Background: an optimization exercise with open tools, aiming at small area, a short achievable clock period and few clock cycles per item. Do not read the settings as production practice. At most, simulation tests tie the RTL to the original design; equivalence was not proved. Some runs may be left out. An edit can pass the tests and still lose a function that they never use. For run 6, only the layout was checked, not whether the RTL still works.

Figure 1. Met1 routing (run 1).
Supply wires on this layer in grey. Cells faint in the background.
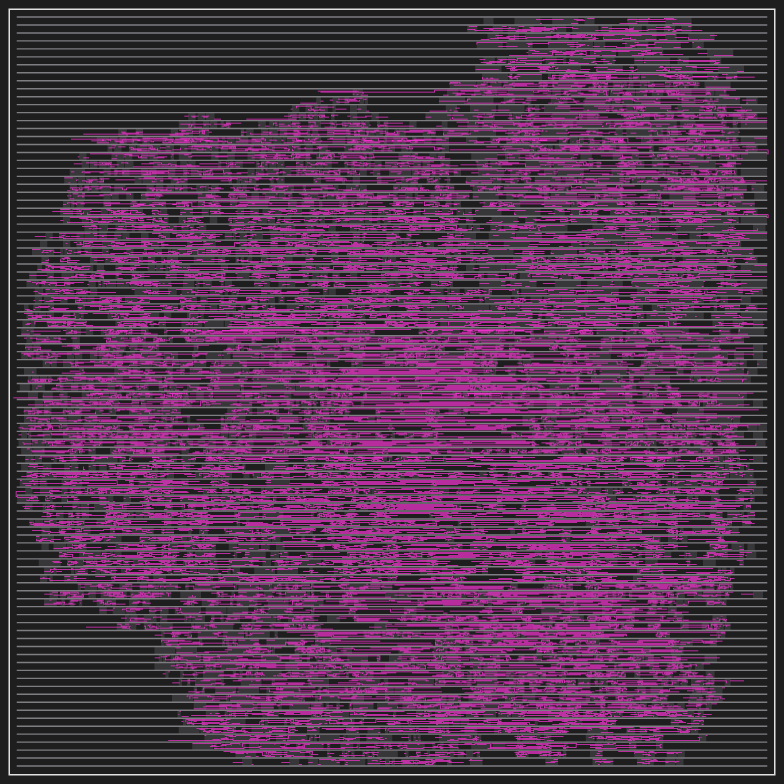
Figure 2. Metal 2 (run 1).
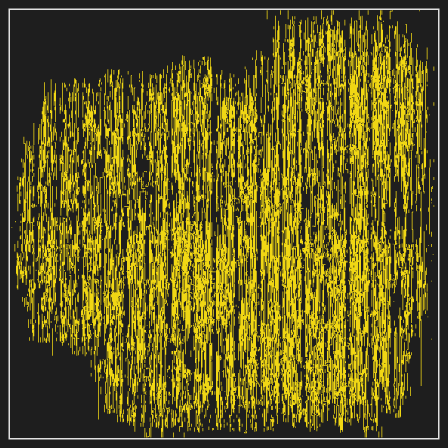
Figure 3. Metal 3 (run 1).
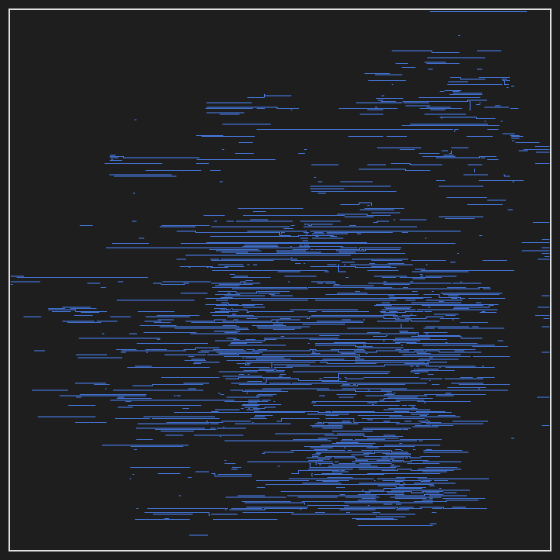
Figure 4. Met4 routing (run 1).
Scale bar: 100 µm. Supply wires on this layer in grey.
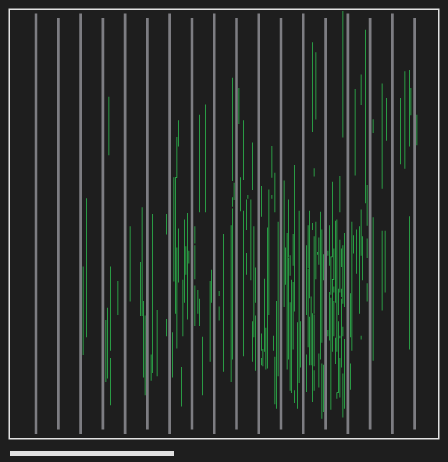
--- design/flow/design.v ---
module register (
    input clk, reset, enable,
    input [15:0] data_in,
    output reg [15:0] data_out
);
    always @(posedge clk or posedge reset) begin
        if (reset)
            data_out <= 16'h0000;
        else if (enable)
            data_out <= data_in;
    end
endmodule
module alu (
    input [15:0] A, B,           
    input [3:0] ALU_Sel,         
    input mode,                  
    output reg [15:0] ALU_Result,  
    output reg Zero              
);
    always @(*) begin
        if (mode == 0) begin
            case (ALU_Sel)
                4'b0000: ALU_Result = A + B;             
                4'b0001: ALU_Result = A - B;             
                4'b0010: ALU_Result = A * B;             
                4'b0011: ALU_Result = (B != 0) ? A / B : 16'hFFFF;  
                4'b0100: ALU_Result = (B != 0) ? A % B : A;  
                4'b0101: ALU_Result = A + 1;             
                4'b0110: ALU_Result = A - 1;             
                4'b0111: ALU_Result = (A > B) ? 16'h1 : 16'h0;  
                4'b1000: ALU_Result = (A == B) ? 16'h1 : 16'h0;  
                4'b1001: ALU_Result = (A < B) ? 16'h1 : 16'h0;  
                4'b1010: ALU_Result = (A >= B) ? 16'h1 : 16'h0;  
                4'b1011: ALU_Result = (A <= B) ? 16'h1 : 16'h0;  
                4'b1100: ALU_Result = -(A);             
                4'b1101: ALU_Result = A + B + 1;        
                4'b1110: ALU_Result = B - A;            
                4'b1111: ALU_Result = 16'h0;            
                default: ALU_Result = 16'h0000;         
            endcase
        end else begin
            case (ALU_Sel)
                4'b0000: ALU_Result = A & B;             
                4'b0001: ALU_Result = A | B;             
                4'b0010: ALU_Result = A ^ B;             
                4'b0011: ALU_Result = ~A;                
                4'b0100: ALU_Result = A << 1;            
                4'b0101: ALU_Result = A >> 1;            
                4'b0110: ALU_Result = A << B;            
                4'b0111: ALU_Result = A >> B;            
                4'b1000: ALU_Result = ~(A & B);          
                4'b1001: ALU_Result = ~(A | B);          
                4'b1010: ALU_Result = ~(A ^ B);          
                4'b1011: ALU_Result = {A[7:0], A[15:8]};  
                4'b1100: ALU_Result = (A == B) ? 16'hFFFF : 16'h0000;  
                4'b1101: ALU_Result = A & ~B;            
                4'b1110: ALU_Result = A | ~B;            
                4'b1111: ALU_Result = 16'hFFFF;          
                default: ALU_Result = 16'h0000;          
            endcase
        end
        Zero = (ALU_Result == 16'h0000) ? 1'b1 : 1'b0;
    end
endmodule
module control_unit (
    input clk, reset, run,                 
    input [15:0] instruction,              
    output reg [2:0] mux_sel,              
    output reg en_S, en_C, en_5,           
    output reg [3:0] alu_sel,              
    output reg alu_mode,                   
    output reg done,                       
    output reg [1:0] state                 
);
    typedef enum reg [1:0] {
        STATE_0 = 2'b00,   
        STATE_1 = 2'b01,   
        STATE_2 = 2'b10    
    } state_t;
    reg [1:0] next_state;           
    always @(posedge clk or posedge reset) begin
        if (reset)
            state <= STATE_0;
        else if (run)   
            state <= next_state;
    end
    always @(*) begin
        next_state = state;
        mux_sel = 3'b000;
        en_S = 0;
        en_C = 0;
        en_5 = 0;
        alu_sel = 4'b0000;
        alu_mode = 0;
        done = 0;
        case (state)
            STATE_0: begin
                mux_sel = instruction[15:13];  
                en_S = 1;                      
                next_state = STATE_1;          
            end
            STATE_1: begin
                mux_sel = instruction[12:10];  
                en_C = 1;                      
                alu_sel = instruction[6:3];    
                alu_mode = instruction[2];     
                next_state = STATE_2;          
            end
            STATE_2: begin
                en_5 = 1;                      
                done = 1;                      
                next_state = STATE_0;          
            end
            default: next_state = STATE_0;     
        endcase
    end
endmodule
module bitty_core (
    input clk, reset, run,                   
    input [15:0] instruction,                
    output done,                             
    output [15:0] reg_s,                     
    output [15:0] alu_result                 
);
    wire [15:0] reg_data[7:0];               
    wire [2:0] mux_sel;                      
    wire [3:0] alu_sel;                      
    wire alu_mode;                           
    wire en_S, en_C, en_5;                   
    wire [15:0] alu_out;                     
    generate
        genvar i;
        for (i = 0; i < 8; i = i + 1) begin : gen_registers
            register reg_inst (
                .clk(clk),
                .reset(reset),
                .enable(en_5 && (instruction[15:13] == i)),  
                .data_in(alu_result),                         
                .data_out(reg_data[i])
            );
        end
    endgenerate
    register reg_s_inst (
        .clk(clk),
        .reset(reset),
        .enable(en_S),
        .data_in(reg_data[mux_sel]),  
        .data_out(reg_s)
    );
    register reg_c_inst (
        .clk(clk),
        .reset(reset),
        .enable(en_C),
        .data_in(alu_out),
        .data_out(alu_result)
    );
    alu alu_inst (
        .A(reg_s),               
        .B(reg_data[mux_sel]),   
        .ALU_Sel(alu_sel),       
        .mode(alu_mode),         
        .ALU_Result(alu_out),    
        .Zero()                  
        /*verilator lint_off PINCONNECTEMPTY*/
        /*verilator lint_on PINCONNECTEMPTY*/
    );
    control_unit cu (
        .clk(clk),
        .reset(reset),
        .run(run),
        .instruction(instruction),
        .mux_sel(mux_sel),
        .en_S(en_S),
        .en_C(en_C),
        .en_5(en_5),
        .alu_sel(alu_sel),
        .alu_mode(alu_mode),
        .done(done),
        .state()                 
        /*verilator lint_off PINCONNECTEMPTY*/
        /*verilator lint_on PINCONNECTEMPTY*/
    );
endmodule
--- design/flow/constraint.sdc ---
create_clock -name core_clock -period 40.0 [get_ports {clk}]
set_input_delay 8.0000 -clock core_clock [delete_from_list [all_inputs] [get_ports {clk}]]
set_output_delay 8.0000 -clock core_clock [all_outputs]
set_load 0.01 [all_outputs]
--- design/flow/run.sh ---
#!/bin/bash
# synth_recipe.tcl (not shown) runs the flow's synth.tcl, then flattens the netlist and writes it again
# the make line also repeats each setting of config.mk as NAME=value (left out here)
make -C /OpenROAD-flow-scripts/flow DESIGN_CONFIG=/design/flow/config.mk WORK_HOME=/design/flow/orfs CLKGATE_MAP_FILE= SYNTH_SCRIPT=/design/flow/synth_recipe.tcl finish
--- design/flow/config.mk ---
export PLATFORM = sky130hd
export DESIGN_NAME = bitty_core
export DESIGN_NICKNAME = bitty_core
export VERILOG_FILES = /design/flow/design.v
export SDC_FILE = /design/flow/constraint.sdc
export NUM_CORES = 4
export LEC_CHECK = 0
export CAP_MARGIN = 20
export CORE_MARGIN = 2
export CORE_UTILIZATION = 40
export SLEW_MARGIN = 20
==> metrics.yaml, run 1 <==
r2r-start: "cu.state[1]"
drt_iter0_markers: 3712
preCtsSetupSlack_ns: -0.296
global_route.usage.met3_pct: 8.35
async_flop_share_pct: 100
crit_arrival_ns: 38.71
yosysSeqAreaShare_pct: 15.4
clock.fmax_mhz: 26.1
antenna_left: 0
r2r_cells: 148
place_inst: 4528
grt_start_max_net_pins: 104
max_stage_delay_ns: 0.48
hp-class: "reg -> reg"
grt.total_usage_pct: 35.1
clkTransAtPathRegs_ns: 0.07
crit_path_start_kind: "primary input"
grtUsageMet1_pct: 47.3
grt_util_met2_pct: 53.3
critPathMostFrequentCell: "ha_1"
drc: 0
worst_slack_ns: 1.66
synth-seq-cells: 162
cp-end-kind: "flop"
setup-tns-final_ns: 0
yosysTopAreaCell: "dfrtp_1"
root_buffer: "clkbuf_16"
crit_fanout: 11
area_growth_pct: 20.5
crit_cells: 148
core-area_um2: 65500
cts_resized: 0
first_pass_iters: 10
wl_per_cell_um: 26.5
place_congestion: 1.08
reg2reg_slack_ns: 8.84
routed_via_density: 6.28
insertion_delay_ns: 0.44
holdCritStartpoint: "gen_registers[4].reg_inst.data_out[5]"
critical_path_class: "in -> reg"
worst_hold_slack_ns: 0.500
critPathRequiredTime_ns: 40.36
synthCells: 3332
cts_tree: "built"
nets: 4091
io_buffers: 46
grt_pass1_vias: 27316
hold_buffers: 0
setup_viol_count_final: 0
post_cts_buffers: 0
hold_viol_final: 0
routed_wl_um: 121000
worstSetupEndpoint: "reg_c_inst.data_out[14]"
cts-htree-levels: 4
slew_violations: 0
syn-num-nets: 3732
crit_slowest_cell: "a2111o_1"
synth_edf_count: 0
relSlewSlack_pct: 15.6
final_cells: 4571
rr_endpoint: "reg_c_inst.data_out[14]"
yosysWarnings: 4
cts_buffer_depth: 2
io_pins: 52
fp.dieW_um: 261
antenna_found_initial: 7
die_y_um: 261
fin_area_um2: 31800
grt_overflow: 0
synth_area_um2: 26400
status: "complete, no violations"
synth_top_area_share_pct: 15.4
yosysMostFrequentCell: "nor2_1"
synth.top_cells.by_count: "nor2_1 (356), ha_1 (296), nand2_1 (273), a21oi_1 (220), o21ai_0 (208)"
dp_hpwl_um: 90800
placed_area_um2: 30800
grt_pass1_wl_um: 178000
final_layout_size_suffix_gt1_share_pct: 21.8
seq_area_um2: 4050
num_rows: 94
Testbench counts for the RTL of run 1, summed over its fixed seeds: cycles 36,000, instrs 12,000.
-- Figure 1 (at the start) --
nets with wire on the layer = 3816
wire length on this layer = 49.6 mm
longest straight run = 116 µm
main direction = horizontal

-- Figure 2 (at the start) --
main direction = vertical
share of all routed wire = 42%
wire length on this layer = 51.0 mm

-- Figure 3 (at the start) --
share of all routed wire = 12%
wire length on this layer = 14000 µm
nets with wire on the layer = 452
main direction = horizontal

-- Figure 4 (at the start) --
nets with wire on the layer = 126
longest straight run = 105 µm
main direction = vertical
wire length on this layer = 6340 µm

==> run 1: per-layer routing <==
layer | vias to the layer above | wire length, µm | part of all wire, %
met1 | 13773 | 49600 | 41
met3 | 368 | 14000 | 12
met4 | 8 | 6340 | 5.2
li1 | 12906 | - | -
met2 | 1652 | 51000 | 42
met5 | - | 48 | 0.040
==> run 1: sequential cells by signal, summed over array words and instances, names as in the netlist <==
register / count
cu.state: 2
gen_registers.reg_inst.data_out: 128
reg_c_inst.data_out: 16
reg_s_inst.data_out: 16
==> run 1: worst min-delay path by stage <==
stage	end	slack, ns	depth (start not counted)
after floorplan	gen_registers[0].reg_inst.data_out[10]	0.47	1
after global placement	gen_registers[0].reg_inst.data_out[10]	0.48	1
after detailed placement	gen_registers[1].reg_inst.data_out[4]	0.49	1
after CTS	gen_registers[4].reg_inst.data_out[5]	0.50	1
after global routing	gen_registers[1].reg_inst.data_out[12]	0.51	1
final	gen_registers[4].reg_inst.data_out[5]	0.50	1
==> run 1: cell type report <==
class	instances	area share [%]
Inverter	196	2.33
Multi-Input combinational cell	2775	66.3
Timing Repair Buffer	539	13.2
Sequential cell	162	12.8
Clock inverter	15	0.661
Clock buffer	17	1.34
Tap cell	864	3.40
Antenna cell	3	0.0236
==> run 1: cells in the final DEF, fill, tap and decap left out, types with 17 or more instances in the layout <==
cell type and instances:
buf_4 489, nor2_1 350, ha_1 296, nand2_1 271, a21oi_1 216, o21ai_0 200
inv_1 177, dfrtp_1 162, mux2_2 153, xnor2_1 139, nor3_1 109, fa_1 85
a21o_1 63, nand3_1 58, o21a_1 57, o22ai_1 45, xor2_1 43, clkdlybuf4s50_1 41
or3_1 35, a211oi_1 31, nand2b_1 27, nand4_1 26, a31oi_1 26, mux2i_1 26
nor2b_1 25, o211ai_1 25, o221ai_1 23, a221oi_1 22, or2_2 19, o21bai_1 19
a222oi_1 17, a2111oi_0 17, clkbuf_16 17
==> run 1: cell families after synthesis <==
logic type | Yosys count | share of synthesized area, %
compound gates | 982 | 25.3
mux | 185 | 7.85
fa+ha+maj | 381 | 20.5
simple gates | 1040 | 18.6
xor+xnor | 186 | 6.39
buf+inv | 396 | 5.94
flops | 162 | 15.4
==> run 2: a larger rewrite; changed files in full <==
==> design/flow/design.v <==
module register (
    input clk, reset, enable,
    input [15:0] data_in,
    output reg [15:0] data_out
);
    always @(posedge clk or posedge reset) begin
        if (reset)
            data_out <= 16'h0000;
        else if (enable)
            data_out <= data_in;
    end
endmodule
module alu (
    input  [15:0] A, B,
    input  [3:0]  ALU_Sel,
    input         mode,
    output reg [15:0] ALU_Result
);
    wire s0 = (ALU_Sel == 4'd0), s1 = (ALU_Sel == 4'd1), s5 = (ALU_Sel == 4'd5),
         s6 = (ALU_Sel == 4'd6), s7 = (ALU_Sel == 4'd7), s9 = (ALU_Sel == 4'd9),
         s10 = (ALU_Sel == 4'd10), s11 = (ALU_Sel == 4'd11), s12 = (ALU_Sel == 4'd12),
         s13 = (ALU_Sel == 4'd13), s14 = (ALU_Sel == 4'd14);
    wire        inv_a  = s7 | s11 | s12 | s14;           
    wire        y_b    = s0 | s7 | s11 | s13 | s14;      
    wire        y_nb   = s1 | s9 | s10;                  
    wire        y_ones = s6;                             
    wire        cin    = ~(s0 | s6);
    wire [15:0] X = inv_a ? ~A : A;
    wire [15:0] Y = ({16{y_b}} & B) | ({16{y_nb}} & ~B) | {16{y_ones}};
    wire [16:0] S = {1'b0, X} + {1'b0, Y} + {16'd0, cin};
    wire        cout = S[16];
    wire        eq = (A == B);
    wire        big = |B[15:4];
    wire [15:0] shl = big ? 16'd0 : (A << B[3:0]);
    wire [15:0] shr = big ? 16'd0 : (A >> B[3:0]);
    always @(*) begin
        if (!mode) begin
            case (ALU_Sel)
                4'd7, 4'd9:   ALU_Result = {15'd0, ~cout};
                4'd10, 4'd11: ALU_Result = {15'd0, cout};
                4'd8:         ALU_Result = {15'd0, eq};
                4'd2, 4'd3, 4'd4, 4'd15: ALU_Result = 16'h0000;
                default:      ALU_Result = S[15:0];
            endcase
        end else begin
            case (ALU_Sel)
                4'd0:  ALU_Result = A & B;
                4'd1:  ALU_Result = A | B;
                4'd2:  ALU_Result = A ^ B;
                4'd3:  ALU_Result = ~A;
                4'd4:  ALU_Result = {A[14:0], 1'b0};
                4'd5:  ALU_Result = {1'b0, A[15:1]};
                4'd6:  ALU_Result = shl;
                4'd7:  ALU_Result = shr;
                4'd8:  ALU_Result = ~(A & B);
                4'd9:  ALU_Result = ~(A | B);
                4'd10: ALU_Result = ~(A ^ B);
                4'd11: ALU_Result = {A[7:0], A[15:8]};
                4'd12: ALU_Result = {16{eq}};
                4'd13: ALU_Result = A & ~B;
                4'd14: ALU_Result = A | ~B;
                default: ALU_Result = 16'hFFFF;
            endcase
        end
    end
endmodule
module muldiv #(parameter K = 1) (
    input             clk,
    input             first,      
    input             is_mul,
    input      [15:0] A, B,
    output reg [15:0] R,
    output reg [15:0] Q
);
    reg [15:0] r, q;
    reg [16:0] rs, d;
    integer k;
    always @(*) begin
        r = first ? 16'd0 : R;
        q = first ? A : Q;
        for (k = 0; k < K; k = k + 1) begin
            rs = {r, q[15]};
            d  = rs - {1'b0, B};
            r  = d[16] ? rs[15:0] : d[15:0];
            q  = {q[14:0], ~d[16]};
        end
    end
    always @(posedge clk) begin
        R <= is_mul ? A * B : r;
        Q <= q;
    end
endmodule
module control_unit #(parameter K = 1) (
    input        clk, reset, run,
    input  [15:0] instruction,
    output       first,
    output       is_mul,
    output       multi,
    output       done
);
    localparam integer NDIV = 16 / K;
    wire [3:0] sel  = instruction[6:3];
    wire       mode = instruction[2];
    assign is_mul = ~mode & (sel == 4'd2);
    wire   is_div = ~mode & ((sel == 4'd3) | (sel == 4'd4));
    assign multi  = is_mul | is_div;
    reg [4:0] cnt;
    assign first = (cnt == 5'd0);
    wire last = is_mul ? (cnt == 5'd1) : (cnt == NDIV);
    assign done = run & (~multi | last);
    always @(posedge clk or posedge reset) begin
        if (reset)
            cnt <= 5'd0;
        else if (run & multi & ~last)
            cnt <= cnt + 5'd1;
        else
            cnt <= 5'd0;
    end
endmodule
module bitty_core (
    input clk, reset, run,                   
    input [15:0] instruction,                
    output done,                             
    output [15:0] reg_s,                     
    output [15:0] alu_result                 
);
    localparam integer K = 1;                
    wire [15:0] reg_data [7:0];
    wire [2:0]  rx = instruction[15:13];
    wire [2:0]  ry = instruction[12:10];
    wire [15:0] A = reg_data[rx];
    wire [15:0] B = reg_data[ry];
    wire        first, is_mul, multi;
    wire [15:0] fast_out, R, Q;
    generate
        genvar i;
        for (i = 0; i < 8; i = i + 1) begin : gen_registers
            register reg_inst (
                .clk(clk),
                .reset(reset),
                .enable(done && (rx == i)),
                .data_in(alu_result),
                .data_out(reg_data[i])
            );
        end
    endgenerate
    assign reg_s = A;
    alu alu_inst (
        .A(A), .B(B),
        .ALU_Sel(instruction[6:3]),
        .mode(instruction[2]),
        .ALU_Result(fast_out)
    );
    muldiv #(.K(K)) md (
        .clk(clk), .first(first), .is_mul(is_mul),
        .A(A), .B(B), .R(R), .Q(Q)
    );
    assign alu_result = multi ? ((instruction[6:3] == 4'd3) ? Q : R) : fast_out;
    control_unit #(.K(K)) cu (
        .clk(clk), .reset(reset), .run(run),
        .instruction(instruction),
        .first(first), .is_mul(is_mul), .multi(multi), .done(done)
    );
endmodule
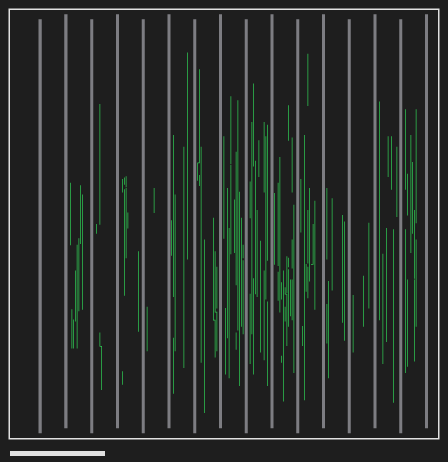
Figure 5: run 2, met4 routing.
Scale bar: 50 µm. Supply wires on this layer in grey.
wire length on this layer = 5130 µm
share of all routed wire = 6.7%
main direction = vertical
nets with wire on the layer = 88

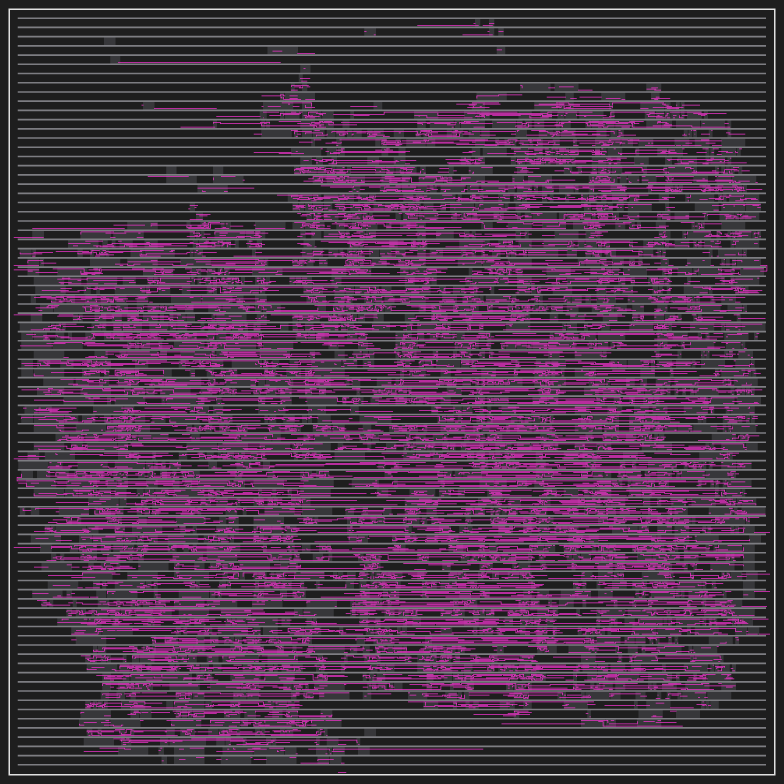
Figure 6: run 2, met1 routing.
Supply wires on this layer in grey. Cells faint in the background.
Detailed Route WL: 76900 µm
Vias: 19045
met1 Usage GRT: 39.4%

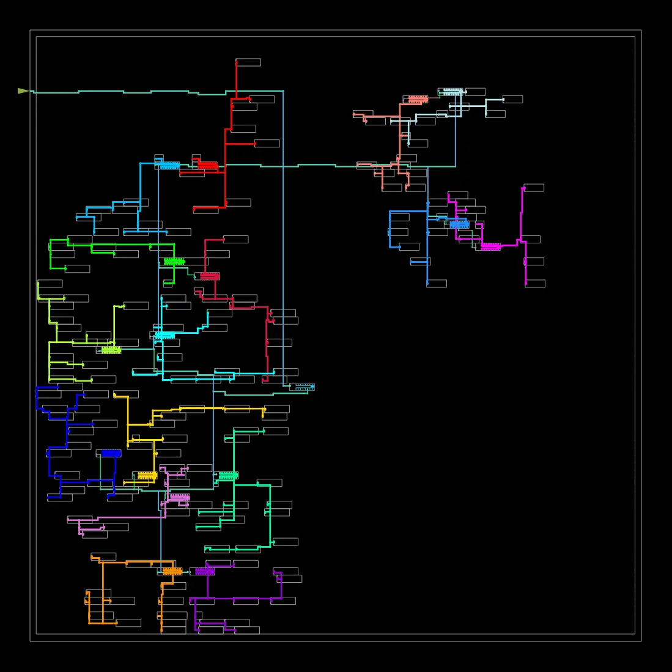
Figure 7: run 2, clock tree after CTS.
root buf cell: clkbuf_16
Clock Sinks: 165
number of buffers created by CTS: 17
H-tree levels: 4
Seq cells: 165

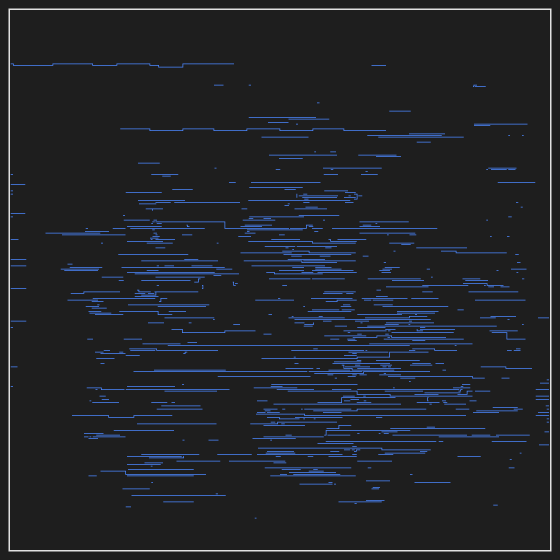
Figure 8: run 2, metal 3.
main direction = horizontal
share of all routed wire = 8.3%
longest straight run = 101 µm
nets with wire on the layer = 283
wire length on this layer = 6350 µm

==> run 2 against run 1 <==
Still clean. Non-clock buffer count shrank 422. Routed wire length shrank 37%. Sequential share of layout area grew 5.9 points. Synthesized cell count shrank 27%. Register-to-register slack gained 24 ns. Setup slack gained 16 ns. First-iteration DRC count shrank 48%. Via count shrank 34%. Cell area shrank 33%.
==> metrics.yaml, run 2 <==
core-area_um2: 48600
hold_buffers: 0
tightest_slew_ns: 1.11
insertion_delay_ns: 0.46
syn_avg_cell_area_um2: 8.03
yosysWarnings: 5
grt.total_usage_pct: 30.5
place_inst: 3011
grt_pass1_vias: 18497
critPathRequiredTime_ns: 32.00
worst_slack_ns: 17.17
synth_top_area_share_pct: 17.0
io_pins: 52
final_common_cell: "nand2_1"
cts_buffer_depth: 2
mostFrequentLayoutCells: "nand2_1 (256), nor2_1 (227), inv_1 (186), ha_1 (143), o21ai_0 (134)"
critPathMostFrequentCell: "o21ai_0"
clkTransAtPathRegs_ns: 0.07
synth_area_um2: 19600
area_growth_pct: 8.40
finish.utilization_pct: 43.7
final_cells: 3043
synth_ff_type: "dfrtp_1"
die_y_um: 225
synth_area_leaders: "dfrtp_1 (17%), ha_1 (9.1%), fa_1 (8.4%)"
drt_iter0_markers: 1946
largest_register_ffs: 128
async_flop_share_pct: 80.6
routed_via_density: 6.26
hold_viol_final: 0
synth.top_cells.by_count: "nand2_1 (256), nor2_1 (229), inv_1 (187), ha_1 (143), o21ai_0 (134)"
crit_path_start_kind: "primary input"
num_rows: 81
yosysTopAreaCell: "dfrtp_1"
dp_hpwl_um: 53700
drc: 0
grt_overflow: 0
relSlewSlack_pct: 23.9
crit_slowest_cell: "a31oi_2"
cts_tree: "built"
critical_path_class: "in -> out"
rsz0062_at_grt: "false"
synth-seq-cells: 165
place_congestion: 1.00
io_buffers: 46
setup_viol_count_final: 0
dieArea_um2: 50800
crit_fanout: 46
max_stage_delay_ns: 0.62
synthCells: 2442
grt_pass1_wl_um: 116000
placed_area_um2: 20700
post_cts_buffers: 0
period_share_pct: 57.1
status: "complete, no violations"
yosysMostFrequentCell: "nand2_1"
synthDistinctLibCells: 105
final_layout_size_suffix_gt1_share_pct: 9.29
antenna_found_initial: 0
preCtsSetupSlack_ns: 17.29
diodes: 0
critPathTopFamily: "compound AO/OA/AOI/OAI gates"
min_period_ns: 22.83
clock.fmax_mhz: 43.8
top_register: "gen_registers.reg_inst.data_out"
worst_hold_slack_ns: 0.455
first_pass_iters: 5
fin_area_um2: 21300
finClkSkew_ns: 0.00714
antenna_left: 0
cp-end-kind: "primary output"
grt_start_max_net_pins: 76
synth_edf_count: 0
fp.dieW_um: 225
maxCapViolCount: 0
nets: 2652
hp-class: "reg -> reg"
cts_resized: 0
path_buf_inv: 6
yosysSeqAreaShare_pct: 20.2
slew_violations: 0
largestRegisters: "gen_registers.reg_inst.data_out x128, md.Q x16, md.R x16"
crit_arrival_ns: 14.83
setup-tns-final_ns: 0
wl_per_cell_um: 25.3
start_util_pct: 40.3
crit_chain: "clkdlybuf4s50_1, buf_4, nand2_1, o2bb2ai_1, o32a_1, inv_2, buf_4, nor2_1, a21oi_1, o32ai_1, o21ai_0, fa_1, fa_1, nor2b_1, o21ai_0, a21o_1, a21oi_1, a41oi_1, a31oi_1, mux2i_1, o21ai_0, a31oi_2, inv_1, clkdlybuf4s50_1"
syn-num-nets: 2686
Testbench counts for the RTL of run 2, summed over its fixed seeds: cycles 16,557, instrs 12,000.
## run 2: changes by cell type in the layout (fill, tap and decap cells not counted), sizes merged, moves of 35 or more
cell / delta
a21o: -48
a21oi: -86
buf: -414
ha: -153
mux2: -108
mux2i: +68
nor2: -129
nor3: -66
o21a: -35
o21ai: -62
xnor2: -65
## run 2: worst paths after layout
kind	start	end	slack [ns]	depth (start not counted)
worst max register to register	gen_registers[5].reg_inst.data_out[2]	md.R[15]	32.40	26
worst min register to register	md.Q[11]	md.Q[12]	0.45	2
worst max-delay path	instruction[12]	alu_result[0]	17.17	24
worst min-delay path	md.Q[11]	md.Q[12]	0.45	2
max in group asynchronous	reset	gen_registers[3].reg_inst.data_out[5]	30.58	3
min in group asynchronous	reset	cu.cnt[3]	7.97	2
## run 2: cell type report
class                   instances  area [µm²]
clock buffers                  18         429
clock inverters                14         164
fillers                      4904       27400
inverters                     197         744
multi-input cells            1910       14200
flip-flops and latches        165        3970
well taps                     622         778
repair buffers                117         957
## run 2: kinds of logic (layout without fill, tap and decap cells)
kind of cell | after synthesis | count (layout) | share of synthesized area [%]
DFF | 165 | 165 | 20.2
AOI/OAI and AO/OA | 656 | 656 | 22.6
adders and majority gates | 237 | 237 | 18.1
buffers and inverters | 367 | 346 | 7.69
and+or+nand+nor | 766 | 766 | 18.4
muxes | 148 | 148 | 8.11
xor gates and xnor gates | 103 | 103 | 4.88
## run 2: worst register-to-register path, stage by stage (launching register included)
cell	delay, ns
dfrtp_1	0.41
mux2i_1	0.16
o2bb2ai_1	0.10
a221oi_1	0.63
nor2_4	0.27
inv_1	0.12
buf_4	0.46
nor2_1	0.16
fa_1	0.53
inv_1	0.06
fa_1	0.53
inv_1	0.06
fa_1	0.48
fa_1	0.55
inv_1	0.05
fa_1	0.45
fa_1	0.43
xor2_1	0.17
xnor2_1	0.20
xnor2_1	0.17
xnor2_1	0.17
xnor2_1	0.15
xnor3_1	0.28
xnor2_1	0.34
xnor3_1	0.29
xnor2_1	0.17
mux2i_1	0.10
## run 2: routing by layer
layer | up-vias | track usage, % | share of wire [%]
li1 | 8553 | - | -
met2 | 984 | 47.7 | 44
met1 | 9252 | 39.4 | 41
met3 | 256 | 5.33 | 8.3
met4 | 0 | 18.1 | 6.7
met5 | - | 0 | 0
## Run 3: files that changed since run 2, shown whole
==> design/flow/design.v <==
module register (
    input clk, enable,
    input [15:0] data_in,
    output reg [15:0] data_out
);
    always @(posedge clk)
        if (enable)
            data_out <= data_in;
endmodule
module regfile (
    input         clk, reset,
    input  [2:0]  rx, ry,
    input         we,
    input  [15:0] wdata,
    output reg [15:0] A, B
);
    wire [15:0] rd [7:0];
    reg  [7:0]  valid;
    integer j;
    always @(posedge clk or posedge reset)
        if (reset)
            valid <= 8'd0;
        else if (we)
            valid[rx] <= 1'b1;
    genvar i;
    generate
        for (i = 0; i < 8; i = i + 1) begin : gen_registers
            register reg_inst (
                .clk(clk),
                .enable(we && (rx == i)),
                .data_in(wdata),
                .data_out(rd[i])
            );
        end
    endgenerate
    always @(*) begin
        A = 16'd0;
        B = 16'd0;
        for (j = 0; j < 8; j = j + 1) begin
            A = A | ({16{valid[j] & (rx == j)}} & rd[j]);
            B = B | ({16{valid[j] & (ry == j)}} & rd[j]);
        end
    end
endmodule
module alu (
    input  [15:0] A, B,
    input  [3:0]  ALU_Sel,
    input         mode,
    output reg [15:0] ALU_Result
);
    wire s0 = (ALU_Sel == 4'd0), s1 = (ALU_Sel == 4'd1), s5 = (ALU_Sel == 4'd5),
         s6 = (ALU_Sel == 4'd6), s7 = (ALU_Sel == 4'd7), s9 = (ALU_Sel == 4'd9),
         s10 = (ALU_Sel == 4'd10), s11 = (ALU_Sel == 4'd11), s12 = (ALU_Sel == 4'd12),
         s13 = (ALU_Sel == 4'd13), s14 = (ALU_Sel == 4'd14);
    wire        inv_a  = s7 | s11 | s12 | s14;           
    wire        y_b    = s0 | s7 | s11 | s13 | s14;      
    wire        y_nb   = s1 | s9 | s10;                  
    wire        y_ones = s6;                             
    wire        cin    = ~(s0 | s6);
    wire [15:0] X = inv_a ? ~A : A;
    wire [15:0] Y = ({16{y_b}} & B) | ({16{y_nb}} & ~B) | {16{y_ones}};
    wire [16:0] S = {1'b0, X} + {1'b0, Y} + {16'd0, cin};
    wire        cout = S[16];
    reg [3:0] t;
    always @(*) begin
        case ({mode, ALU_Sel})
            5'h10: t = 4'b1000;   
            5'h11: t = 4'b1110;   
            5'h13: t = 4'b0011;   
            5'h18: t = 4'b0111;   
            5'h19: t = 4'b0001;   
            5'h1A: t = 4'b1001;   
            5'h1D: t = 4'b0100;   
            5'h1E: t = 4'b1101;   
            5'h1F: t = 4'b1111;   
            default: t = 4'b0110;  
        endcase
    end
    wire [15:0] L;
    genvar i;
    generate
        for (i = 0; i < 16; i = i + 1) begin : gen_lut
            assign L[i] = t[{A[i], B[i]}];
        end
    endgenerate
    wire eq = ~|L;
    always @(*) begin
        if (!mode) begin
            case (ALU_Sel)
                4'd7, 4'd9:   ALU_Result = {15'd0, ~cout};
                4'd10, 4'd11: ALU_Result = {15'd0, cout};
                4'd8:         ALU_Result = {15'd0, eq};
                4'd2, 4'd3, 4'd4, 4'd15: ALU_Result = 16'h0000;
                default:      ALU_Result = S[15:0];
            endcase
        end else begin
            case (ALU_Sel)
                4'd4:  ALU_Result = {A[14:0], 1'b0};
                4'd5:  ALU_Result = {1'b0, A[15:1]};
                4'd6, 4'd7: ALU_Result = 16'h0000;
                4'd11: ALU_Result = {A[7:0], A[15:8]};
                4'd12: ALU_Result = {16{eq}};
                default: ALU_Result = L;
            endcase
        end
    end
endmodule
module fa (input x, y, z, output s, c);
    assign s = x ^ y ^ z;
    assign c = (x & y) | (x & z) | (y & z);
endmodule
module muldiv (
    input             clk,
    input             first,      
    input             is_mul,     
    input             is_shift,   
    input             is_shr,     
    input      [15:0] A, B,
    output reg [15:0] R,
    output reg [15:0] Q
);
    function [15:0] rev(input [15:0] v);
        integer n;
        for (n = 0; n < 16; n = n + 1) rev[n] = v[15 - n];
    endfunction
    wire [15:0] pow2 = (|B[15:4]) ? 16'd0 : (16'd1 << B[3:0]);
    wire [15:0] ma = is_shr ? rev(A) : A;
    wire [15:0] mb = is_shift ? pow2 : B;
    wire [15:0] prod;
    mul16lo mul (.a(ma), .b(mb), .p(prod));
    wire [15:0] r  = first ? 16'd0 : R;
    wire [15:0] q  = first ? A : Q;
    wire [15:0] rs = {r[14:0], q[15]};
    wire [15:0] nb = ~B;
    wire [16:0] cy;
    wire [15:0] d;
    assign cy[0] = 1'b1;
    genvar i;
    generate
        for (i = 0; i < 16; i = i + 1) begin : gen_sub
            fa f (.x(rs[i]), .y(nb[i]), .z(cy[i]), .s(d[i]), .c(cy[i + 1]));
        end
    endgenerate
    wire ge = cy[16] | r[15];    
    always @(posedge clk) begin
        R <= is_mul ? (is_shr ? rev(prod) : prod) : (ge ? d : rs);
        Q <= {q[14:0], ge};
    end
endmodule
module mul16lo (input [15:0] a, b, output [15:0] p);
    wire n0_0, n0_1, n0_2, n0_3, n0_4, n0_5, n0_6, n0_7, n0_8, n0_9, n0_10, n0_11, n0_12, n0_13, n0_14, n0_15, n1_0, n1_1, n1_2, n1_3, n1_4, n1_5, n1_6, n1_7, n1_8, n1_9, n1_10, n1_11, n1_12, n1_13, n1_14, n2_0, n2_1, n2_2, n2_3, n2_4, n2_5, n2_6, n2_7, n2_8, n2_9, n2_10, n2_11, n2_12, n2_13, n3_0, n3_1, n3_2, n3_3, n3_4, n3_5, n3_6, n3_7, n3_8, n3_9, n3_10, n3_11, n3_12, n4_0, n4_1, n4_2, n4_3, n4_4, n4_5, n4_6, n4_7, n4_8, n4_9, n4_10, n4_11, n5_0, n5_1, n5_2, n5_3, n5_4, n5_5, n5_6, n5_7, n5_8, n5_9, n5_10, n6_0, n6_1, n6_2, n6_3, n6_4, n6_5, n6_6, n6_7, n6_8, n6_9, n7_0, n7_1, n7_2, n7_3, n7_4, n7_5, n7_6, n7_7, n7_8, n8_0, n8_1, n8_2, n8_3, n8_4, n8_5, n8_6, n8_7, n9_0, n9_1, n9_2, n9_3, n9_4, n9_5, n9_6, n10_0, n10_1, n10_2, n10_3, n10_4, n10_5, n11_0, n11_1, n11_2, n11_3, n11_4, n12_0, n12_1, n12_2, n12_3, n13_0, n13_1, n13_2, n14_0, n14_1, n15_0, s0, k0, s1, k1, s2, k2, s3, k3, s4, k4, s5, k5, s6, k6, s7, k7, s8, k8, s9, k9, s10, k10, s11, k11, s12, k12, s13, k13, s14, k14, s15, k15, s16, k16, s17, k17, s18, k18, s19, k19, s20, k20, s21, k21, s22, k22, s23, k23, s24, k24, s25, k25, s26, k26, s27, k27, s28, k28, s29, k29, s30, k30, s31, k31, s32, k32, s33, k33, s34, k34, s35, k35, s36, k36, s37, k37, s38, k38, s39, k39, s40, k40, s41, k41, s42, k42, s43, k43, s44, k44, s45, k45, s46, k46, s47, k47, s48, k48, s49, k49, s50, k50, s51, k51, s52, k52, s53, k53, s54, k54, s55, k55, s56, k56, s57, k57, s58, k58, s59, k59, s60, k60, s61, k61, s62, k62, s63, k63, s64, k64, s65, k65, s66, k66, s67, k67, s68, k68, s69, k69, s70, k70, s71, k71, s72, k72, s73, k73, s74, k74, s75, k75, s76, k76, s77, k77, s78, k78, s79, k79, s80, k80, s81, k81, s82, k82, s83, k83, s84, k84, s85, k85, s86, k86, s87, k87, s88, k88, s89, k89, s90, k90, s91, k91, s92, k92, s93, k93, s94, k94, s95, k95, s96, k96, s97, k97, s98, k98, s99, k99, s100, k100, s101, k101, s102, k102, s103, k103, s104, k104;
    assign n0_0 = ~(a[0] & b[0]);
    assign n0_1 = ~(a[0] & b[1]);
    assign n0_2 = ~(a[0] & b[2]);
    assign n0_3 = ~(a[0] & b[3]);
    assign n0_4 = ~(a[0] & b[4]);
    assign n0_5 = ~(a[0] & b[5]);
    assign n0_6 = ~(a[0] & b[6]);
    assign n0_7 = ~(a[0] & b[7]);
    assign n0_8 = ~(a[0] & b[8]);
    assign n0_9 = ~(a[0] & b[9]);
    assign n0_10 = ~(a[0] & b[10]);
    assign n0_11 = ~(a[0] & b[11]);
    assign n0_12 = ~(a[0] & b[12]);
    assign n0_13 = ~(a[0] & b[13]);
    assign n0_14 = ~(a[0] & b[14]);
    assign n0_15 = ~(a[0] & b[15]);
    assign n1_0 = ~(a[1] & b[0]);
    assign n1_1 = ~(a[1] & b[1]);
    assign n1_2 = ~(a[1] & b[2]);
    assign n1_3 = ~(a[1] & b[3]);
    assign n1_4 = ~(a[1] & b[4]);
    assign n1_5 = ~(a[1] & b[5]);
    assign n1_6 = ~(a[1] & b[6]);
    assign n1_7 = ~(a[1] & b[7]);
    assign n1_8 = ~(a[1] & b[8]);
    assign n1_9 = ~(a[1] & b[9]);
    assign n1_10 = ~(a[1] & b[10]);
    assign n1_11 = ~(a[1] & b[11]);
    assign n1_12 = ~(a[1] & b[12]);
    assign n1_13 = ~(a[1] & b[13]);
    assign n1_14 = ~(a[1] & b[14]);
    assign n2_0 = ~(a[2] & b[0]);
    assign n2_1 = ~(a[2] & b[1]);
    assign n2_2 = ~(a[2] & b[2]);
    assign n2_3 = ~(a[2] & b[3]);
    assign n2_4 = ~(a[2] & b[4]);
    assign n2_5 = ~(a[2] & b[5]);
    assign n2_6 = ~(a[2] & b[6]);
    assign n2_7 = ~(a[2] & b[7]);
    assign n2_8 = ~(a[2] & b[8]);
    assign n2_9 = ~(a[2] & b[9]);
    assign n2_10 = ~(a[2] & b[10]);
    assign n2_11 = ~(a[2] & b[11]);
    assign n2_12 = ~(a[2] & b[12]);
    assign n2_13 = ~(a[2] & b[13]);
    assign n3_0 = ~(a[3] & b[0]);
    assign n3_1 = ~(a[3] & b[1]);
    assign n3_2 = ~(a[3] & b[2]);
    assign n3_3 = ~(a[3] & b[3]);
    assign n3_4 = ~(a[3] & b[4]);
    assign n3_5 = ~(a[3] & b[5]);
    assign n3_6 = ~(a[3] & b[6]);
    assign n3_7 = ~(a[3] & b[7]);
    assign n3_8 = ~(a[3] & b[8]);
    assign n3_9 = ~(a[3] & b[9]);
    assign n3_10 = ~(a[3] & b[10]);
    assign n3_11 = ~(a[3] & b[11]);
    assign n3_12 = ~(a[3] & b[12]);
    assign n4_0 = ~(a[4] & b[0]);
    assign n4_1 = ~(a[4] & b[1]);
    assign n4_2 = ~(a[4] & b[2]);
    assign n4_3 = ~(a[4] & b[3]);
    assign n4_4 = ~(a[4] & b[4]);
    assign n4_5 = ~(a[4] & b[5]);
    assign n4_6 = ~(a[4] & b[6]);
    assign n4_7 = ~(a[4] & b[7]);
    assign n4_8 = ~(a[4] & b[8]);
    assign n4_9 = ~(a[4] & b[9]);
    assign n4_10 = ~(a[4] & b[10]);
    assign n4_11 = ~(a[4] & b[11]);
    assign n5_0 = ~(a[5] & b[0]);
    assign n5_1 = ~(a[5] & b[1]);
    assign n5_2 = ~(a[5] & b[2]);
    assign n5_3 = ~(a[5] & b[3]);
    assign n5_4 = ~(a[5] & b[4]);
    assign n5_5 = ~(a[5] & b[5]);
    assign n5_6 = ~(a[5] & b[6]);
    assign n5_7 = ~(a[5] & b[7]);
    assign n5_8 = ~(a[5] & b[8]);
    assign n5_9 = ~(a[5] & b[9]);
    assign n5_10 = ~(a[5] & b[10]);
    assign n6_0 = ~(a[6] & b[0]);
    assign n6_1 = ~(a[6] & b[1]);
    assign n6_2 = ~(a[6] & b[2]);
    assign n6_3 = ~(a[6] & b[3]);
    assign n6_4 = ~(a[6] & b[4]);
    assign n6_5 = ~(a[6] & b[5]);
    assign n6_6 = ~(a[6] & b[6]);
    assign n6_7 = ~(a[6] & b[7]);
    assign n6_8 = ~(a[6] & b[8]);
    assign n6_9 = ~(a[6] & b[9]);
    assign n7_0 = ~(a[7] & b[0]);
    assign n7_1 = ~(a[7] & b[1]);
    assign n7_2 = ~(a[7] & b[2]);
    assign n7_3 = ~(a[7] & b[3]);
    assign n7_4 = ~(a[7] & b[4]);
    assign n7_5 = ~(a[7] & b[5]);
    assign n7_6 = ~(a[7] & b[6]);
    assign n7_7 = ~(a[7] & b[7]);
    assign n7_8 = ~(a[7] & b[8]);
    assign n8_0 = ~(a[8] & b[0]);
    assign n8_1 = ~(a[8] & b[1]);
    assign n8_2 = ~(a[8] & b[2]);
    assign n8_3 = ~(a[8] & b[3]);
    assign n8_4 = ~(a[8] & b[4]);
    assign n8_5 = ~(a[8] & b[5]);
    assign n8_6 = ~(a[8] & b[6]);
    assign n8_7 = ~(a[8] & b[7]);
    assign n9_0 = ~(a[9] & b[0]);
    assign n9_1 = ~(a[9] & b[1]);
    assign n9_2 = ~(a[9] & b[2]);
    assign n9_3 = ~(a[9] & b[3]);
    assign n9_4 = ~(a[9] & b[4]);
    assign n9_5 = ~(a[9] & b[5]);
    assign n9_6 = ~(a[9] & b[6]);
    assign n10_0 = ~(a[10] & b[0]);
    assign n10_1 = ~(a[10] & b[1]);
    assign n10_2 = ~(a[10] & b[2]);
    assign n10_3 = ~(a[10] & b[3]);
    assign n10_4 = ~(a[10] & b[4]);
    assign n10_5 = ~(a[10] & b[5]);
    assign n11_0 = ~(a[11] & b[0]);
    assign n11_1 = ~(a[11] & b[1]);
    assign n11_2 = ~(a[11] & b[2]);
    assign n11_3 = ~(a[11] & b[3]);
    assign n11_4 = ~(a[11] & b[4]);
    assign n12_0 = ~(a[12] & b[0]);
    assign n12_1 = ~(a[12] & b[1]);
    assign n12_2 = ~(a[12] & b[2]);
    assign n12_3 = ~(a[12] & b[3]);
    assign n13_0 = ~(a[13] & b[0]);
    assign n13_1 = ~(a[13] & b[1]);
    assign n13_2 = ~(a[13] & b[2]);
    assign n14_0 = ~(a[14] & b[0]);
    assign n14_1 = ~(a[14] & b[1]);
    assign n15_0 = ~(a[15] & b[0]);
    fa u0 (.x(n0_2), .y(n1_1), .z(n2_0), .s(s0), .c(k0));
    fa u1 (.x(n0_3), .y(n1_2), .z(n2_1), .s(s1), .c(k1));
    fa u2 (.x(n3_0), .y(k0), .z(s1), .s(s2), .c(k2));
    fa u3 (.x(n0_4), .y(n1_3), .z(n2_2), .s(s3), .c(k3));
    fa u4 (.x(n3_1), .y(n4_0), .z(k1), .s(s4), .c(k4));
    fa u5 (.x(s3), .y(k2), .z(s4), .s(s5), .c(k5));
    fa u6 (.x(n0_5), .y(n1_4), .z(n2_3), .s(s6), .c(k6));
    fa u7 (.x(n3_2), .y(n4_1), .z(n5_0), .s(s7), .c(k7));
    fa u8 (.x(k3), .y(s6), .z(s7), .s(s8), .c(k8));
    fa u9 (.x(k4), .y(s8), .z(k5), .s(s9), .c(k9));
    fa u10 (.x(n0_6), .y(n1_5), .z(n2_4), .s(s10), .c(k10));
    fa u11 (.x(n3_3), .y(n4_2), .z(n5_1), .s(s11), .c(k11));
    fa u12 (.x(n6_0), .y(k6), .z(k7), .s(s12), .c(k12));
    fa u13 (.x(s10), .y(s11), .z(k8), .s(s13), .c(k13));
    fa u14 (.x(s12), .y(s13), .z(k9), .s(s14), .c(k14));
    fa u15 (.x(n0_7), .y(n1_6), .z(n2_5), .s(s15), .c(k15));
    fa u16 (.x(n3_4), .y(n4_3), .z(n5_2), .s(s16), .c(k16));
    fa u17 (.x(n6_1), .y(n7_0), .z(k10), .s(s17), .c(k17));
    fa u18 (.x(k11), .y(s15), .z(s16), .s(s18), .c(k18));
    fa u19 (.x(k12), .y(s17), .z(s18), .s(s19), .c(k19));
    fa u20 (.x(k13), .y(s19), .z(k14), .s(s20), .c(k20));
    fa u21 (.x(n0_8), .y(n1_7), .z(n2_6), .s(s21), .c(k21));
    fa u22 (.x(n3_5), .y(n4_4), .z(n5_3), .s(s22), .c(k22));
    fa u23 (.x(n6_2), .y(n7_1), .z(n8_0), .s(s23), .c(k23));
    fa u24 (.x(k15), .y(k16), .z(s21), .s(s24), .c(k24));
    fa u25 (.x(s22), .y(s23), .z(k17), .s(s25), .c(k25));
    fa u26 (.x(k18), .y(s24), .z(k19), .s(s26), .c(k26));
    fa u27 (.x(s25), .y(s26), .z(k20), .s(s27), .c(k27));
    fa u28 (.x(n0_9), .y(n1_8), .z(n2_7), .s(s28), .c(k28));
    fa u29 (.x(n3_6), .y(n4_5), .z(n5_4), .s(s29), .c(k29));
    fa u30 (.x(n6_3), .y(n7_2), .z(n8_1), .s(s30), .c(k30));
    fa u31 (.x(n9_0), .y(k21), .z(k22), .s(s31), .c(k31));
    fa u32 (.x(k23), .y(s28), .z(s29), .s(s32), .c(k32));
    fa u33 (.x(s30), .y(k24), .z(s31), .s(s33), .c(k33));
    fa u34 (.x(s32), .y(k25), .z(s33), .s(s34), .c(k34));
    fa u35 (.x(k26), .y(s34), .z(k27), .s(s35), .c(k35));
    fa u36 (.x(n0_10), .y(n1_9), .z(n2_8), .s(s36), .c(k36));
    fa u37 (.x(n3_7), .y(n4_6), .z(n5_5), .s(s37), .c(k37));
    fa u38 (.x(n6_4), .y(n7_3), .z(n8_2), .s(s38), .c(k38));
    fa u39 (.x(n9_1), .y(n10_0), .z(k28), .s(s39), .c(k39));
    fa u40 (.x(k29), .y(k30), .z(s36), .s(s40), .c(k40));
    fa u41 (.x(s37), .y(s38), .z(k31), .s(s41), .c(k41));
    fa u42 (.x(k32), .y(s39), .z(s40), .s(s42), .c(k42));
    fa u43 (.x(k33), .y(s41), .z(s42), .s(s43), .c(k43));
    fa u44 (.x(k34), .y(s43), .z(k35), .s(s44), .c(k44));
    fa u45 (.x(n0_11), .y(n1_10), .z(n2_9), .s(s45), .c(k45));
    fa u46 (.x(n3_8), .y(n4_7), .z(n5_6), .s(s46), .c(k46));
    fa u47 (.x(n6_5), .y(n7_4), .z(n8_3), .s(s47), .c(k47));
    fa u48 (.x(n9_2), .y(n10_1), .z(n11_0), .s(s48), .c(k48));
    fa u49 (.x(k36), .y(k37), .z(k38), .s(s49), .c(k49));
    fa u50 (.x(s45), .y(s46), .z(s47), .s(s50), .c(k50));
    fa u51 (.x(s48), .y(k39), .z(k40), .s(s51), .c(k51));
    fa u52 (.x(s49), .y(s50), .z(k41), .s(s52), .c(k52));
    fa u53 (.x(k42), .y(s51), .z(k43), .s(s53), .c(k53));
    fa u54 (.x(s52), .y(s53), .z(k44), .s(s54), .c(k54));
    fa u55 (.x(n0_12), .y(n1_11), .z(n2_10), .s(s55), .c(k55));
    fa u56 (.x(n3_9), .y(n4_8), .z(n5_7), .s(s56), .c(k56));
    fa u57 (.x(n6_6), .y(n7_5), .z(n8_4), .s(s57), .c(k57));
    fa u58 (.x(n9_3), .y(n10_2), .z(n11_1), .s(s58), .c(k58));
    fa u59 (.x(n12_0), .y(k45), .z(k46), .s(s59), .c(k59));
    fa u60 (.x(k47), .y(k48), .z(s55), .s(s60), .c(k60));
    fa u61 (.x(s56), .y(s57), .z(s58), .s(s61), .c(k61));
    fa u62 (.x(k49), .y(k50), .z(s59), .s(s62), .c(k62));
    fa u63 (.x(s60), .y(s61), .z(k51), .s(s63), .c(k63));
    fa u64 (.x(s62), .y(k52), .z(s63), .s(s64), .c(k64));
    fa u65 (.x(k53), .y(s64), .z(k54), .s(s65), .c(k65));
    fa u66 (.x(n0_13), .y(n1_12), .z(n2_11), .s(s66), .c(k66));
    fa u67 (.x(n3_10), .y(n4_9), .z(n5_8), .s(s67), .c(k67));
    fa u68 (.x(n6_7), .y(n7_6), .z(n8_5), .s(s68), .c(k68));
    fa u69 (.x(n9_4), .y(n10_3), .z(n11_2), .s(s69), .c(k69));
    fa u70 (.x(n12_1), .y(n13_0), .z(k55), .s(s70), .c(k70));
    fa u71 (.x(k56), .y(k57), .z(k58), .s(s71), .c(k71));
    fa u72 (.x(s66), .y(s67), .z(s68), .s(s72), .c(k72));
    fa u73 (.x(s69), .y(k59), .z(k60), .s(s73), .c(k73));
    fa u74 (.x(k61), .y(s70), .z(s71), .s(s74), .c(k74));
    fa u75 (.x(s72), .y(k62), .z(s73), .s(s75), .c(k75));
    fa u76 (.x(s74), .y(k63), .z(s75), .s(s76), .c(k76));
    fa u77 (.x(k64), .y(s76), .z(k65), .s(s77), .c(k77));
    fa u78 (.x(n0_14), .y(n1_13), .z(n2_12), .s(s78), .c(k78));
    fa u79 (.x(n3_11), .y(n4_10), .z(n5_9), .s(s79), .c(k79));
    fa u80 (.x(n6_8), .y(n7_7), .z(n8_6), .s(s80), .c(k80));
    fa u81 (.x(n9_5), .y(n10_4), .z(n11_3), .s(s81), .c(k81));
    fa u82 (.x(n12_2), .y(n13_1), .z(n14_0), .s(s82), .c(k82));
    fa u83 (.x(k66), .y(k67), .z(k68), .s(s83), .c(k83));
    fa u84 (.x(k69), .y(s78), .z(s79), .s(s84), .c(k84));
    fa u85 (.x(s80), .y(s81), .z(s82), .s(s85), .c(k85));
    fa u86 (.x(k70), .y(k71), .z(k72), .s(s86), .c(k86));
    fa u87 (.x(s83), .y(s84), .z(s85), .s(s87), .c(k87));
    fa u88 (.x(k73), .y(k74), .z(s86), .s(s88), .c(k88));
    fa u89 (.x(s87), .y(k75), .z(s88), .s(s89), .c(k89));
    fa u90 (.x(k76), .y(s89), .z(k77), .s(s90), .c(k90));
    fa u91 (.x(n0_15), .y(n1_14), .z(n2_13), .s(s91), .c(k91));
    fa u92 (.x(n3_12), .y(n4_11), .z(n5_10), .s(s92), .c(k92));
    fa u93 (.x(n6_9), .y(n7_8), .z(n8_7), .s(s93), .c(k93));
    fa u94 (.x(n9_6), .y(n10_5), .z(n11_4), .s(s94), .c(k94));
    fa u95 (.x(n12_3), .y(n13_2), .z(n14_1), .s(s95), .c(k95));
    fa u96 (.x(n15_0), .y(k78), .z(k79), .s(s96), .c(k96));
    fa u97 (.x(k80), .y(k81), .z(k82), .s(s97), .c(k97));
    fa u98 (.x(s91), .y(s92), .z(s93), .s(s98), .c(k98));
    fa u99 (.x(s94), .y(s95), .z(k83), .s(s99), .c(k99));
    fa u100 (.x(k84), .y(k85), .z(s96), .s(s100), .c(k100));
    fa u101 (.x(s97), .y(s98), .z(k86), .s(s101), .c(k101));
    fa u102 (.x(k87), .y(s99), .z(s100), .s(s102), .c(k102));
    fa u103 (.x(k88), .y(s101), .z(s102), .s(s103), .c(k103));
    fa u104 (.x(k89), .y(s103), .z(k90), .s(s104), .c(k104));
    wire [15:0] ns = {s104, s90, s77, s65, s54, s44, s35, s27, s20, s14, s9, s5, s2, s0, n0_1, n0_0};
    wire [15:0] nc = {1'b1, 1'b1, 1'b1, 1'b1, 1'b1, 1'b1, 1'b1, 1'b1, 1'b1, 1'b1, 1'b1, 1'b1, 1'b1, 1'b1, n1_0, 1'b1};
    assign p = ~(ns + nc + 16'd1);
endmodule
module control_unit #(parameter K = 1) (
    input        clk, reset, run,
    input  [15:0] instruction,
    output       first,
    output       is_mul,
    output       is_shift,
    output       is_shr,
    output       multi,
    output       done
);
    localparam integer NDIV = 16 / K;
    wire [3:0] sel  = instruction[6:3];
    wire       mode = instruction[2];
    assign is_shift = mode & ((sel == 4'd6) | (sel == 4'd7));
    assign is_shr   = mode & (sel == 4'd7);
    assign is_mul   = (~mode & (sel == 4'd2)) | is_shift;
    wire   is_div   = ~mode & ((sel == 4'd3) | (sel == 4'd4));
    assign multi    = is_mul | is_div;
    reg [4:0] cnt;
    assign first = (cnt == 5'd0);
    wire last = is_mul ? (cnt == 5'd1) : (cnt == NDIV);
    assign done = run & (~multi | last);
    always @(posedge clk or posedge reset) begin
        if (reset)
            cnt <= 5'd0;
        else if (run & multi & ~last)
            cnt <= cnt + 5'd1;
        else
            cnt <= 5'd0;
    end
endmodule
module bitty_core (
    input clk, reset, run,                   
    input [15:0] instruction,                
    output done,                             
    output [15:0] reg_s,                     
    output [15:0] alu_result                 
);
    localparam integer K = 1;                
    wire [15:0] A, B;
    wire        first, is_mul, is_shift, is_shr, multi;
    wire [15:0] fast_out, R, Q;
    regfile rf (
        .clk(clk), .reset(reset),
        .rx(instruction[15:13]), .ry(instruction[12:10]),
        .we(done), .wdata(alu_result),
        .A(A), .B(B)
    );
    assign reg_s = A;
    alu alu_inst (
        .A(A), .B(B),
        .ALU_Sel(instruction[6:3]),
        .mode(instruction[2]),
        .ALU_Result(fast_out)
    );
    muldiv md (
        .clk(clk), .first(first), .is_mul(is_mul),
        .is_shift(is_shift), .is_shr(is_shr),
        .A(A), .B(B), .R(R), .Q(Q)
    );
    assign alu_result = multi ? ((~instruction[2] & (instruction[6:3] == 4'd3)) ? Q : R)
                              : fast_out;
    control_unit #(.K(K)) cu (
        .clk(clk), .reset(reset), .run(run),
        .instruction(instruction),
        .first(first), .is_mul(is_mul), .is_shift(is_shift), .is_shr(is_shr),
        .multi(multi), .done(done)
    );
endmodule
==> design/flow/config.mk <==
export PLATFORM = sky130hd
export DESIGN_NAME = bitty_core
export DESIGN_NICKNAME = bitty_core
export VERILOG_FILES = /design/flow/design.v
export SDC_FILE = /design/flow/constraint.sdc
export NUM_CORES = 4
export LEC_CHECK = 0
export ABC_AREA = 1
export CAP_MARGIN = 20
export CORE_MARGIN = 2
export CORE_UTILIZATION = 40
export SLEW_MARGIN = 20
export SYNTH_HIERARCHICAL = 1
export SYNTH_MINIMUM_KEEP_SIZE = 0
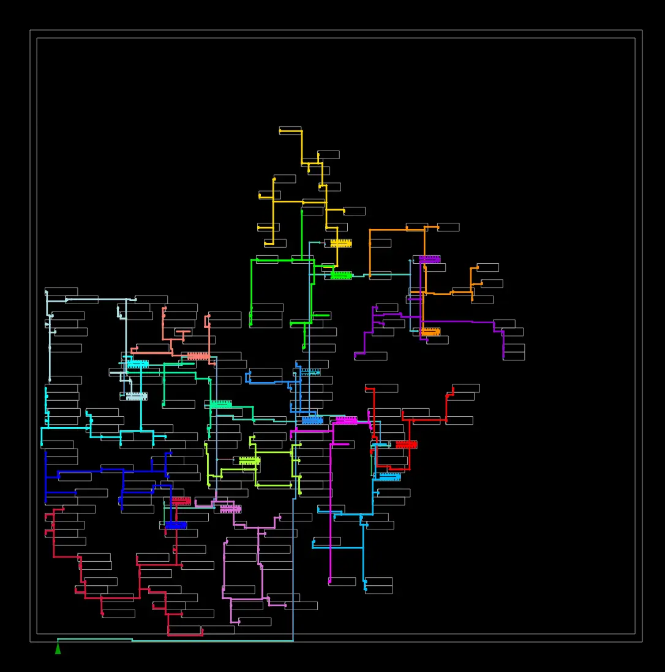
Figure 9: run 3, clock tree after CTS.
Clock Sinks: 173
Seq cells: 173

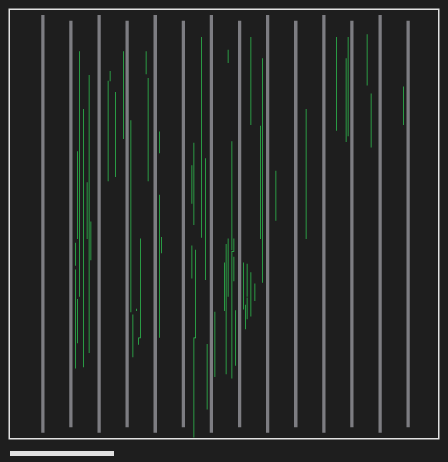
Figure 10: run 3, met4 routing.
Scale bar: 50 µm. Supply wires on this layer in grey.
share of all routed wire = 4.0%
main direction = vertical
nets with wire on the layer = 42
longest straight run = 134 µm
wire length on this layer = 2230 µm

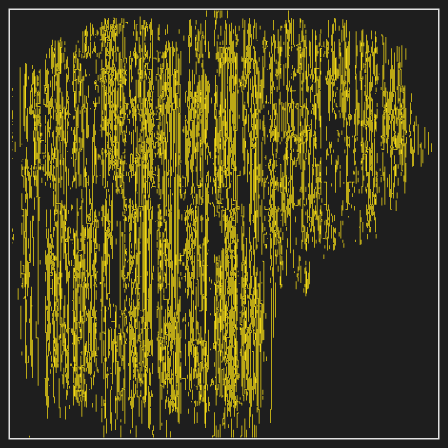
Figure 11: run 3, metal 2.
share of all routed wire = 46%
wire length on this layer = 26.0 mm
nets with wire on the layer = 1860

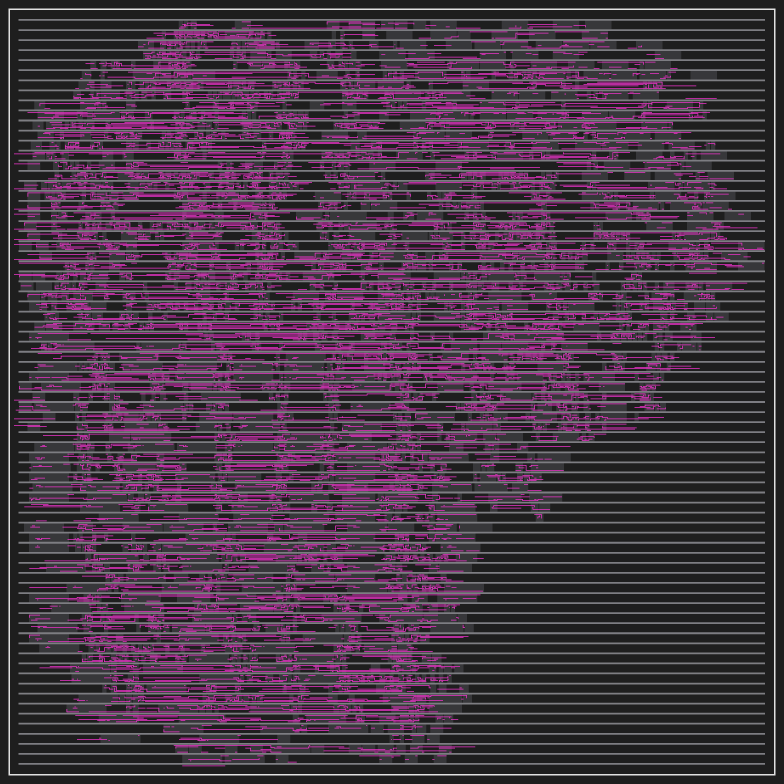
Figure 12: run 3, met1 routing.
Supply wires on this layer in grey. Cells faint in the background.
longest straight run = 65.8 µm
wire length on this layer = 23.1 mm
nets with wire on the layer = 2164
share of all routed wire = 41%

==> run 3 against run 2 <==
Register-to-register slack worse by 2.6 ns. Worst hold slack better by 0.012 ns. Cell count fell by 9.0%. Via count shrank 19%. Sequential share of layout area rose by 8.2 points. Critical endpoint unchanged. Die area fell by 16%. Routed wire length decreased by 27%. Flip-flop and latch count up 8. Core utilization up 0.34 points. Still clean on timing, DRC and antenna. Critical path type unchanged.
==> metrics.yaml, run 3 <==
status: "complete, no violations"
top_register: "rf.gen_registers.reg_inst.data_out"
clock.fmax_mhz: 45.2
final_common_cell: "nand2_1"
root_buffer: "clkbuf_16"
routed_via_density: 5.58
antenna_found_initial: 0
crit_slowest_cell: "clkdlybuf4s50_1"
yosysWarnings: 11
setup-tns-final_ns: 0
reg2reg_slack_ns: 29.75
io_buffers: 46
synthDistinctLibCells: 52
mostFrequentLayoutCells: "nand2_1 (667), nand3_1 (320), inv_1 (281), nor2_1 (151), edfxtp_1 (128)"
cp-end-kind: "primary output"
crit_cells: 27
cts-htree-levels: 4
synth_top_area_share_pct: 23.4
wl_per_cell_um: 20.2
tightest_slew_ns: 1.05
post_cts_buffers: 0
maxCapViolCount: 0
largest_register_ffs: 128
syn_avg_cell_area_um2: 7.35
grt.total_usage_pct: 26.5
dieArea_um2: 42700
route.met3.wl_um: 4680
crit_start: "instruction[13]"
setup_viol_count_final: 0
n_fill_cell: 4091
die_y_um: 207
wl_met1_um: 23100
slew_violations: 0
place_congestion: 0.939
min_period_ns: 22.11
synth_area_leaders: "edfxtp_1 (23%), nand2_1 (15%), fa_1 (15%)"
cts_tree: "built"
finClkSkew_ns: 0.0196
cts_buffer_depth: 2
crit_arrival_ns: 14.11
r2r_cells: 33
via_count: 15453
rr_endpoint: "md.R[15]"
critPathMostFrequentCell: "nand2_1"
cts_made_buffers: 17
insertion_delay_ns: 0.46
yosysMostFrequentCell: "nand2_1"
rsz0062_at_grt: "false"
hold_buffers: 0
io_pins: 52
worstSetupEndpoint: "alu_result[0]"
r2r-start: "rf.valid[3]"
max_stage_delay_ns: 0.62
antenna_left: 0
final_layout_size_suffix_gt1_share_pct: 6.48
yosysTopAreaCell: "edfxtp_1"
hp-class: "reg -> reg"
async_flop_share_pct: 7.51
Testbench counts for the RTL of run 3, summed over its fixed seeds: cycles 16,742, instrs 12,000.
run 3: changes by cell type after synthesis, sizes merged, moves of 68 or more:
cell,change
nand2,+422
nand3,+277
edfxtp,+128
dfrtp,-120
ha,-114
inv,+99
a21oi,-97
mux2i,-97
xnor2,-68
run 3: worst min-delay path by stage:
stage	startpoint	endpoint	slack, ns	cells past startpoint
floorplan	md.Q[9]	md.Q[10]	0.43	2
global placement	md.Q[9]	md.Q[10]	0.44	2
detailed placement	md.Q[9]	md.Q[10]	0.45	2
CTS	md.Q[9]	md.Q[10]	0.47	2
global route	md.Q[11]	md.Q[12]	0.49	2
finish	md.Q[6]	md.Q[7]	0.47	2
run 3: logic make-up (layout without fill, tap and decap cells):
logic type / count (synthesis) / after routing / share of synthesized area (%)
buffers and inverters: 408 / 410 / 10.7
XOR/XNOR: 30 / 30 / 1.60
other: 1 / 1 / 0.0228
AND/OR/NAND/NOR: 1267 / 1267 / 34.1
adder cells (fa/ha/maj): 152 / 152 / 17.2
AO/OA/AOI/OAI: 205 / 205 / 7.11
flip-flops: 173 / 173 / 29.3
run 3: layer usage:
layer	vias to the layer above	GRT usage, %
met1	7381	35.4
met4	0	11.5
met2	768	43.2
met3	126	3.59
li1	7178	-
met5	-	0
run 3: metrics by stage:
step / setup WS (ns) / instance area [µm²] / cells / hold slack (ns)
2_1_floorplan: 20.42 / 16400 / 2236 / 0.428
3_3_place_gp: 18.03 / 17200 / 2735 / 0.440
3_5_place_dp: 17.95 / 17200 / 2735 / 0.450
4_1_cts: 17.95 / 17900 / 2767 / 0.469
5_1_grt: 17.55 / 17900 / 2770 / 0.485
6_report: 17.89 / 17900 / 2770 / 0.467
run 3: Yosys stat by module (local to each module, per instance), a selection:
module	copies in the design	flops+latches	cells inside	area (µm²)
fa	121	0	1	20.0
mul16lo	1	0	239	1000
alu	1	0	539	2820
regfile	1	8	625	3030
register	8	16	16	480
muldiv	1	32	403	2270
bitty_core	1	0	123	582
run 3: layout make-up:
class	count	area [µm²]	area share, %
Timing Repair Buffer	84	773	4.32
Clock inverter	15	228	1.27
Clock buffer	17	425	2.38
Multi-Input combinational cell	1655	9900	55.3
Sequential cell	173	4810	26.9
Inverter	294	1100	6.16
Tap cell	532	666	3.72
## Run 4: what changed since run 3
--- a/design/flow/design.v
+++ b/design/flow/design.v
@@ -9,2 +9,8 @@
 endmodule
+module ao8 (
+    input  [7:0] s, d,
+    output       y
+);
+    assign y = |(s & d);
+endmodule
 module regfile (
@@ -14,3 +20,3 @@
     input  [15:0] wdata,
-    output reg [15:0] A, B
+    output [15:0] A, B
 );
@@ -18,3 +24,3 @@
     reg  [7:0]  valid;
-    integer j;
+    wire [7:0]  asel, bsel;
     always @(posedge clk or posedge reset)
@@ -24,3 +30,3 @@
             valid[rx] <= 1'b1;
-    genvar i;
+    genvar i, j;
     generate
@@ -33,12 +39,12 @@
             );
+            assign asel[i] = valid[i] & (rx == i);
+            assign bsel[i] = valid[i] & (ry == i);
         end
-    endgenerate
-    always @(*) begin
-        A = 16'd0;
-        B = 16'd0;
-        for (j = 0; j < 8; j = j + 1) begin
-            A = A | ({16{valid[j] & (rx == j)}} & rd[j]);
-            B = B | ({16{valid[j] & (ry == j)}} & rd[j]);
+        for (j = 0; j < 16; j = j + 1) begin : gen_read
+            wire [7:0] col = {rd[7][j], rd[6][j], rd[5][j], rd[4][j],
+                              rd[3][j], rd[2][j], rd[1][j], rd[0][j]};
+            ao8 ra (.s(asel), .d(col), .y(A[j]));
+            ao8 rb (.s(bsel), .d(col), .y(B[j]));
         end
-    end
+    endgenerate
 endmodule
@@ -48,20 +54,26 @@
     input         mode,
-    output reg [15:0] ALU_Result
+    input         shift_multi,      
+    input  [15:0] R, Q,             
+    output [15:0] ALU_Result
 );
-    wire s0 = (ALU_Sel == 4'd0), s1 = (ALU_Sel == 4'd1), s5 = (ALU_Sel == 4'd5),
-         s6 = (ALU_Sel == 4'd6), s7 = (ALU_Sel == 4'd7), s9 = (ALU_Sel == 4'd9),
-         s10 = (ALU_Sel == 4'd10), s11 = (ALU_Sel == 4'd11), s12 = (ALU_Sel == 4'd12),
-         s13 = (ALU_Sel == 4'd13), s14 = (ALU_Sel == 4'd14);
-    wire        inv_a  = s7 | s11 | s12 | s14;           
-    wire        y_b    = s0 | s7 | s11 | s13 | s14;      
-    wire        y_nb   = s1 | s9 | s10;                  
-    wire        y_ones = s6;                             
-    wire        cin    = ~(s0 | s6);
-    wire [15:0] X = inv_a ? ~A : A;
-    wire [15:0] Y = ({16{y_b}} & B) | ({16{y_nb}} & ~B) | {16{y_ones}};
-    wire [16:0] S = {1'b0, X} + {1'b0, Y} + {16'd0, cin};
-    wire        cout = S[16];
+    wire [4:0] op = {mode, ALU_Sel};
+    wire o_add  = (op == 5'h00), o_sub  = (op == 5'h01), o_mul  = (op == 5'h02),
+         o_div  = (op == 5'h03), o_mod  = (op == 5'h04), o_inc  = (op == 5'h05),
+         o_dec  = (op == 5'h06), o_gt   = (op == 5'h07), o_eq   = (op == 5'h08),
+         o_lt   = (op == 5'h09), o_ge   = (op == 5'h0A), o_le   = (op == 5'h0B),
+         o_neg  = (op == 5'h0C), o_addc = (op == 5'h0D), o_rsub = (op == 5'h0E),
+         o_shl1 = (op == 5'h14), o_shr1 = (op == 5'h15), o_shl  = (op == 5'h16),
+         o_shr  = (op == 5'h17), o_swap = (op == 5'h1B), o_eqm  = (op == 5'h1C);
+    wire o_cmp = o_gt | o_lt | o_ge | o_le;
+    wire arith = o_add | o_sub | o_inc | o_dec | o_neg | o_addc | o_rsub | o_shl1;
+    wire inv_a  = o_gt | o_le | o_neg | o_rsub;
+    wire y_b    = o_add | o_addc | o_rsub | o_gt | o_le;
+    wire y_nb   = o_sub | o_lt | o_ge;
+    wire y_a    = o_shl1;                        
+    wire y_ones = o_dec;
+    wire cin    = o_sub | o_inc | o_neg | o_addc | o_rsub | o_cmp;
+    wire b_zero = ~|B;
     reg [3:0] t;
     always @(*) begin
-        case ({mode, ALU_Sel})
+        case (op)
             5'h10: t = 4'b1000;   
@@ -69,2 +81,3 @@
             5'h13: t = 4'b0011;   
+            5'h16, 5'h17: t = b_zero ? 4'b1100 : 4'b0000;
             5'h18: t = 4'b0111;   
@@ -75,33 +88,89 @@
             5'h1F: t = 4'b1111;   
-            default: t = 4'b0110;  
+            5'h12, 5'h08, 5'h1C: t = 4'b0110;   
+            default: t = 4'b0000;
         endcase
     end
-    wire [15:0] L;
+    wire en_L = ~(o_eq | o_eqm) & ~shift_multi;
+    wire en_R = o_mul | o_mod;
+    wire en_Q = o_div | (shift_multi & (o_shl | o_shr));
+    wire [15:0] p, g, h, L;
+    wire [15:0] a_up = {1'b0, A[15:1]};
+    wire [15:0] a_sw = {A[7:0], A[15:8]};
+    wire        eq = ~|L;
+    wire        e_all = o_eqm & eq;
+    wire        e_0 = (o_eqm | o_eq) & eq;
     genvar i;
     generate
-        for (i = 0; i < 16; i = i + 1) begin : gen_lut
-            assign L[i] = t[{A[i], B[i]}];
+        for (i = 0; i < 16; i = i + 1) begin : gen_slice
+            alu_slice s (
+                .a(A[i]), .b(B[i]), .a_up(a_up[i]), .a_sw(a_sw[i]),
+                .r(R[i]), .q(Q[i]), .e(i == 0 ? e_0 : e_all),
+                .inv_a(inv_a), .y_b(y_b), .y_nb(y_nb), .y_a(y_a), .y_ones(y_ones),
+                .t(t), .en_L(en_L), .en_shr1(o_shr1), .en_sw(o_swap),
+                .en_R(en_R), .en_Q(en_Q), .arith(arith),
+                .p(p[i]), .g(g[i]), .L(L[i]), .h(h[i])
+            );
         end
     endgenerate
-    wire eq = ~|L;
-    always @(*) begin
-        if (!mode) begin
-            case (ALU_Sel)
-                4'd7, 4'd9:   ALU_Result = {15'd0, ~cout};
-                4'd10, 4'd11: ALU_Result = {15'd0, cout};
-                4'd8:         ALU_Result = {15'd0, eq};
-                4'd2, 4'd3, 4'd4, 4'd15: ALU_Result = 16'h0000;
-                default:      ALU_Result = S[15:0];
-            endcase
-        end else begin
-            case (ALU_Sel)
-                4'd4:  ALU_Result = {A[14:0], 1'b0};
-                4'd5:  ALU_Result = {1'b0, A[15:1]};
-                4'd6, 4'd7: ALU_Result = 16'h0000;
-                4'd11: ALU_Result = {A[7:0], A[15:8]};
-                4'd12: ALU_Result = {16{eq}};
-                default: ALU_Result = L;
-            endcase
+    wire [15:0] c;
+    wire        cout;
+    prefix16 pf (.p(p), .g(g), .cin(cin), .c(c), .cout(cout));
+    wire [15:0] cm = c & {16{~o_cmp}};
+    assign ALU_Result = {h[15:1] ^ cm[15:1],
+                         o_cmp ? (cout ^ (o_gt | o_lt)) : (h[0] ^ cin)};
+endmodule
+module alu_slice (
+    input       a, b, a_up, a_sw, r, q, e,
+    input       inv_a, y_b, y_nb, y_a, y_ones,
+    input [3:0] t,
+    input       en_L, en_shr1, en_sw, en_R, en_Q, arith,
+    output      p, g, L, h
+);
+    wire x = a ^ inv_a;
+    wire y = (y_b & b) | (y_nb & ~b) | (y_a & a) | y_ones;
+    assign p = x ^ y;
+    assign g = x & y;
+    assign L = t[{a, b}];
+    wire other = (en_L & L) | (en_shr1 & a_up) | (en_sw & a_sw) | e |
+                 (en_R & r) | (en_Q & q);
+    assign h = arith ? p : other;
+endmodule
+module prefix16 (
+    input  [15:0] p, g,
+    input         cin,
+    output [15:0] c,
+    output        cout
+);
+    wire [15:0] G1, P1, G2, P2, G3, P3, G4;
+    wire [15:0] g0 = {g[15:1], g[0] | (p[0] & cin)};
+    genvar i;
+    generate
+        for (i = 0; i < 16; i = i + 1) begin : pf
+            if (i % 2 == 1) begin
+                assign G1[i] = g0[i] | (p[i] & g0[i-1]);
+                assign P1[i] = p[i] & p[i-1];
+            end else begin
+                assign G1[i] = g0[i]; assign P1[i] = p[i];
+            end
+            if (i % 4 >= 2) begin
+                assign G2[i] = G1[i] | (P1[i] & G1[(i/4)*4+1]);
+                assign P2[i] = P1[i] & P1[(i/4)*4+1];
+            end else begin
+                assign G2[i] = G1[i]; assign P2[i] = P1[i];
+            end
+            if (i % 8 >= 4) begin
+                assign G3[i] = G2[i] | (P2[i] & G2[(i/8)*8+3]);
+                assign P3[i] = P2[i] & P2[(i/8)*8+3];
+            end else begin
+                assign G3[i] = G2[i]; assign P3[i] = P2[i];
+            end
+            if (i >= 8) begin
+                assign G4[i] = G3[i] | (P3[i] & G3[7]);
+            end else begin
+                assign G4[i] = G3[i];
+            end
         end
-    end
+    endgenerate
+    assign c = {G4[14:0], cin};
+    assign cout = G4[15];
 endmodule
@@ -114,4 +183,4 @@
     input             first,      
-    input             is_mul,     
-    input             is_shift,   
+    input             is_mul,
+    input             is_div,     
     input             is_shr,     
@@ -121,11 +190,4 @@
 );
-    function [15:0] rev(input [15:0] v);
-        integer n;
-        for (n = 0; n < 16; n = n + 1) rev[n] = v[15 - n];
-    endfunction
-    wire [15:0] pow2 = (|B[15:4]) ? 16'd0 : (16'd1 << B[3:0]);
-    wire [15:0] ma = is_shr ? rev(A) : A;
-    wire [15:0] mb = is_shift ? pow2 : B;
     wire [15:0] prod;
-    mul16lo mul (.a(ma), .b(mb), .p(prod));
+    mul16lo mul (.a(A), .b(B), .p(prod));
     wire [15:0] r  = first ? 16'd0 : R;
@@ -145,4 +207,4 @@
     always @(posedge clk) begin
-        R <= is_mul ? (is_shr ? rev(prod) : prod) : (ge ? d : rs);
-        Q <= {q[14:0], ge};
+        R <= is_mul ? prod : (ge ? d : rs);
+        Q <= is_shr ? {1'b0, q[15:1]} : {q[14:0], ge & is_div};
     end
@@ -396,23 +458,25 @@
 endmodule
-module control_unit #(parameter K = 1) (
+module control_unit (
     input        clk, reset, run,
     input  [15:0] instruction,
+    input  [15:0] B,
     output       first,
     output       is_mul,
-    output       is_shift,
+    output       is_div,
     output       is_shr,
-    output       multi,
+    output       shift_multi,
     output       done
 );
-    localparam integer NDIV = 16 / K;
     wire [3:0] sel  = instruction[6:3];
     wire       mode = instruction[2];
-    assign is_shift = mode & ((sel == 4'd6) | (sel == 4'd7));
+    wire   is_shift = mode & ((sel == 4'd6) | (sel == 4'd7));
     assign is_shr   = mode & (sel == 4'd7);
-    assign is_mul   = (~mode & (sel == 4'd2)) | is_shift;
-    wire   is_div   = ~mode & ((sel == 4'd3) | (sel == 4'd4));
-    assign multi    = is_mul | is_div;
+    assign is_mul   = ~mode & (sel == 4'd2);
+    assign is_div   = ~mode & ((sel == 4'd3) | (sel == 4'd4));
+    assign shift_multi = is_shift & ~|B[15:4] & |B[3:0];
+    wire   multi    = is_mul | is_div | shift_multi;
     reg [4:0] cnt;
     assign first = (cnt == 5'd0);
-    wire last = is_mul ? (cnt == 5'd1) : (cnt == NDIV);
+    wire [4:0] target = is_div ? 5'd16 : is_mul ? 5'd1 : {1'b0, B[3:0]};
+    wire last = (cnt == target);
     assign done = run & (~multi | last);
@@ -434,6 +498,4 @@
 );
-    localparam integer K = 1;                
-    wire [15:0] A, B;
-    wire        first, is_mul, is_shift, is_shr, multi;
-    wire [15:0] fast_out, R, Q;
+    wire [15:0] A, B, R, Q;
+    wire        first, is_mul, is_div, is_shr, shift_multi;
     regfile rf (
@@ -449,16 +511,15 @@
         .mode(instruction[2]),
-        .ALU_Result(fast_out)
+        .shift_multi(shift_multi),
+        .R(R), .Q(Q),
+        .ALU_Result(alu_result)
     );
     muldiv md (
-        .clk(clk), .first(first), .is_mul(is_mul),
-        .is_shift(is_shift), .is_shr(is_shr),
-        .A(A), .B(B), .R(R), .Q(Q)
+        .clk(clk), .first(first), .is_mul(is_mul), .is_div(is_div),
+        .is_shr(is_shr), .A(A), .B(B), .R(R), .Q(Q)
     );
-    assign alu_result = multi ? ((~instruction[2] & (instruction[6:3] == 4'd3)) ? Q : R)
-                              : fast_out;
-    control_unit #(.K(K)) cu (
+    control_unit cu (
         .clk(clk), .reset(reset), .run(run),
-        .instruction(instruction),
-        .first(first), .is_mul(is_mul), .is_shift(is_shift), .is_shr(is_shr),
-        .multi(multi), .done(done)
+        .instruction(instruction), .B(B),
+        .first(first), .is_mul(is_mul), .is_div(is_div), .is_shr(is_shr),
+        .shift_multi(shift_multi), .done(done)
     );
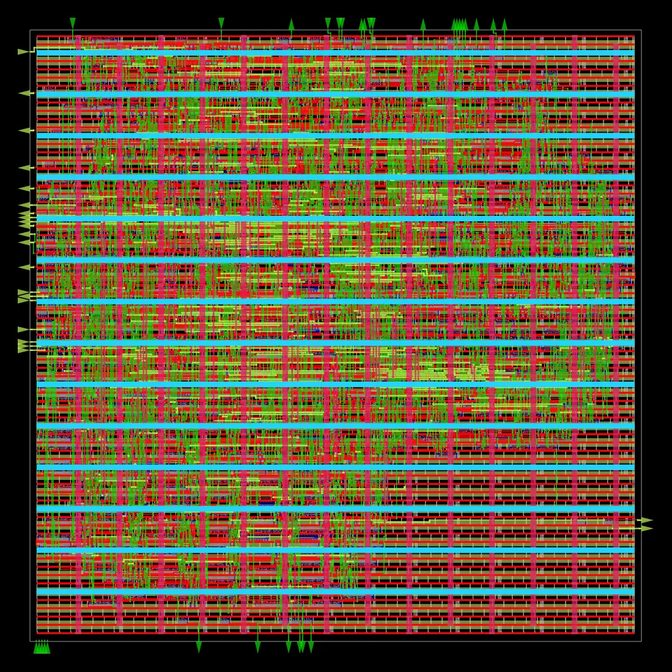
Figure 13: run 4, full-chip view from the flow's report step.
Die H: 201 µm
Die Area: 40200 µm²
design area: 17500 µm²

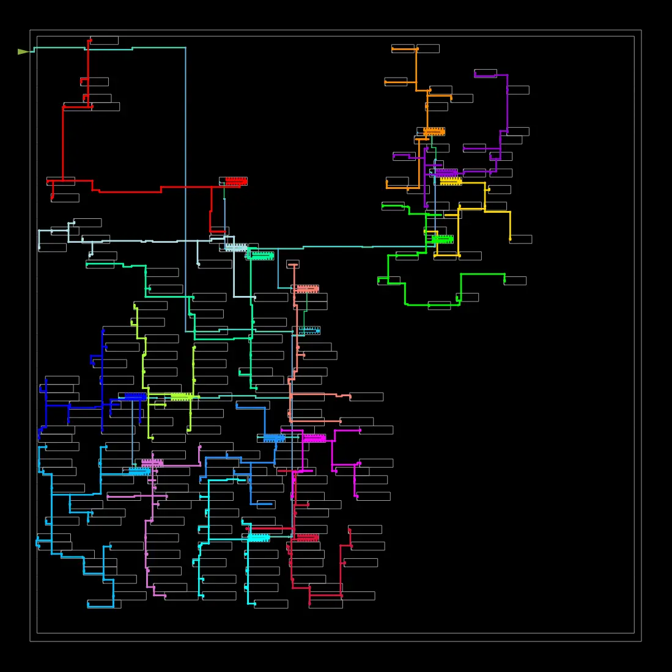
Figure 14: run 4, clock tree after CTS.

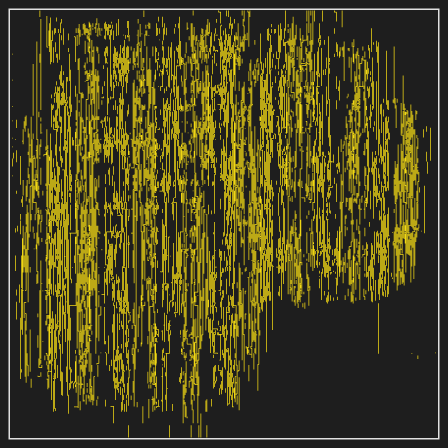
Figure 15: run 4, metal 2.
Vias: 14414
Detailed Route WL: 51100 µm

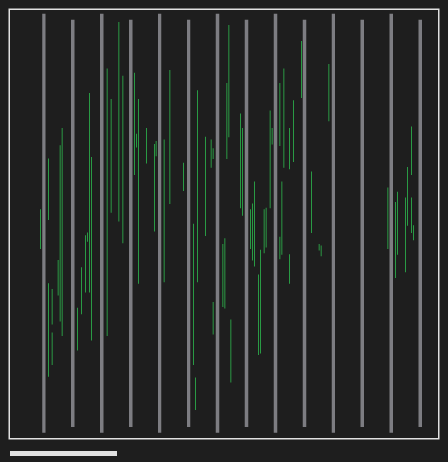
Figure 16: run 4, met4 routing.
Scale bar: 50 µm. Supply wires on this layer in grey.
nets with wire on the layer = 40
share of all routed wire = 4.9%
longest straight run = 125 µm
wire length on this layer = 2510 µm

==> run 4 against run 3 <==
Flip-flop and latch count did not move. Critical path depth fell by 1. Global-route usage fell by 0.86 points. Sequential share of layout area rose by 0.57 points. Area after synthesis fell by 5.9%. Worst hold slack improved by 0.047 ns. Cell count fell by 1.2%. Count of clock-buffer cells in the layout did not move.
==> metrics.yaml, run 4 <==
antenna_left: 0
dp_hpwl_um: 33900
hp-class: "reg -> reg"
hold_viol_final: 0
worst_hold_slack_ns: 0.514
grt_pass1_wl_um: 79200
syn_avg_cell_area_um2: 7.28
period_share_pct: 55.8
yosysWarnings: 11
io_buffers: 46
grt_start_max_net_pins: 34
crit_path_start_kind: "primary input"
rsz0062_at_grt: "false"
cp-end-kind: "primary output"
slew_violations: 0
setup-tns-final_ns: 0
fp.dieW_um: 201
finClkSkew_ns: 0.0132
synth_area_um2: 15500
drt_iter0_markers: 1360
largestRegisters: "rf.gen_registers.reg_inst.data_out x128, md.Q x16, md.R x16"
routed_via_density: 5.26
grt.total_usage_pct: 25.7
crit_slowest_cell: "nor2_1"
area_growth_pct: 13.4
status: "complete, no violations"
grt_overflow: 0
post_cts_buffers: 0
insertion_delay_ns: 0.45
start_util_pct: 40.3
crit_fanout: 16
cts_sinks: 173
cts-htree-levels: 4
preCtsSetupSlack_ns: 17.79
core-area_um2: 38400
top_register: "rf.gen_registers.reg_inst.data_out"
critPathMostFrequentCell: "nand2_1"
hold_buffers: 0
critPathRequiredTime_ns: 32.00
maxCapViolCount: 0
relSlewSlack_pct: 37.8
syn-num-nets: 2292
clock.fmax_mhz: 44.8
root_buffer: "clkbuf_16"
critPathTopFamily: "simple AND/OR/NAND/NOR gates"
setup_viol_count_final: 0
cts_resized: 0
max_stage_delay_ns: 0.75
worst_slack_ns: 17.68
final_common_cell: "nand2_1"
path_buf_inv: 4
cts_tree: "built"
crit_arrival_ns: 14.32
drc: 0
wl_per_cell_um: 18.6
clkTransAtPathRegs_ns: 0.07
antenna_found_initial: 0
place_congestion: 0.891
synthCells: 2125
grt_pass1_vias: 14403
mostFrequentLayoutCells: "nand2_1 (990), nor2_1 (187), inv_1 (180), edfxtp_1 (128), fa_1 (121)"
final_layout_size_suffix_gt1_share_pct: 11.7
cts_buffer_depth: 2
min_period_ns: 22.32
num_rows: 72
critical_path_class: "in -> out"
largest_register_ffs: 128
nets: 2374
tightest_slew_ns: 0.929
cts_made_buffers: 17
io_pins: 52
finish.utilization_pct: 45.7
diodes: 0
first_pass_iters: 5
Testbench counts for the RTL of run 4, summed over its fixed seeds: cycles 16,588, instrs 12,000.
run 4: area by class of cell:
type	count	area, µm²
Fill cell	3799	20800
Multi-Input combinational cell	1692	9750
Sequential cell	173	4810
Timing Repair Buffer	100	873
Inverter	223	840
Tap cell	518	648
Clock buffer	17	425
Clock inverter	15	186
run 4: worst paths after layout:
path                                 start             to  slack (ns)  depth (start not counted)
setup / recovery           instruction[12]  alu_result[5]       17.68                         26
hold / removal                 rf.valid[5]    rf.valid[5]        0.51                          2
setup reg to reg               rf.valid[0]       md.R[10]       30.27                         31
hold reg to reg                rf.valid[5]    rf.valid[5]        0.51                          2
max in group asynchronous            reset    rf.valid[4]       31.91                          2
min in group asynchronous            reset      cu.cnt[4]        7.81                          2
run 4: worst min-delay path, delay by kind of cell, from the launching register on:
kind | cells | cell delay [ns]
compound gates | 1 | 0.08
flops | 1 | 0.33
buf+inv | 1 | 0.07
run 4: per-layer routing:
layer / GRT usage [%] / wire, µm / vias up / part of all wire [%]
li1: - / - / 6758 / -
met5: 0 / 0 / - / 0
met1: 31.9 / 20600 / 6865 / 40
met2: 42.6 / 23700 / 634 / 46
met3: 4.87 / 4270 / 157 / 8.4
met4: 13.2 / 2510 / 0 / 4.9
run 4: per-stage QoR:
| stage | area [µm²] | std cells |
|---|---|---|
| 6_report | 17500 | 2738 |
| 5_1_grt | 17500 | 2738 |
| 4_1_cts | 17500 | 2737 |
| 3_5_place_dp | 16900 | 2705 |
| 3_3_place_gp | 16900 | 2705 |
| 2_1_floorplan | 15500 | 2125 |
## Run 5: what changed since run 4
==> design/flow/flow/run.sh (new file) <==
#!/bin/bash
# Own layout flow: the standard ORFS flow (standard.sh) with two changes:
#  - synthesis maps the logic with an area-oriented abc script
#    (flow/abc_myarea.script) instead of ORFS's delay-oriented one; the
#    flip-flops, flattening and renaming are the standard flow's (synth_recipe.tcl);
#  - the port buffers that placement inserts are buf_2 cells.
# Each tool's output goes to the logs under orfs/logs and to flow_*.log here.
set -euo pipefail
HERE=$(pwd)
rm -rf scripts_mod
cp -r "$FLOW_HOME/scripts" scripts_mod
cp flow/abc_myarea.script scripts_mod/
python3 flow/patch_synth.py scripts_mod/synth.tcl
# standard.sh with our scripts folder and port buffer cell added to its make call
sed -e "s|make -C |make SCRIPTS_DIR=$HERE/scripts_mod 'BUFFER_PORTS_ARGS=-buffer_cell sky130_fd_sc_hd__buf_2' -C |" standard.sh > standard_mod.sh
grep -q "SCRIPTS_DIR=$HERE/scripts_mod" standard_mod.sh
bash standard_mod.sh synth > flow_synth.log 2>&1
bash standard_mod.sh > flow_layout.log 2>&1
test -f out/final.def
==> design/flow/flow/abc_myarea.script (new file) <==
strash
dch
map -a
topo
stime -c
==> design/flow/flow/patch_synth.py (new file) <==
#!/usr/bin/env python3
"""Patch a copy of ORFS's synth.tcl so that abc maps with abc_myarea.script
(area-oriented mapping) instead of ORFS's delay-oriented abc script. Only the
abc call changes: flip-flop mapping, flattening and renaming are untouched."""
import sys
f = sys.argv[1]
t = open(f).read()
old = '  log_cmd abc {*}$abc_args\n'
assert t.count(old) == 1, "abc call not found"
new = '  log_cmd abc {*}[lreplace $abc_args 1 1 $::env(SCRIPTS_DIR)/abc_myarea.script]\n'
open(f, 'w').write(t.replace(old, new))
==> design/flow/standard.sh (new file) <==
#!/bin/bash
# synth_recipe.tcl (not shown) runs the flow's synth.tcl, then flattens the netlist and writes it again
# the make line also repeats each setting of config.mk as NAME=value (left out here)
make -C /OpenROAD-flow-scripts/flow DESIGN_CONFIG=/design/flow/config.mk WORK_HOME=/design/flow/orfs CLKGATE_MAP_FILE= SYNTH_SCRIPT=/design/flow/synth_recipe.tcl "${@:-finish}"
removed: design/flow/run.sh
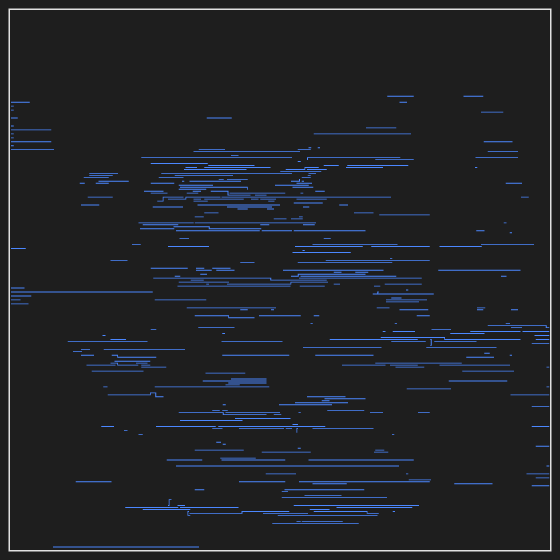
Figure 17: run 5, metal 3.
nets with wire on the layer = 179
main direction = horizontal
wire length on this layer = 3870 µm

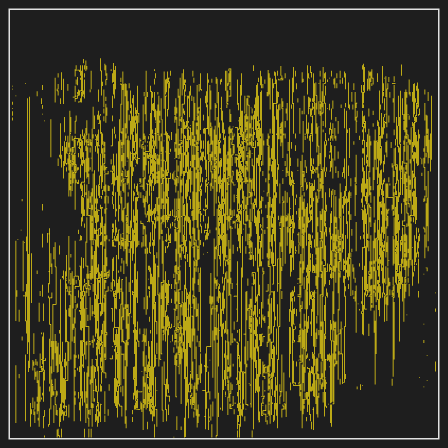
Figure 18: run 5, metal 2.
longest straight run = 118 µm
main direction = vertical
share of all routed wire = 47%
wire length on this layer = 20.8 mm

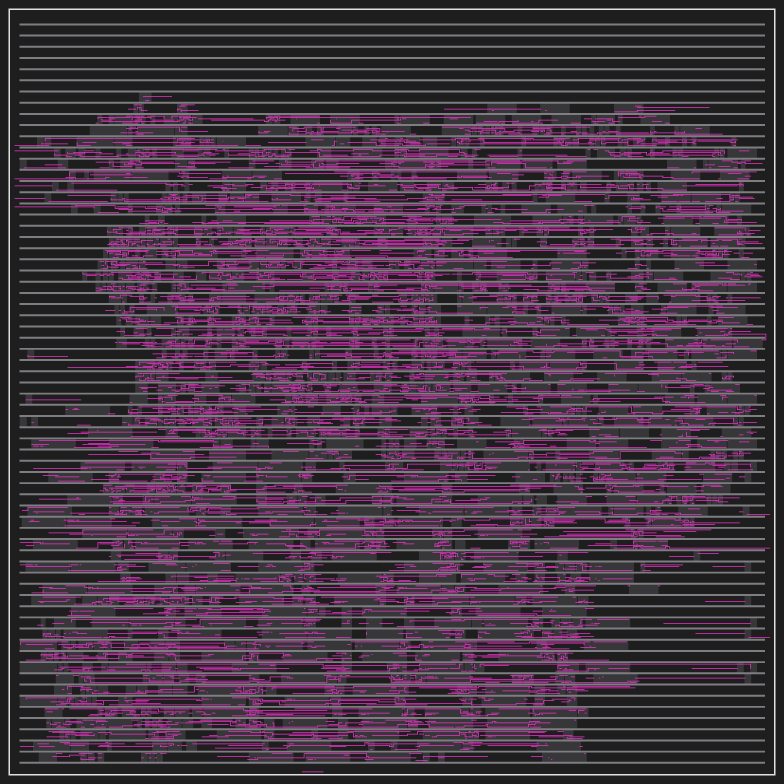
Figure 19: run 5, met1 routing.
Supply wires on this layer in grey. Cells faint in the background.
longest straight run = 65.8 µm
main direction = horizontal
wire length on this layer = 18800 µm
nets with wire on the layer = 1507
share of all routed wire = 42%

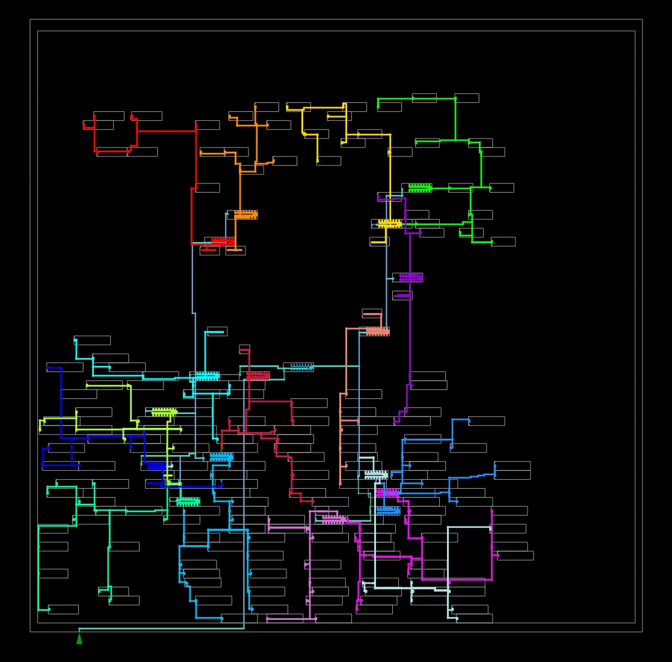
Figure 20: run 5, clock tree after CTS.

==> run 5 against run 4 <==
Synthesized cell count is 34% lower. Non-clock buffer count increased by 6. Die area shrank 14%. Largest cell class unchanged. Highest routed layer unchanged.
==> metrics.yaml, run 5 <==
final_cells: 1987
place_congestion: 0.912
preCtsSetupSlack_ns: 17.93
antenna_left: 0
finish.utilization_pct: 46.9
cts_tree: "built"
crit_fanout: 16
final_layout_size_suffix_gt1_share_pct: 10.8
grt_overflow: 0
insertion_delay_ns: 0.44
worstSetupEndpoint: "alu_result[6]"
largestRegisters: "rf.gen_registers.reg_inst.data_out x128, md.Q x16, md.R x16"
rr_endpoint: "md.R[15]"
routed_wl_um: 44300
clkTransAtPathRegs_ns: 0.07
root_buffer: "clkbuf_16"
antenna_found_initial: 1
setup_viol_count_final: 0
critPathRequiredTime_ns: 32.00
grt_pass1_wl_um: 68600
worst_slack_ns: 17.95
via_count: 11812
start_util_pct: 40.6
syn-num-nets: 1574
crit_arrival_ns: 14.05
mostFrequentLayoutCells: "nand2_1 (335), a22oi_1 (145), clkinv_1 (138), edfxtp_1 (128), fa_1 (121)"
clock.fmax_mhz: 45.3
wl_per_cell_um: 22.3
hold_buffers: 0
tightest_slew_ns: 1.08
r2r_cells: 28
drc: 0
slew_violations: 0
drt_iter0_markers: 1444
critical_path_class: "in -> out"
period_share_pct: 55.1
fp.dieW_um: 186
grt_start_max_net_pins: 34
diodes: 0
maxCapViolCount: 0
cts_resized: 0
multiInputGateArea_um2: 8040
cp-end-kind: "primary output"
seq_area_um2: 4810
grt_pass1_vias: 11703
status: "complete, no violations"
num_rows: 66
cts_sinks: 173
setup-tns-final_ns: 0
final_common_cell: "nand2_1"
min_period_ns: 22.05
dieArea_um2: 34500
io_buffers: 46
rsz0062_at_grt: "false"
routed_via_density: 5.94
hold_viol_final: 0
top_register: "rf.gen_registers.reg_inst.data_out"
grt.total_usage_pct: 26.5
place_inst: 1954
worst_hold_slack_ns: 0.497
core-area_um2: 32500
first_pass_iters: 6
n_fill_cell: 3140
crit_start: "instruction[12]"
synthCells: 1407
die_y_um: 186
dp_hpwl_um: 29000
==> run 5: cell count changes in the layout (fill, tap and decap cells not counted), sizes merged, moves of 31 or more <==
cell | before | now
nand2 | 1008 | 335
inv | 227 | 5
a22oi | 0 | 145
clkinv | 11 | 146
nand3 | 158 | 36
nor2 | 198 | 95
buf | 54 | 106
clkdlybuf4s50 | 46 | 0
a21oi | 41 | 73
nand4 | 5 | 36
==> run 5: critical path: stages <==
cell and delay [ns]:
buf_2 0.17, clkinv_1 0.21, nor3_2 0.44, buf_4 0.32
a22oi_1 0.12, nand4_1 0.55, nor4_1 0.19, nand2_1 0.15
nor2_1 0.05, a31oi_1 0.20, nand3_1 0.57, nand2_1 0.24
a32oi_1 0.15, nor4_1 0.47, nand4_1 0.32, nor4_4 0.59
nand3b_1 0.19, a221oi_1 0.07, o21ai_0 0.33, xnor2_1 0.42
buf_2 0.27
==> run 5: layer usage <==
metal | vias up | wire length (µm) | GRT usage (%)
met2 | 615 | 20800 | 43.4
met5 | - | 0 | 0
met1 | 5852 | 18800 | 37.0
li1 | 5267 | - | -
met4 | 0 | 935 | 7.50
met3 | 78 | 3870 | 3.15
==> run 5: cell type report <==
class,instances,share of cell area (%)
Timing Repair Buffer,106,4.51
Inverter,138,3.40
Clock buffer,17,2.79
Multi-Input combinational cell,1096,52.7
Sequential cell,173,31.5
Clock inverter,15,1.40
Tap cell,442,3.63
==> run 5: worst min path at each step <==
| stage | start | endpoint | cells after the start |
|---|---|---|---|
| 6_report | md.Q[0] | md.Q[1] | 2 |
| 5_1_grt | md.Q[0] | md.Q[1] | 2 |
| 4_1_cts | md.Q[0] | md.Q[1] | 2 |
| 3_5_place_dp | md.Q[0] | md.Q[1] | 2 |
| 3_3_place_gp | md.Q[0] | md.Q[1] | 2 |
| 2_1_floorplan | md.Q[0] | md.Q[1] | 2 |
## Run 6: what changed since run 5
--- a/design/flow/design.v
+++ b/design/flow/design.v
@@ -56,3 +56,6 @@
     input  [15:0] R, Q,             
-    output [15:0] ALU_Result
+    input         div_step,         
+    input  [15:0] rs,               
+    output [15:0] ALU_Result,
+    output        cout
 );
@@ -67,9 +70,9 @@
     wire o_cmp = o_gt | o_lt | o_ge | o_le;
-    wire arith = o_add | o_sub | o_inc | o_dec | o_neg | o_addc | o_rsub | o_shl1;
+    wire arith = o_add | o_sub | o_inc | o_dec | o_neg | o_addc | o_rsub | o_shl1 | div_step;
     wire inv_a  = o_gt | o_le | o_neg | o_rsub;
     wire y_b    = o_add | o_addc | o_rsub | o_gt | o_le;
-    wire y_nb   = o_sub | o_lt | o_ge;
+    wire y_nb   = o_sub | o_lt | o_ge | div_step;
     wire y_a    = o_shl1;                        
     wire y_ones = o_dec;
-    wire cin    = o_sub | o_inc | o_neg | o_addc | o_rsub | o_cmp;
+    wire cin    = o_sub | o_inc | o_neg | o_addc | o_rsub | o_cmp | div_step;
     wire b_zero = ~|B;
@@ -106,2 +109,3 @@
                 .a(A[i]), .b(B[i]), .a_up(a_up[i]), .a_sw(a_sw[i]),
+                .rs(rs[i]), .sel_rs(div_step),
                 .r(R[i]), .q(Q[i]), .e(i == 0 ? e_0 : e_all),
@@ -115,3 +119,2 @@
     wire [15:0] c;
-    wire        cout;
     prefix16 pf (.p(p), .g(g), .cin(cin), .c(c), .cout(cout));
@@ -122,3 +125,3 @@
 module alu_slice (
-    input       a, b, a_up, a_sw, r, q, e,
+    input       a, b, a_up, a_sw, r, q, e, rs, sel_rs,
     input       inv_a, y_b, y_nb, y_a, y_ones,
@@ -128,3 +131,3 @@
 );
-    wire x = a ^ inv_a;
+    wire x = (~sel_rs & ~inv_a & a) | (~sel_rs & inv_a & ~a) | (sel_rs & rs);
     wire y = (y_b & b) | (y_nb & ~b) | (y_a & a) | y_ones;
@@ -187,2 +190,5 @@
     input      [15:0] A, B,
+    output     [15:0] rs,         
+    input      [15:0] d1,         
+    input             c1,         
     output reg [15:0] R,
@@ -192,8 +198,11 @@
     mul16lo mul (.a(A), .b(B), .p(prod));
-    wire [15:0] r  = first ? 16'd0 : R;
-    wire [15:0] q  = first ? A : Q;
-    wire [15:0] rs = {r[14:0], q[15]};
-    wire [15:0] nb = ~B;
+    wire [15:0] r   = first ? 16'd0 : R;
+    wire [15:0] q   = first ? A : Q;
+    assign rs = {r[14:0], q[15]};
+    wire        ge1 = c1 | r[15];            
+    wire [15:0] r1  = ge1 ? d1 : rs;
+    wire [15:0] rs2 = {r1[14:0], q[14]};
+    wire [15:0] nb  = ~B;
     wire [16:0] cy;
-    wire [15:0] d;
+    wire [15:0] d2;
     assign cy[0] = 1'b1;
@@ -202,9 +211,9 @@
         for (i = 0; i < 16; i = i + 1) begin : gen_sub
-            fa f (.x(rs[i]), .y(nb[i]), .z(cy[i]), .s(d[i]), .c(cy[i + 1]));
+            fa f (.x(rs2[i]), .y(nb[i]), .z(cy[i]), .s(d2[i]), .c(cy[i + 1]));
         end
     endgenerate
-    wire ge = cy[16] | r[15];    
+    wire ge2 = cy[16] | r1[15];
     always @(posedge clk) begin
-        R <= is_mul ? prod : (ge ? d : rs);
-        Q <= is_shr ? {1'b0, q[15:1]} : {q[14:0], ge & is_div};
+        R <= is_mul ? prod : (ge2 ? d2 : rs2);
+        Q <= is_shr ? {1'b0, q[15:1]} : is_div ? {q[13:0], ge1, ge2} : {q[14:0], 1'b0};
     end
@@ -467,2 +476,3 @@
     output       shift_multi,
+    output       div_step,
     output       done
@@ -477,14 +487,14 @@
     wire   multi    = is_mul | is_div | shift_multi;
-    reg [4:0] cnt;
-    assign first = (cnt == 5'd0);
-    wire [4:0] target = is_div ? 5'd16 : is_mul ? 5'd1 : {1'b0, B[3:0]};
-    wire last = (cnt == target);
+    reg [3:0] cnt;
+    assign first = (cnt == 4'd0);
+    wire last = is_div ? cnt[3] : is_mul ? cnt[0] : (cnt == B[3:0]);
     assign done = run & (~multi | last);
+    assign div_step = is_div & ~cnt[3];
     always @(posedge clk or posedge reset) begin
         if (reset)
-            cnt <= 5'd0;
+            cnt <= 4'd0;
         else if (run & multi & ~last)
-            cnt <= cnt + 5'd1;
+            cnt <= cnt + 4'd1;
         else
-            cnt <= 5'd0;
+            cnt <= 4'd0;
     end
@@ -499,3 +509,4 @@
     wire [15:0] A, B, R, Q;
-    wire        first, is_mul, is_div, is_shr, shift_multi;
+    wire        first, is_mul, is_div, is_shr, shift_multi, div_step, c1;
+    wire [15:0] rs;
     regfile rf (
@@ -513,3 +524,4 @@
         .R(R), .Q(Q),
-        .ALU_Result(alu_result)
+        .div_step(div_step), .rs(rs),
+        .ALU_Result(alu_result), .cout(c1)
     );
@@ -517,3 +529,4 @@
         .clk(clk), .first(first), .is_mul(is_mul), .is_div(is_div),
-        .is_shr(is_shr), .A(A), .B(B), .R(R), .Q(Q)
+        .is_shr(is_shr), .A(A), .B(B),
+        .rs(rs), .d1(alu_result), .c1(c1), .R(R), .Q(Q)
     );
@@ -523,3 +536,3 @@
         .first(first), .is_mul(is_mul), .is_div(is_div), .is_shr(is_shr),
-        .shift_multi(shift_multi), .done(done)
+        .shift_multi(shift_multi), .div_step(div_step), .done(done)
     );
--- a/design/flow/config.mk
+++ b/design/flow/config.mk
@@ -10,3 +10,4 @@
 export CORE_MARGIN = 2
-export CORE_UTILIZATION = 40
+export CORE_UTILIZATION = 55
+export CTS_BUF_LIST = sky130_fd_sc_hd__clkbuf_8
 export SLEW_MARGIN = 20
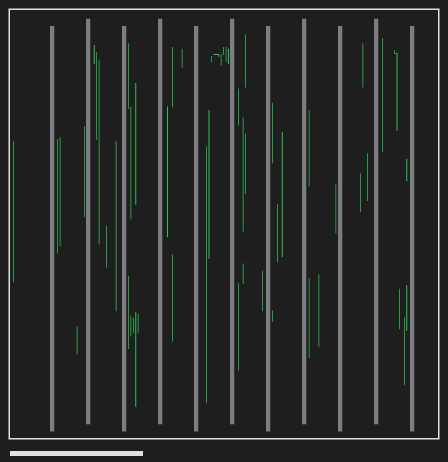
Figure 21: run 6, met4 routing.
Scale bar: 50 µm. Supply wires on this layer in grey.
main direction = vertical
nets with wire on the layer = 43
wire length on this layer = 1390 µm
longest straight run = 96.6 µm
share of all routed wire = 3.0%

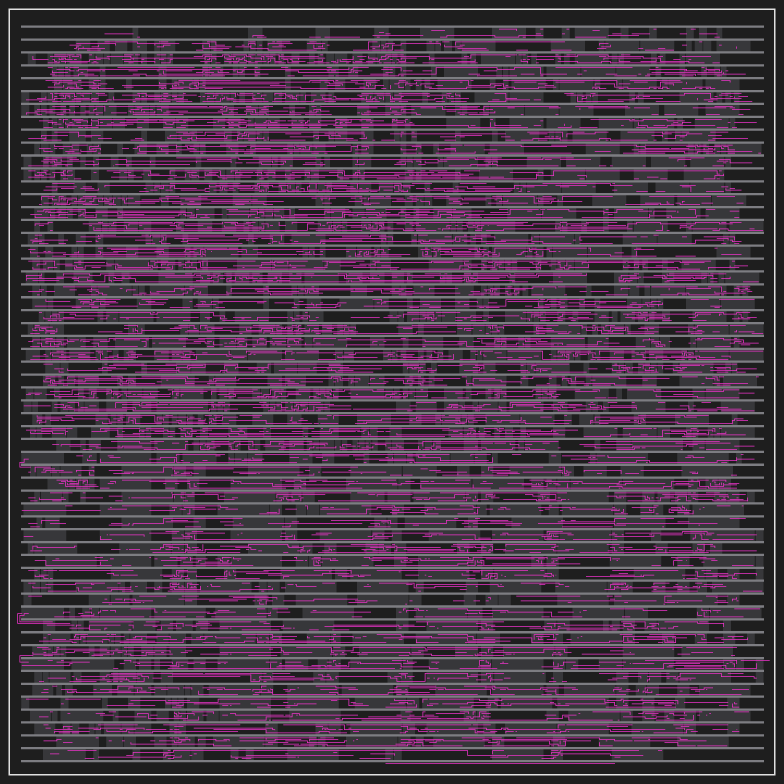
Figure 22: run 6, met1 routing.
Supply wires on this layer in grey. Cells faint in the background.
Detailed Route WL: 46300 µm
Vias: 12624
met1 Usage GRT: 51.0%

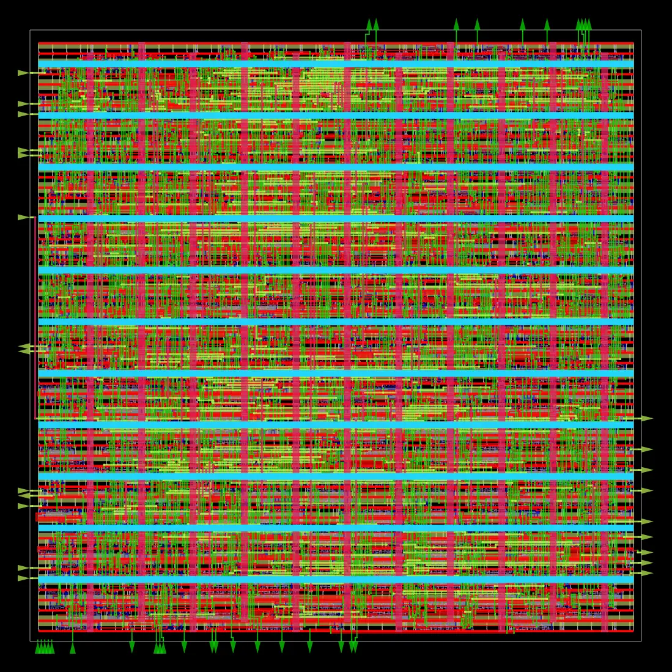
Figure 23: run 6, full-chip view from the flow's report step.
Die H: 161 µm
I/O pin count: 52
design area: 15300 µm²
Non-Filler Instances: 1954

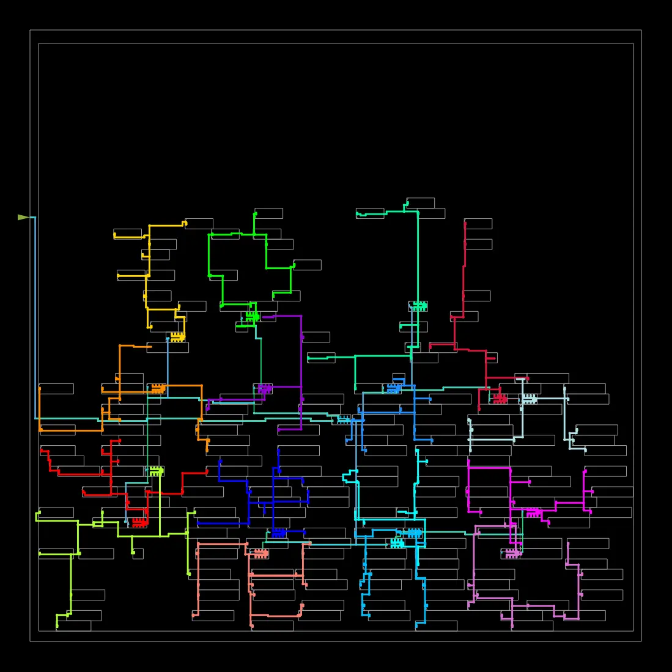
Figure 24: run 6, clock tree after CTS.
Clock Sinks: 172
Seq cells: 172

==> run 6 against run 5 <==
Still clean. Area after synthesis up 3.0%. Cell area up 0.58%. Non-clock buffer count up 19. Cell count down 1.7%. Via count up 6.9%. Core utilization up 16 points. Routed wire length up 4.5%.
==> metrics.yaml, run 6 <==
critPathMostFrequentCell: "clkinv_1"
finClkSkew_ns: 0.0152
crit_path_start_kind: "primary input"
drc: 0
insertion_delay_ns: 0.48
grt_start_max_net_pins: 33
syn-num-nets: 1641
critical_path_class: "in -> out"
grt_pass1_wl_um: 71300
r2r-start: "rf.valid[2]"
grt_pass1_vias: 12273
path_buf_inv: 10
grt.total_usage_pct: 36.5
hp-class: "reg -> reg"
rr_endpoint: "md.R[12]"
crit_fanout: 16
cts_made_buffers: 17
status: "complete, no violations"
antenna_left: 0
largestRegisters: "rf.gen_registers.reg_inst.data_out x128, md.Q x16, md.R x16"
post_cts_buffers: 0
clkTransAtPathRegs_ns: 0.09
antenna_found_initial: 0
dp_hpwl_um: 31200
diodes: 0
whs_path_depth: 1
cp-end-kind: "primary output"
tightest_slew_ns: 1.10
final_common_cell: "nand2_1"
finish.utilization_pct: 63.1
crit_arrival_ns: 14.35
setup-tns-final_ns: 0
holdCritStartpoint: "cu.cnt[0]"
nets: 1784
critPathRequiredTime_ns: 32.00
worstHoldEndpoint: "cu.cnt[0]"
top_register: "rf.gen_registers.reg_inst.data_out"
final_layout_size_suffix_gt1_share_pct: 12.5
io_buffers: 46
cts_buffer_depth: 2
n_fill_cell: 2130
root_buffer: "clkbuf_8"
max_stage_delay_ns: 0.67
slew_violations: 0
hold_buffers: 0
core-area_um2: 24300
r2r_cells: 42
dieArea_um2: 26000
area_growth_pct: 12.8
grt_overflow: 0
min_period_ns: 22.35
rsz0062_at_grt: "false"
synth_area_um2: 13600
start_util_pct: 55.9
place_congestion: 0.991
first_pass_iters: 8
clock.fmax_mhz: 44.7
critPathTopFamily: "compound AO/OA/AOI/OAI gates"
wl_per_cell_um: 23.7
setup_viol_count_final: 0
fp.dieW_um: 161
mostFrequentLayoutCells: "nand2_1 (378), a22oi_1 (145), clkinv_1 (137), edfxtp_1 (128), fa_1 (121)"
num_rows: 57
routed_via_density: 6.46
period_share_pct: 55.9
maxCapViolCount: 0
placed_area_um2: 14900
yosysWarnings: 11
cts_resized: 0
syn_avg_cell_area_um2: 9.23
largest_register_ffs: 128
place_inst: 1921
reg2reg_slack_ns: 26.29
crit_slowest_cell: "nand4_1"
drt_iter0_markers: 1764
hold_viol_final: 0
cts-htree-levels: 4
cts_tree: "built"
relSlewSlack_pct: 26.3
synthCells: 1474
run 6: how the worst max path moves through the flow:
stage | from | end | slack [ns] | cells past startpoint
2_1_floorplan | instruction[13] | alu_result[0] | 19.26 | 22
3_3_place_gp | instruction[15] | alu_result[0] | 17.92 | 27
3_5_place_dp | instruction[15] | alu_result[0] | 17.82 | 27
4_1_cts | instruction[15] | alu_result[0] | 17.78 | 27
5_1_grt | instruction[15] | alu_result[0] | 17.13 | 27
6_report | instruction[15] | alu_result[0] | 17.65 | 27
run 6: cell type report:
| class | instances | area, µm² | area share [%] |
|---|---|---|---|
| sequential | 172 | 4780 | 31.2 |
| tap | 324 | 405 | 2.64 |
| clock buffer | 17 | 234 | 1.53 |
| multi-input combinational | 1165 | 8420 | 54.9 |
| timing repair buffer | 125 | 827 | 5.39 |
| clock inverter | 15 | 161 | 1.05 |
| inverter | 136 | 510 | 3.33 |
run 6: worst reg2reg max path, delay by kind of cell, from the launching register on:
family          cells  cell delay, ns
mux                 1            0.27
compound gates     10            2.82
buf+inv             8            1.77
flops               1            0.38
fa+ha+maj          16            6.99
simple gates        7            1.44
run 6: layer usage:
layer | track usage (%) | share of wire [%] | up-vias
li1 | - | - | 5584
met2 | 56.6 | 45 | 746
met3 | 9.04 | 12 | 116
met5 | 0 | 0 | -
met1 | 51.0 | 41 | 6178
met4 | 11.9 | 3.0 | 0
run 6: metrics by stage:
stage / worst slack, ns / hold slack, ns
detailed placement: 17.82 / 0.542
CTS: 17.78 / 0.555
floorplan: 19.26 / 0.477
finish: 17.65 / 0.545
global route: 17.13 / 0.579
global placement: 17.92 / 0.526
## Run 7: what changed since run 6
--- a/design/flow/design.v
+++ b/design/flow/design.v
@@ -78,2 +78,3 @@
     wire b_zero = ~|B;
+    wire shift_n0 = (o_shl | o_shr) & ~b_zero;
     reg [3:0] t;
@@ -84,3 +85,3 @@
             5'h13: t = 4'b0011;   
-            5'h16, 5'h17: t = b_zero ? 4'b1100 : 4'b0000;
+            5'h16, 5'h17: t = 4'b1100;   
             5'h18: t = 4'b0111;   
@@ -95,3 +96,3 @@
     end
-    wire en_L = ~(o_eq | o_eqm) & ~shift_multi;
+    wire en_L = ~(o_eq | o_eqm) & ~shift_n0;
     wire en_R = o_mul | o_mod;
==> design/flow/flow/run.sh (replaced) <==
#!/bin/bash
# Own layout flow: the standard ORFS flow (standard.sh) with these changes:
#  - synthesis maps the logic with an area-oriented abc script
#    (flow/abc_myarea.script) instead of ORFS's delay-oriented one; the
#    flip-flops, flattening and renaming are the standard flow's (synth_recipe.tcl);
#  - the port buffers that placement inserts are buf_2 cells;
#  - the extra ORFS make variables in flow/make_args.txt, if any (one per
#    line), are passed to every make call.
# Each tool's output goes to the logs under orfs/logs and to flow_*.log here.
set -euo pipefail
HERE=$(pwd)
rm -rf scripts_mod
cp -r "$FLOW_HOME/scripts" scripts_mod
cp flow/abc_myarea.script scripts_mod/
python3 flow/patch_synth.py scripts_mod/synth.tcl
EXTRA=""
if [[ -f flow/make_args.txt ]]; then
  while read -r line; do
    [[ -n "$line" ]] && EXTRA="$EXTRA '$line'"
  done < flow/make_args.txt
fi
# standard.sh with our scripts folder, port buffer cell and extra variables
# added to its make call
sed -e "s|make -C |make SCRIPTS_DIR=$HERE/scripts_mod 'BUFFER_PORTS_ARGS=-buffer_cell sky130_fd_sc_hd__buf_2' $EXTRA -C |" standard.sh > standard_mod.sh
grep -q "SCRIPTS_DIR=$HERE/scripts_mod" standard_mod.sh
bash standard_mod.sh synth > flow_synth.log 2>&1
bash standard_mod.sh > flow_layout.log 2>&1
test -f out/final.def
--- a/design/flow/config.mk
+++ b/design/flow/config.mk
@@ -8,3 +8,3 @@
 export ABC_AREA = 1
-export CAP_MARGIN = 20
+export CAP_MARGIN = 5
 export CORE_MARGIN = 2
@@ -12,3 +12,3 @@
 export CTS_BUF_LIST = sky130_fd_sc_hd__clkbuf_8
-export SLEW_MARGIN = 20
+export SLEW_MARGIN = 5
 export SYNTH_HIERARCHICAL = 1
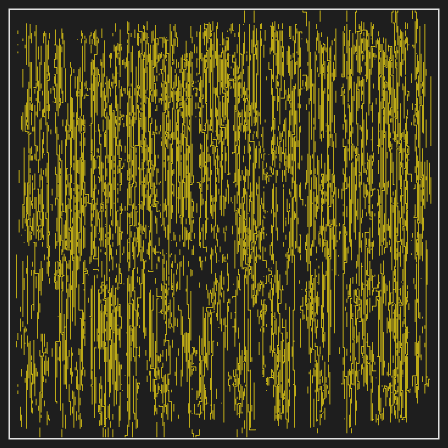
Figure 25: run 7, metal 2.
nets with wire on the layer = 1466
main direction = vertical
longest straight run = 66.3 µm
wire length on this layer = 20.4 mm
share of all routed wire = 44%

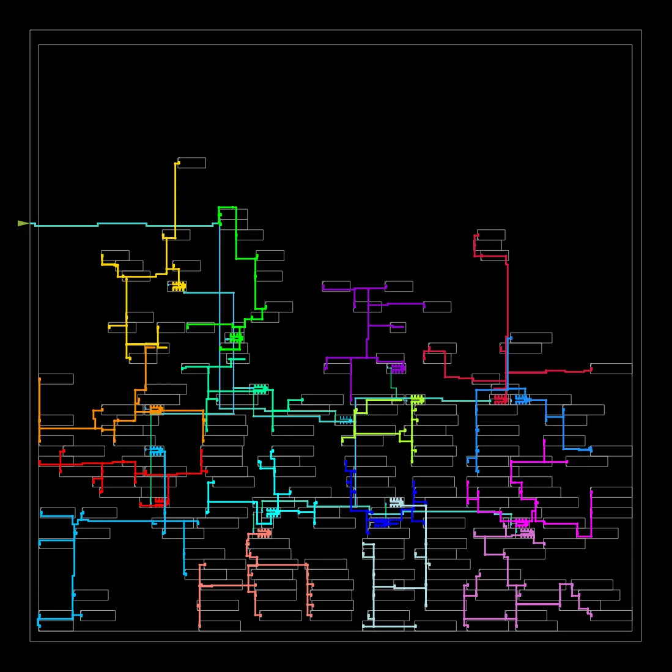
Figure 26: run 7, clock tree after CTS.
root buf cell: clkbuf_8

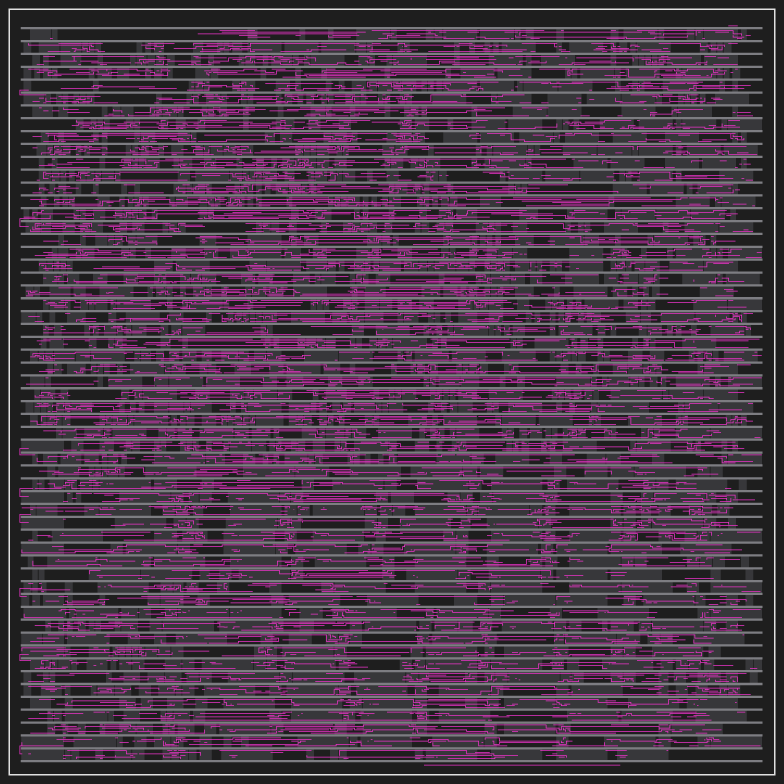
Figure 27: run 7, met1 routing.
Supply wires on this layer in grey. Cells faint in the background.
met1 Usage GRT: 53.0%
Vias: 12552

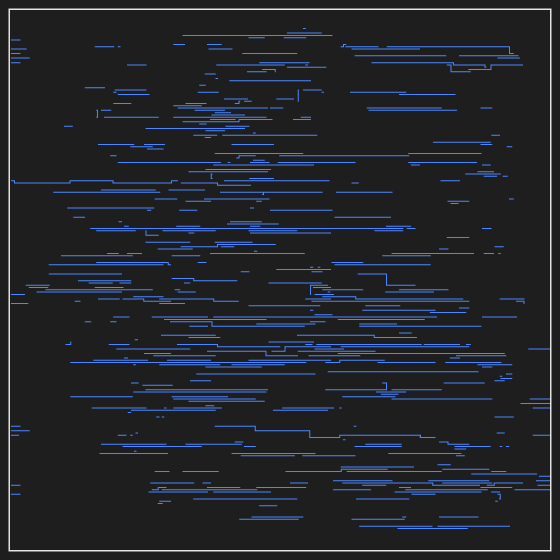
Figure 28: run 7, metal 3.
wire length on this layer = 4860 µm
share of all routed wire = 11%
longest straight run = 93.4 µm

==> run 7 against run 6 <==
Still clean. Sequential share of layout area about the same. Setup slack better by 0.044 ns. Via count decreased by 0.57%. Routed wire length decreased by 0.92%. Non-clock buffer count decreased by 5. Register-to-register slack got worse by 0.08 ns. Highest routed layer unchanged.
==> metrics.yaml, run 7 <==
status: "complete, no violations"
slew_violations: 0
crit_arrival_ns: 14.31
syn_avg_cell_area_um2: 9.22
core-area_um2: 24300
relSlewSlack_pct: 17.1
seq_area_um2: 4780
dieArea_um2: 26100
io_buffers: 46
dp_hpwl_um: 31400
clock.fmax_mhz: 44.8
largestRegisters: "rf.gen_registers.reg_inst.data_out x128, md.Q x16, md.R x16"
cts_made_buffers: 17
io_pins: 52
rsz0062_at_grt: "false"
hp-class: "reg -> reg"
cts_buffer_depth: 2
worst_slack_ns: 17.69
antenna_found_initial: 0
area_growth_pct: 12.4
grt_overflow: 0
wl_per_cell_um: 23.4
hold_viol_final: 0
cts_tree: "built"
cts_sinks: 172
yosysWarnings: 11
synthCells: 1482
insertion_delay_ns: 0.47
routed_via_density: 6.41
multiInputGateArea_um2: 8440
die_y_um: 162
whs_path_depth: 1
diodes: 0
fp.dieW_um: 162
crit_fanout: 16
setup_viol_count_final: 0
r2r-start: "rf.valid[5]"
n_fill_cell: 2108
drc: 0
holdCritStartpoint: "cu.cnt[0]"
final_layout_size_suffix_gt1_share_pct: 11.9
crit_start: "instruction[15]"
nets: 1793
antenna_left: 0
hold_buffers: 0
first_pass_iters: 6
num_rows: 57
start_util_pct: 56.2
syn-num-nets: 1655
grt.total_usage_pct: 36.0
largest_register_ffs: 128
worst_hold_slack_ns: 0.529
post_cts_buffers: 0
tightest_slew_ns: 1.24
r2r_cells: 46
finish.utilization_pct: 63.1
grt_pass1_vias: 11881
grt_pass1_wl_um: 70700
routed_wl_um: 45900
preCtsSetupSlack_ns: 18.00
period_share_pct: 55.8
drt_iter0_markers: 1732
critical_path_class: "in -> out"
min_period_ns: 22.31
maxCapViolCount: 0
cts-htree-levels: 4
clkTransAtPathRegs_ns: 0.09
crit_path_start_kind: "primary input"
top_register: "rf.gen_registers.reg_inst.data_out"
synth_area_um2: 13700
setup-tns-final_ns: 0
critPathRequiredTime_ns: 32.00
cts_resized: 0
mostFrequentLayoutCells: "nand2_1 (383), a22oi_1 (145), clkinv_1 (140), edfxtp_1 (128), fa_1 (121)"
final_common_cell: "nand2_1"
grt_start_max_net_pins: 33
cp-end-kind: "primary output"
finClkSkew_ns: 0.0183
place_congestion: 0.948
Testbench counts for the RTL of run 7, summed over its fixed seeds: cycles 14,932, instrs 12,000.
run 7: routing by layer:
layer	vias up	wire length [µm]	track usage, %
li1	5570	-	-
met1	6123	19300	53.0
met2	759	20400	54.9
met3	100	4860	6.29
met4	0	1370	10.6
met5	-	0	0
run 7: worst paths after layout:
path / slack [ns] / end
worst max-delay path: 17.69 / alu_result[0]
worst min register to register: 0.53 / cu.cnt[0]
min in group asynchronous: 7.39 / cu.cnt[2]
worst max register to register: 26.21 / md.R[12]
max in group asynchronous: 32.39 / rf.valid[3]
worst min-delay path: 0.53 / cu.cnt[0]
run 7: final cells by class:
class / instances / share of cell area (%)
Multi-Input combinational cell: 1170 / 55.0
Sequential cell: 172 / 31.2
Timing Repair Buffer: 120 / 5.12
Inverter: 139 / 3.40
Tap cell: 324 / 2.64
Clock buffer: 17 / 1.52
Clock inverter: 15 / 1.17
run 7: worst max-delay path: stages:
cell	delay, ns
buf_2	0.23
clkinv_1	0.30
ha_1	0.29
clkinv_1	0.06
nor2_1	0.04
buf_4	0.21
a22oi_1	0.21
nand4_1	0.68
nand2_1	0.31
nand2_1	0.10
mux2_2	0.27
ha_1	0.30
a21oi_1	0.16
clkinv_1	0.14
a21oi_1	0.16
clkinv_1	0.12
a31oi_1	0.30
clkinv_1	0.18
a31oi_1	0.70
clkinv_1	0.49
nand3_1	0.16
o311ai_0	0.21
nand2_1	0.12
or2_2	0.11
o221ai_1	0.09
buf_4	0.22
buf_2	0.15
run 7: per-stage QoR:
step	cells	area [µm²]
2_1_floorplan	1482	13700
6_report	1957	15400
4_1_cts	1957	15400
3_3_place_gp	1925	14900
3_5_place_dp	1925	14900
5_1_grt	1957	15400

-- port drivers added, routing unchanged --
No port has a modelled driver above. Below, the same layouts with a new extraction and two added sets of constraints. Step 1 assumes that a clkbuf_16 drives the clock port and a buf_2 every other input. Step 2, shift: input delay + t, output delay - t, t = (earliest + latest rising clock arrival at the registers) / 2. This alone moves slack from input paths to output paths. Slacks: ideal / step 1 / step 2; pairs: ideal / step 1.
run | t, ns | slack for setup (ns) | worst hold slack (ns) | clock arrival spread, ns
run 1 | 0.483 | 1.656 / 1.674 / 1.191 | 0.500 / 0.500 / 0.500 | 0.018 / 0.018
run 2 | 0.516 | 17.173 / 17.151 / 17.151 | 0.455 / 0.455 / 0.455 | 0.007 / 0.007
run 3 | 0.498 | 17.886 / 17.864 / 17.864 | 0.467 / 0.467 / 0.467 | 0.020 / 0.019
run 4 | 0.498 | 17.683 / 17.660 / 17.660 | 0.514 / 0.514 / 0.514 | 0.013 / 0.013
run 5 | 0.478 | 17.947 / 17.926 / 17.926 | 0.497 / 0.497 / 0.497 | 0.017 / 0.017
run 6 | 0.508 | 17.645 / 17.616 / 17.616 | 0.545 / 0.545 / 0.545 | 0.015 / 0.016
run 7 | 0.502 | 17.689 / 17.668 / 17.668 | 0.529 / 0.529 / 0.529 | 0.018 / 0.018
After both steps setup and hold are still met in every run listed. For run 1, which loses most, drivers alone change the setup slack by +0.018 ns; drivers and shift together by -0.465 ns.
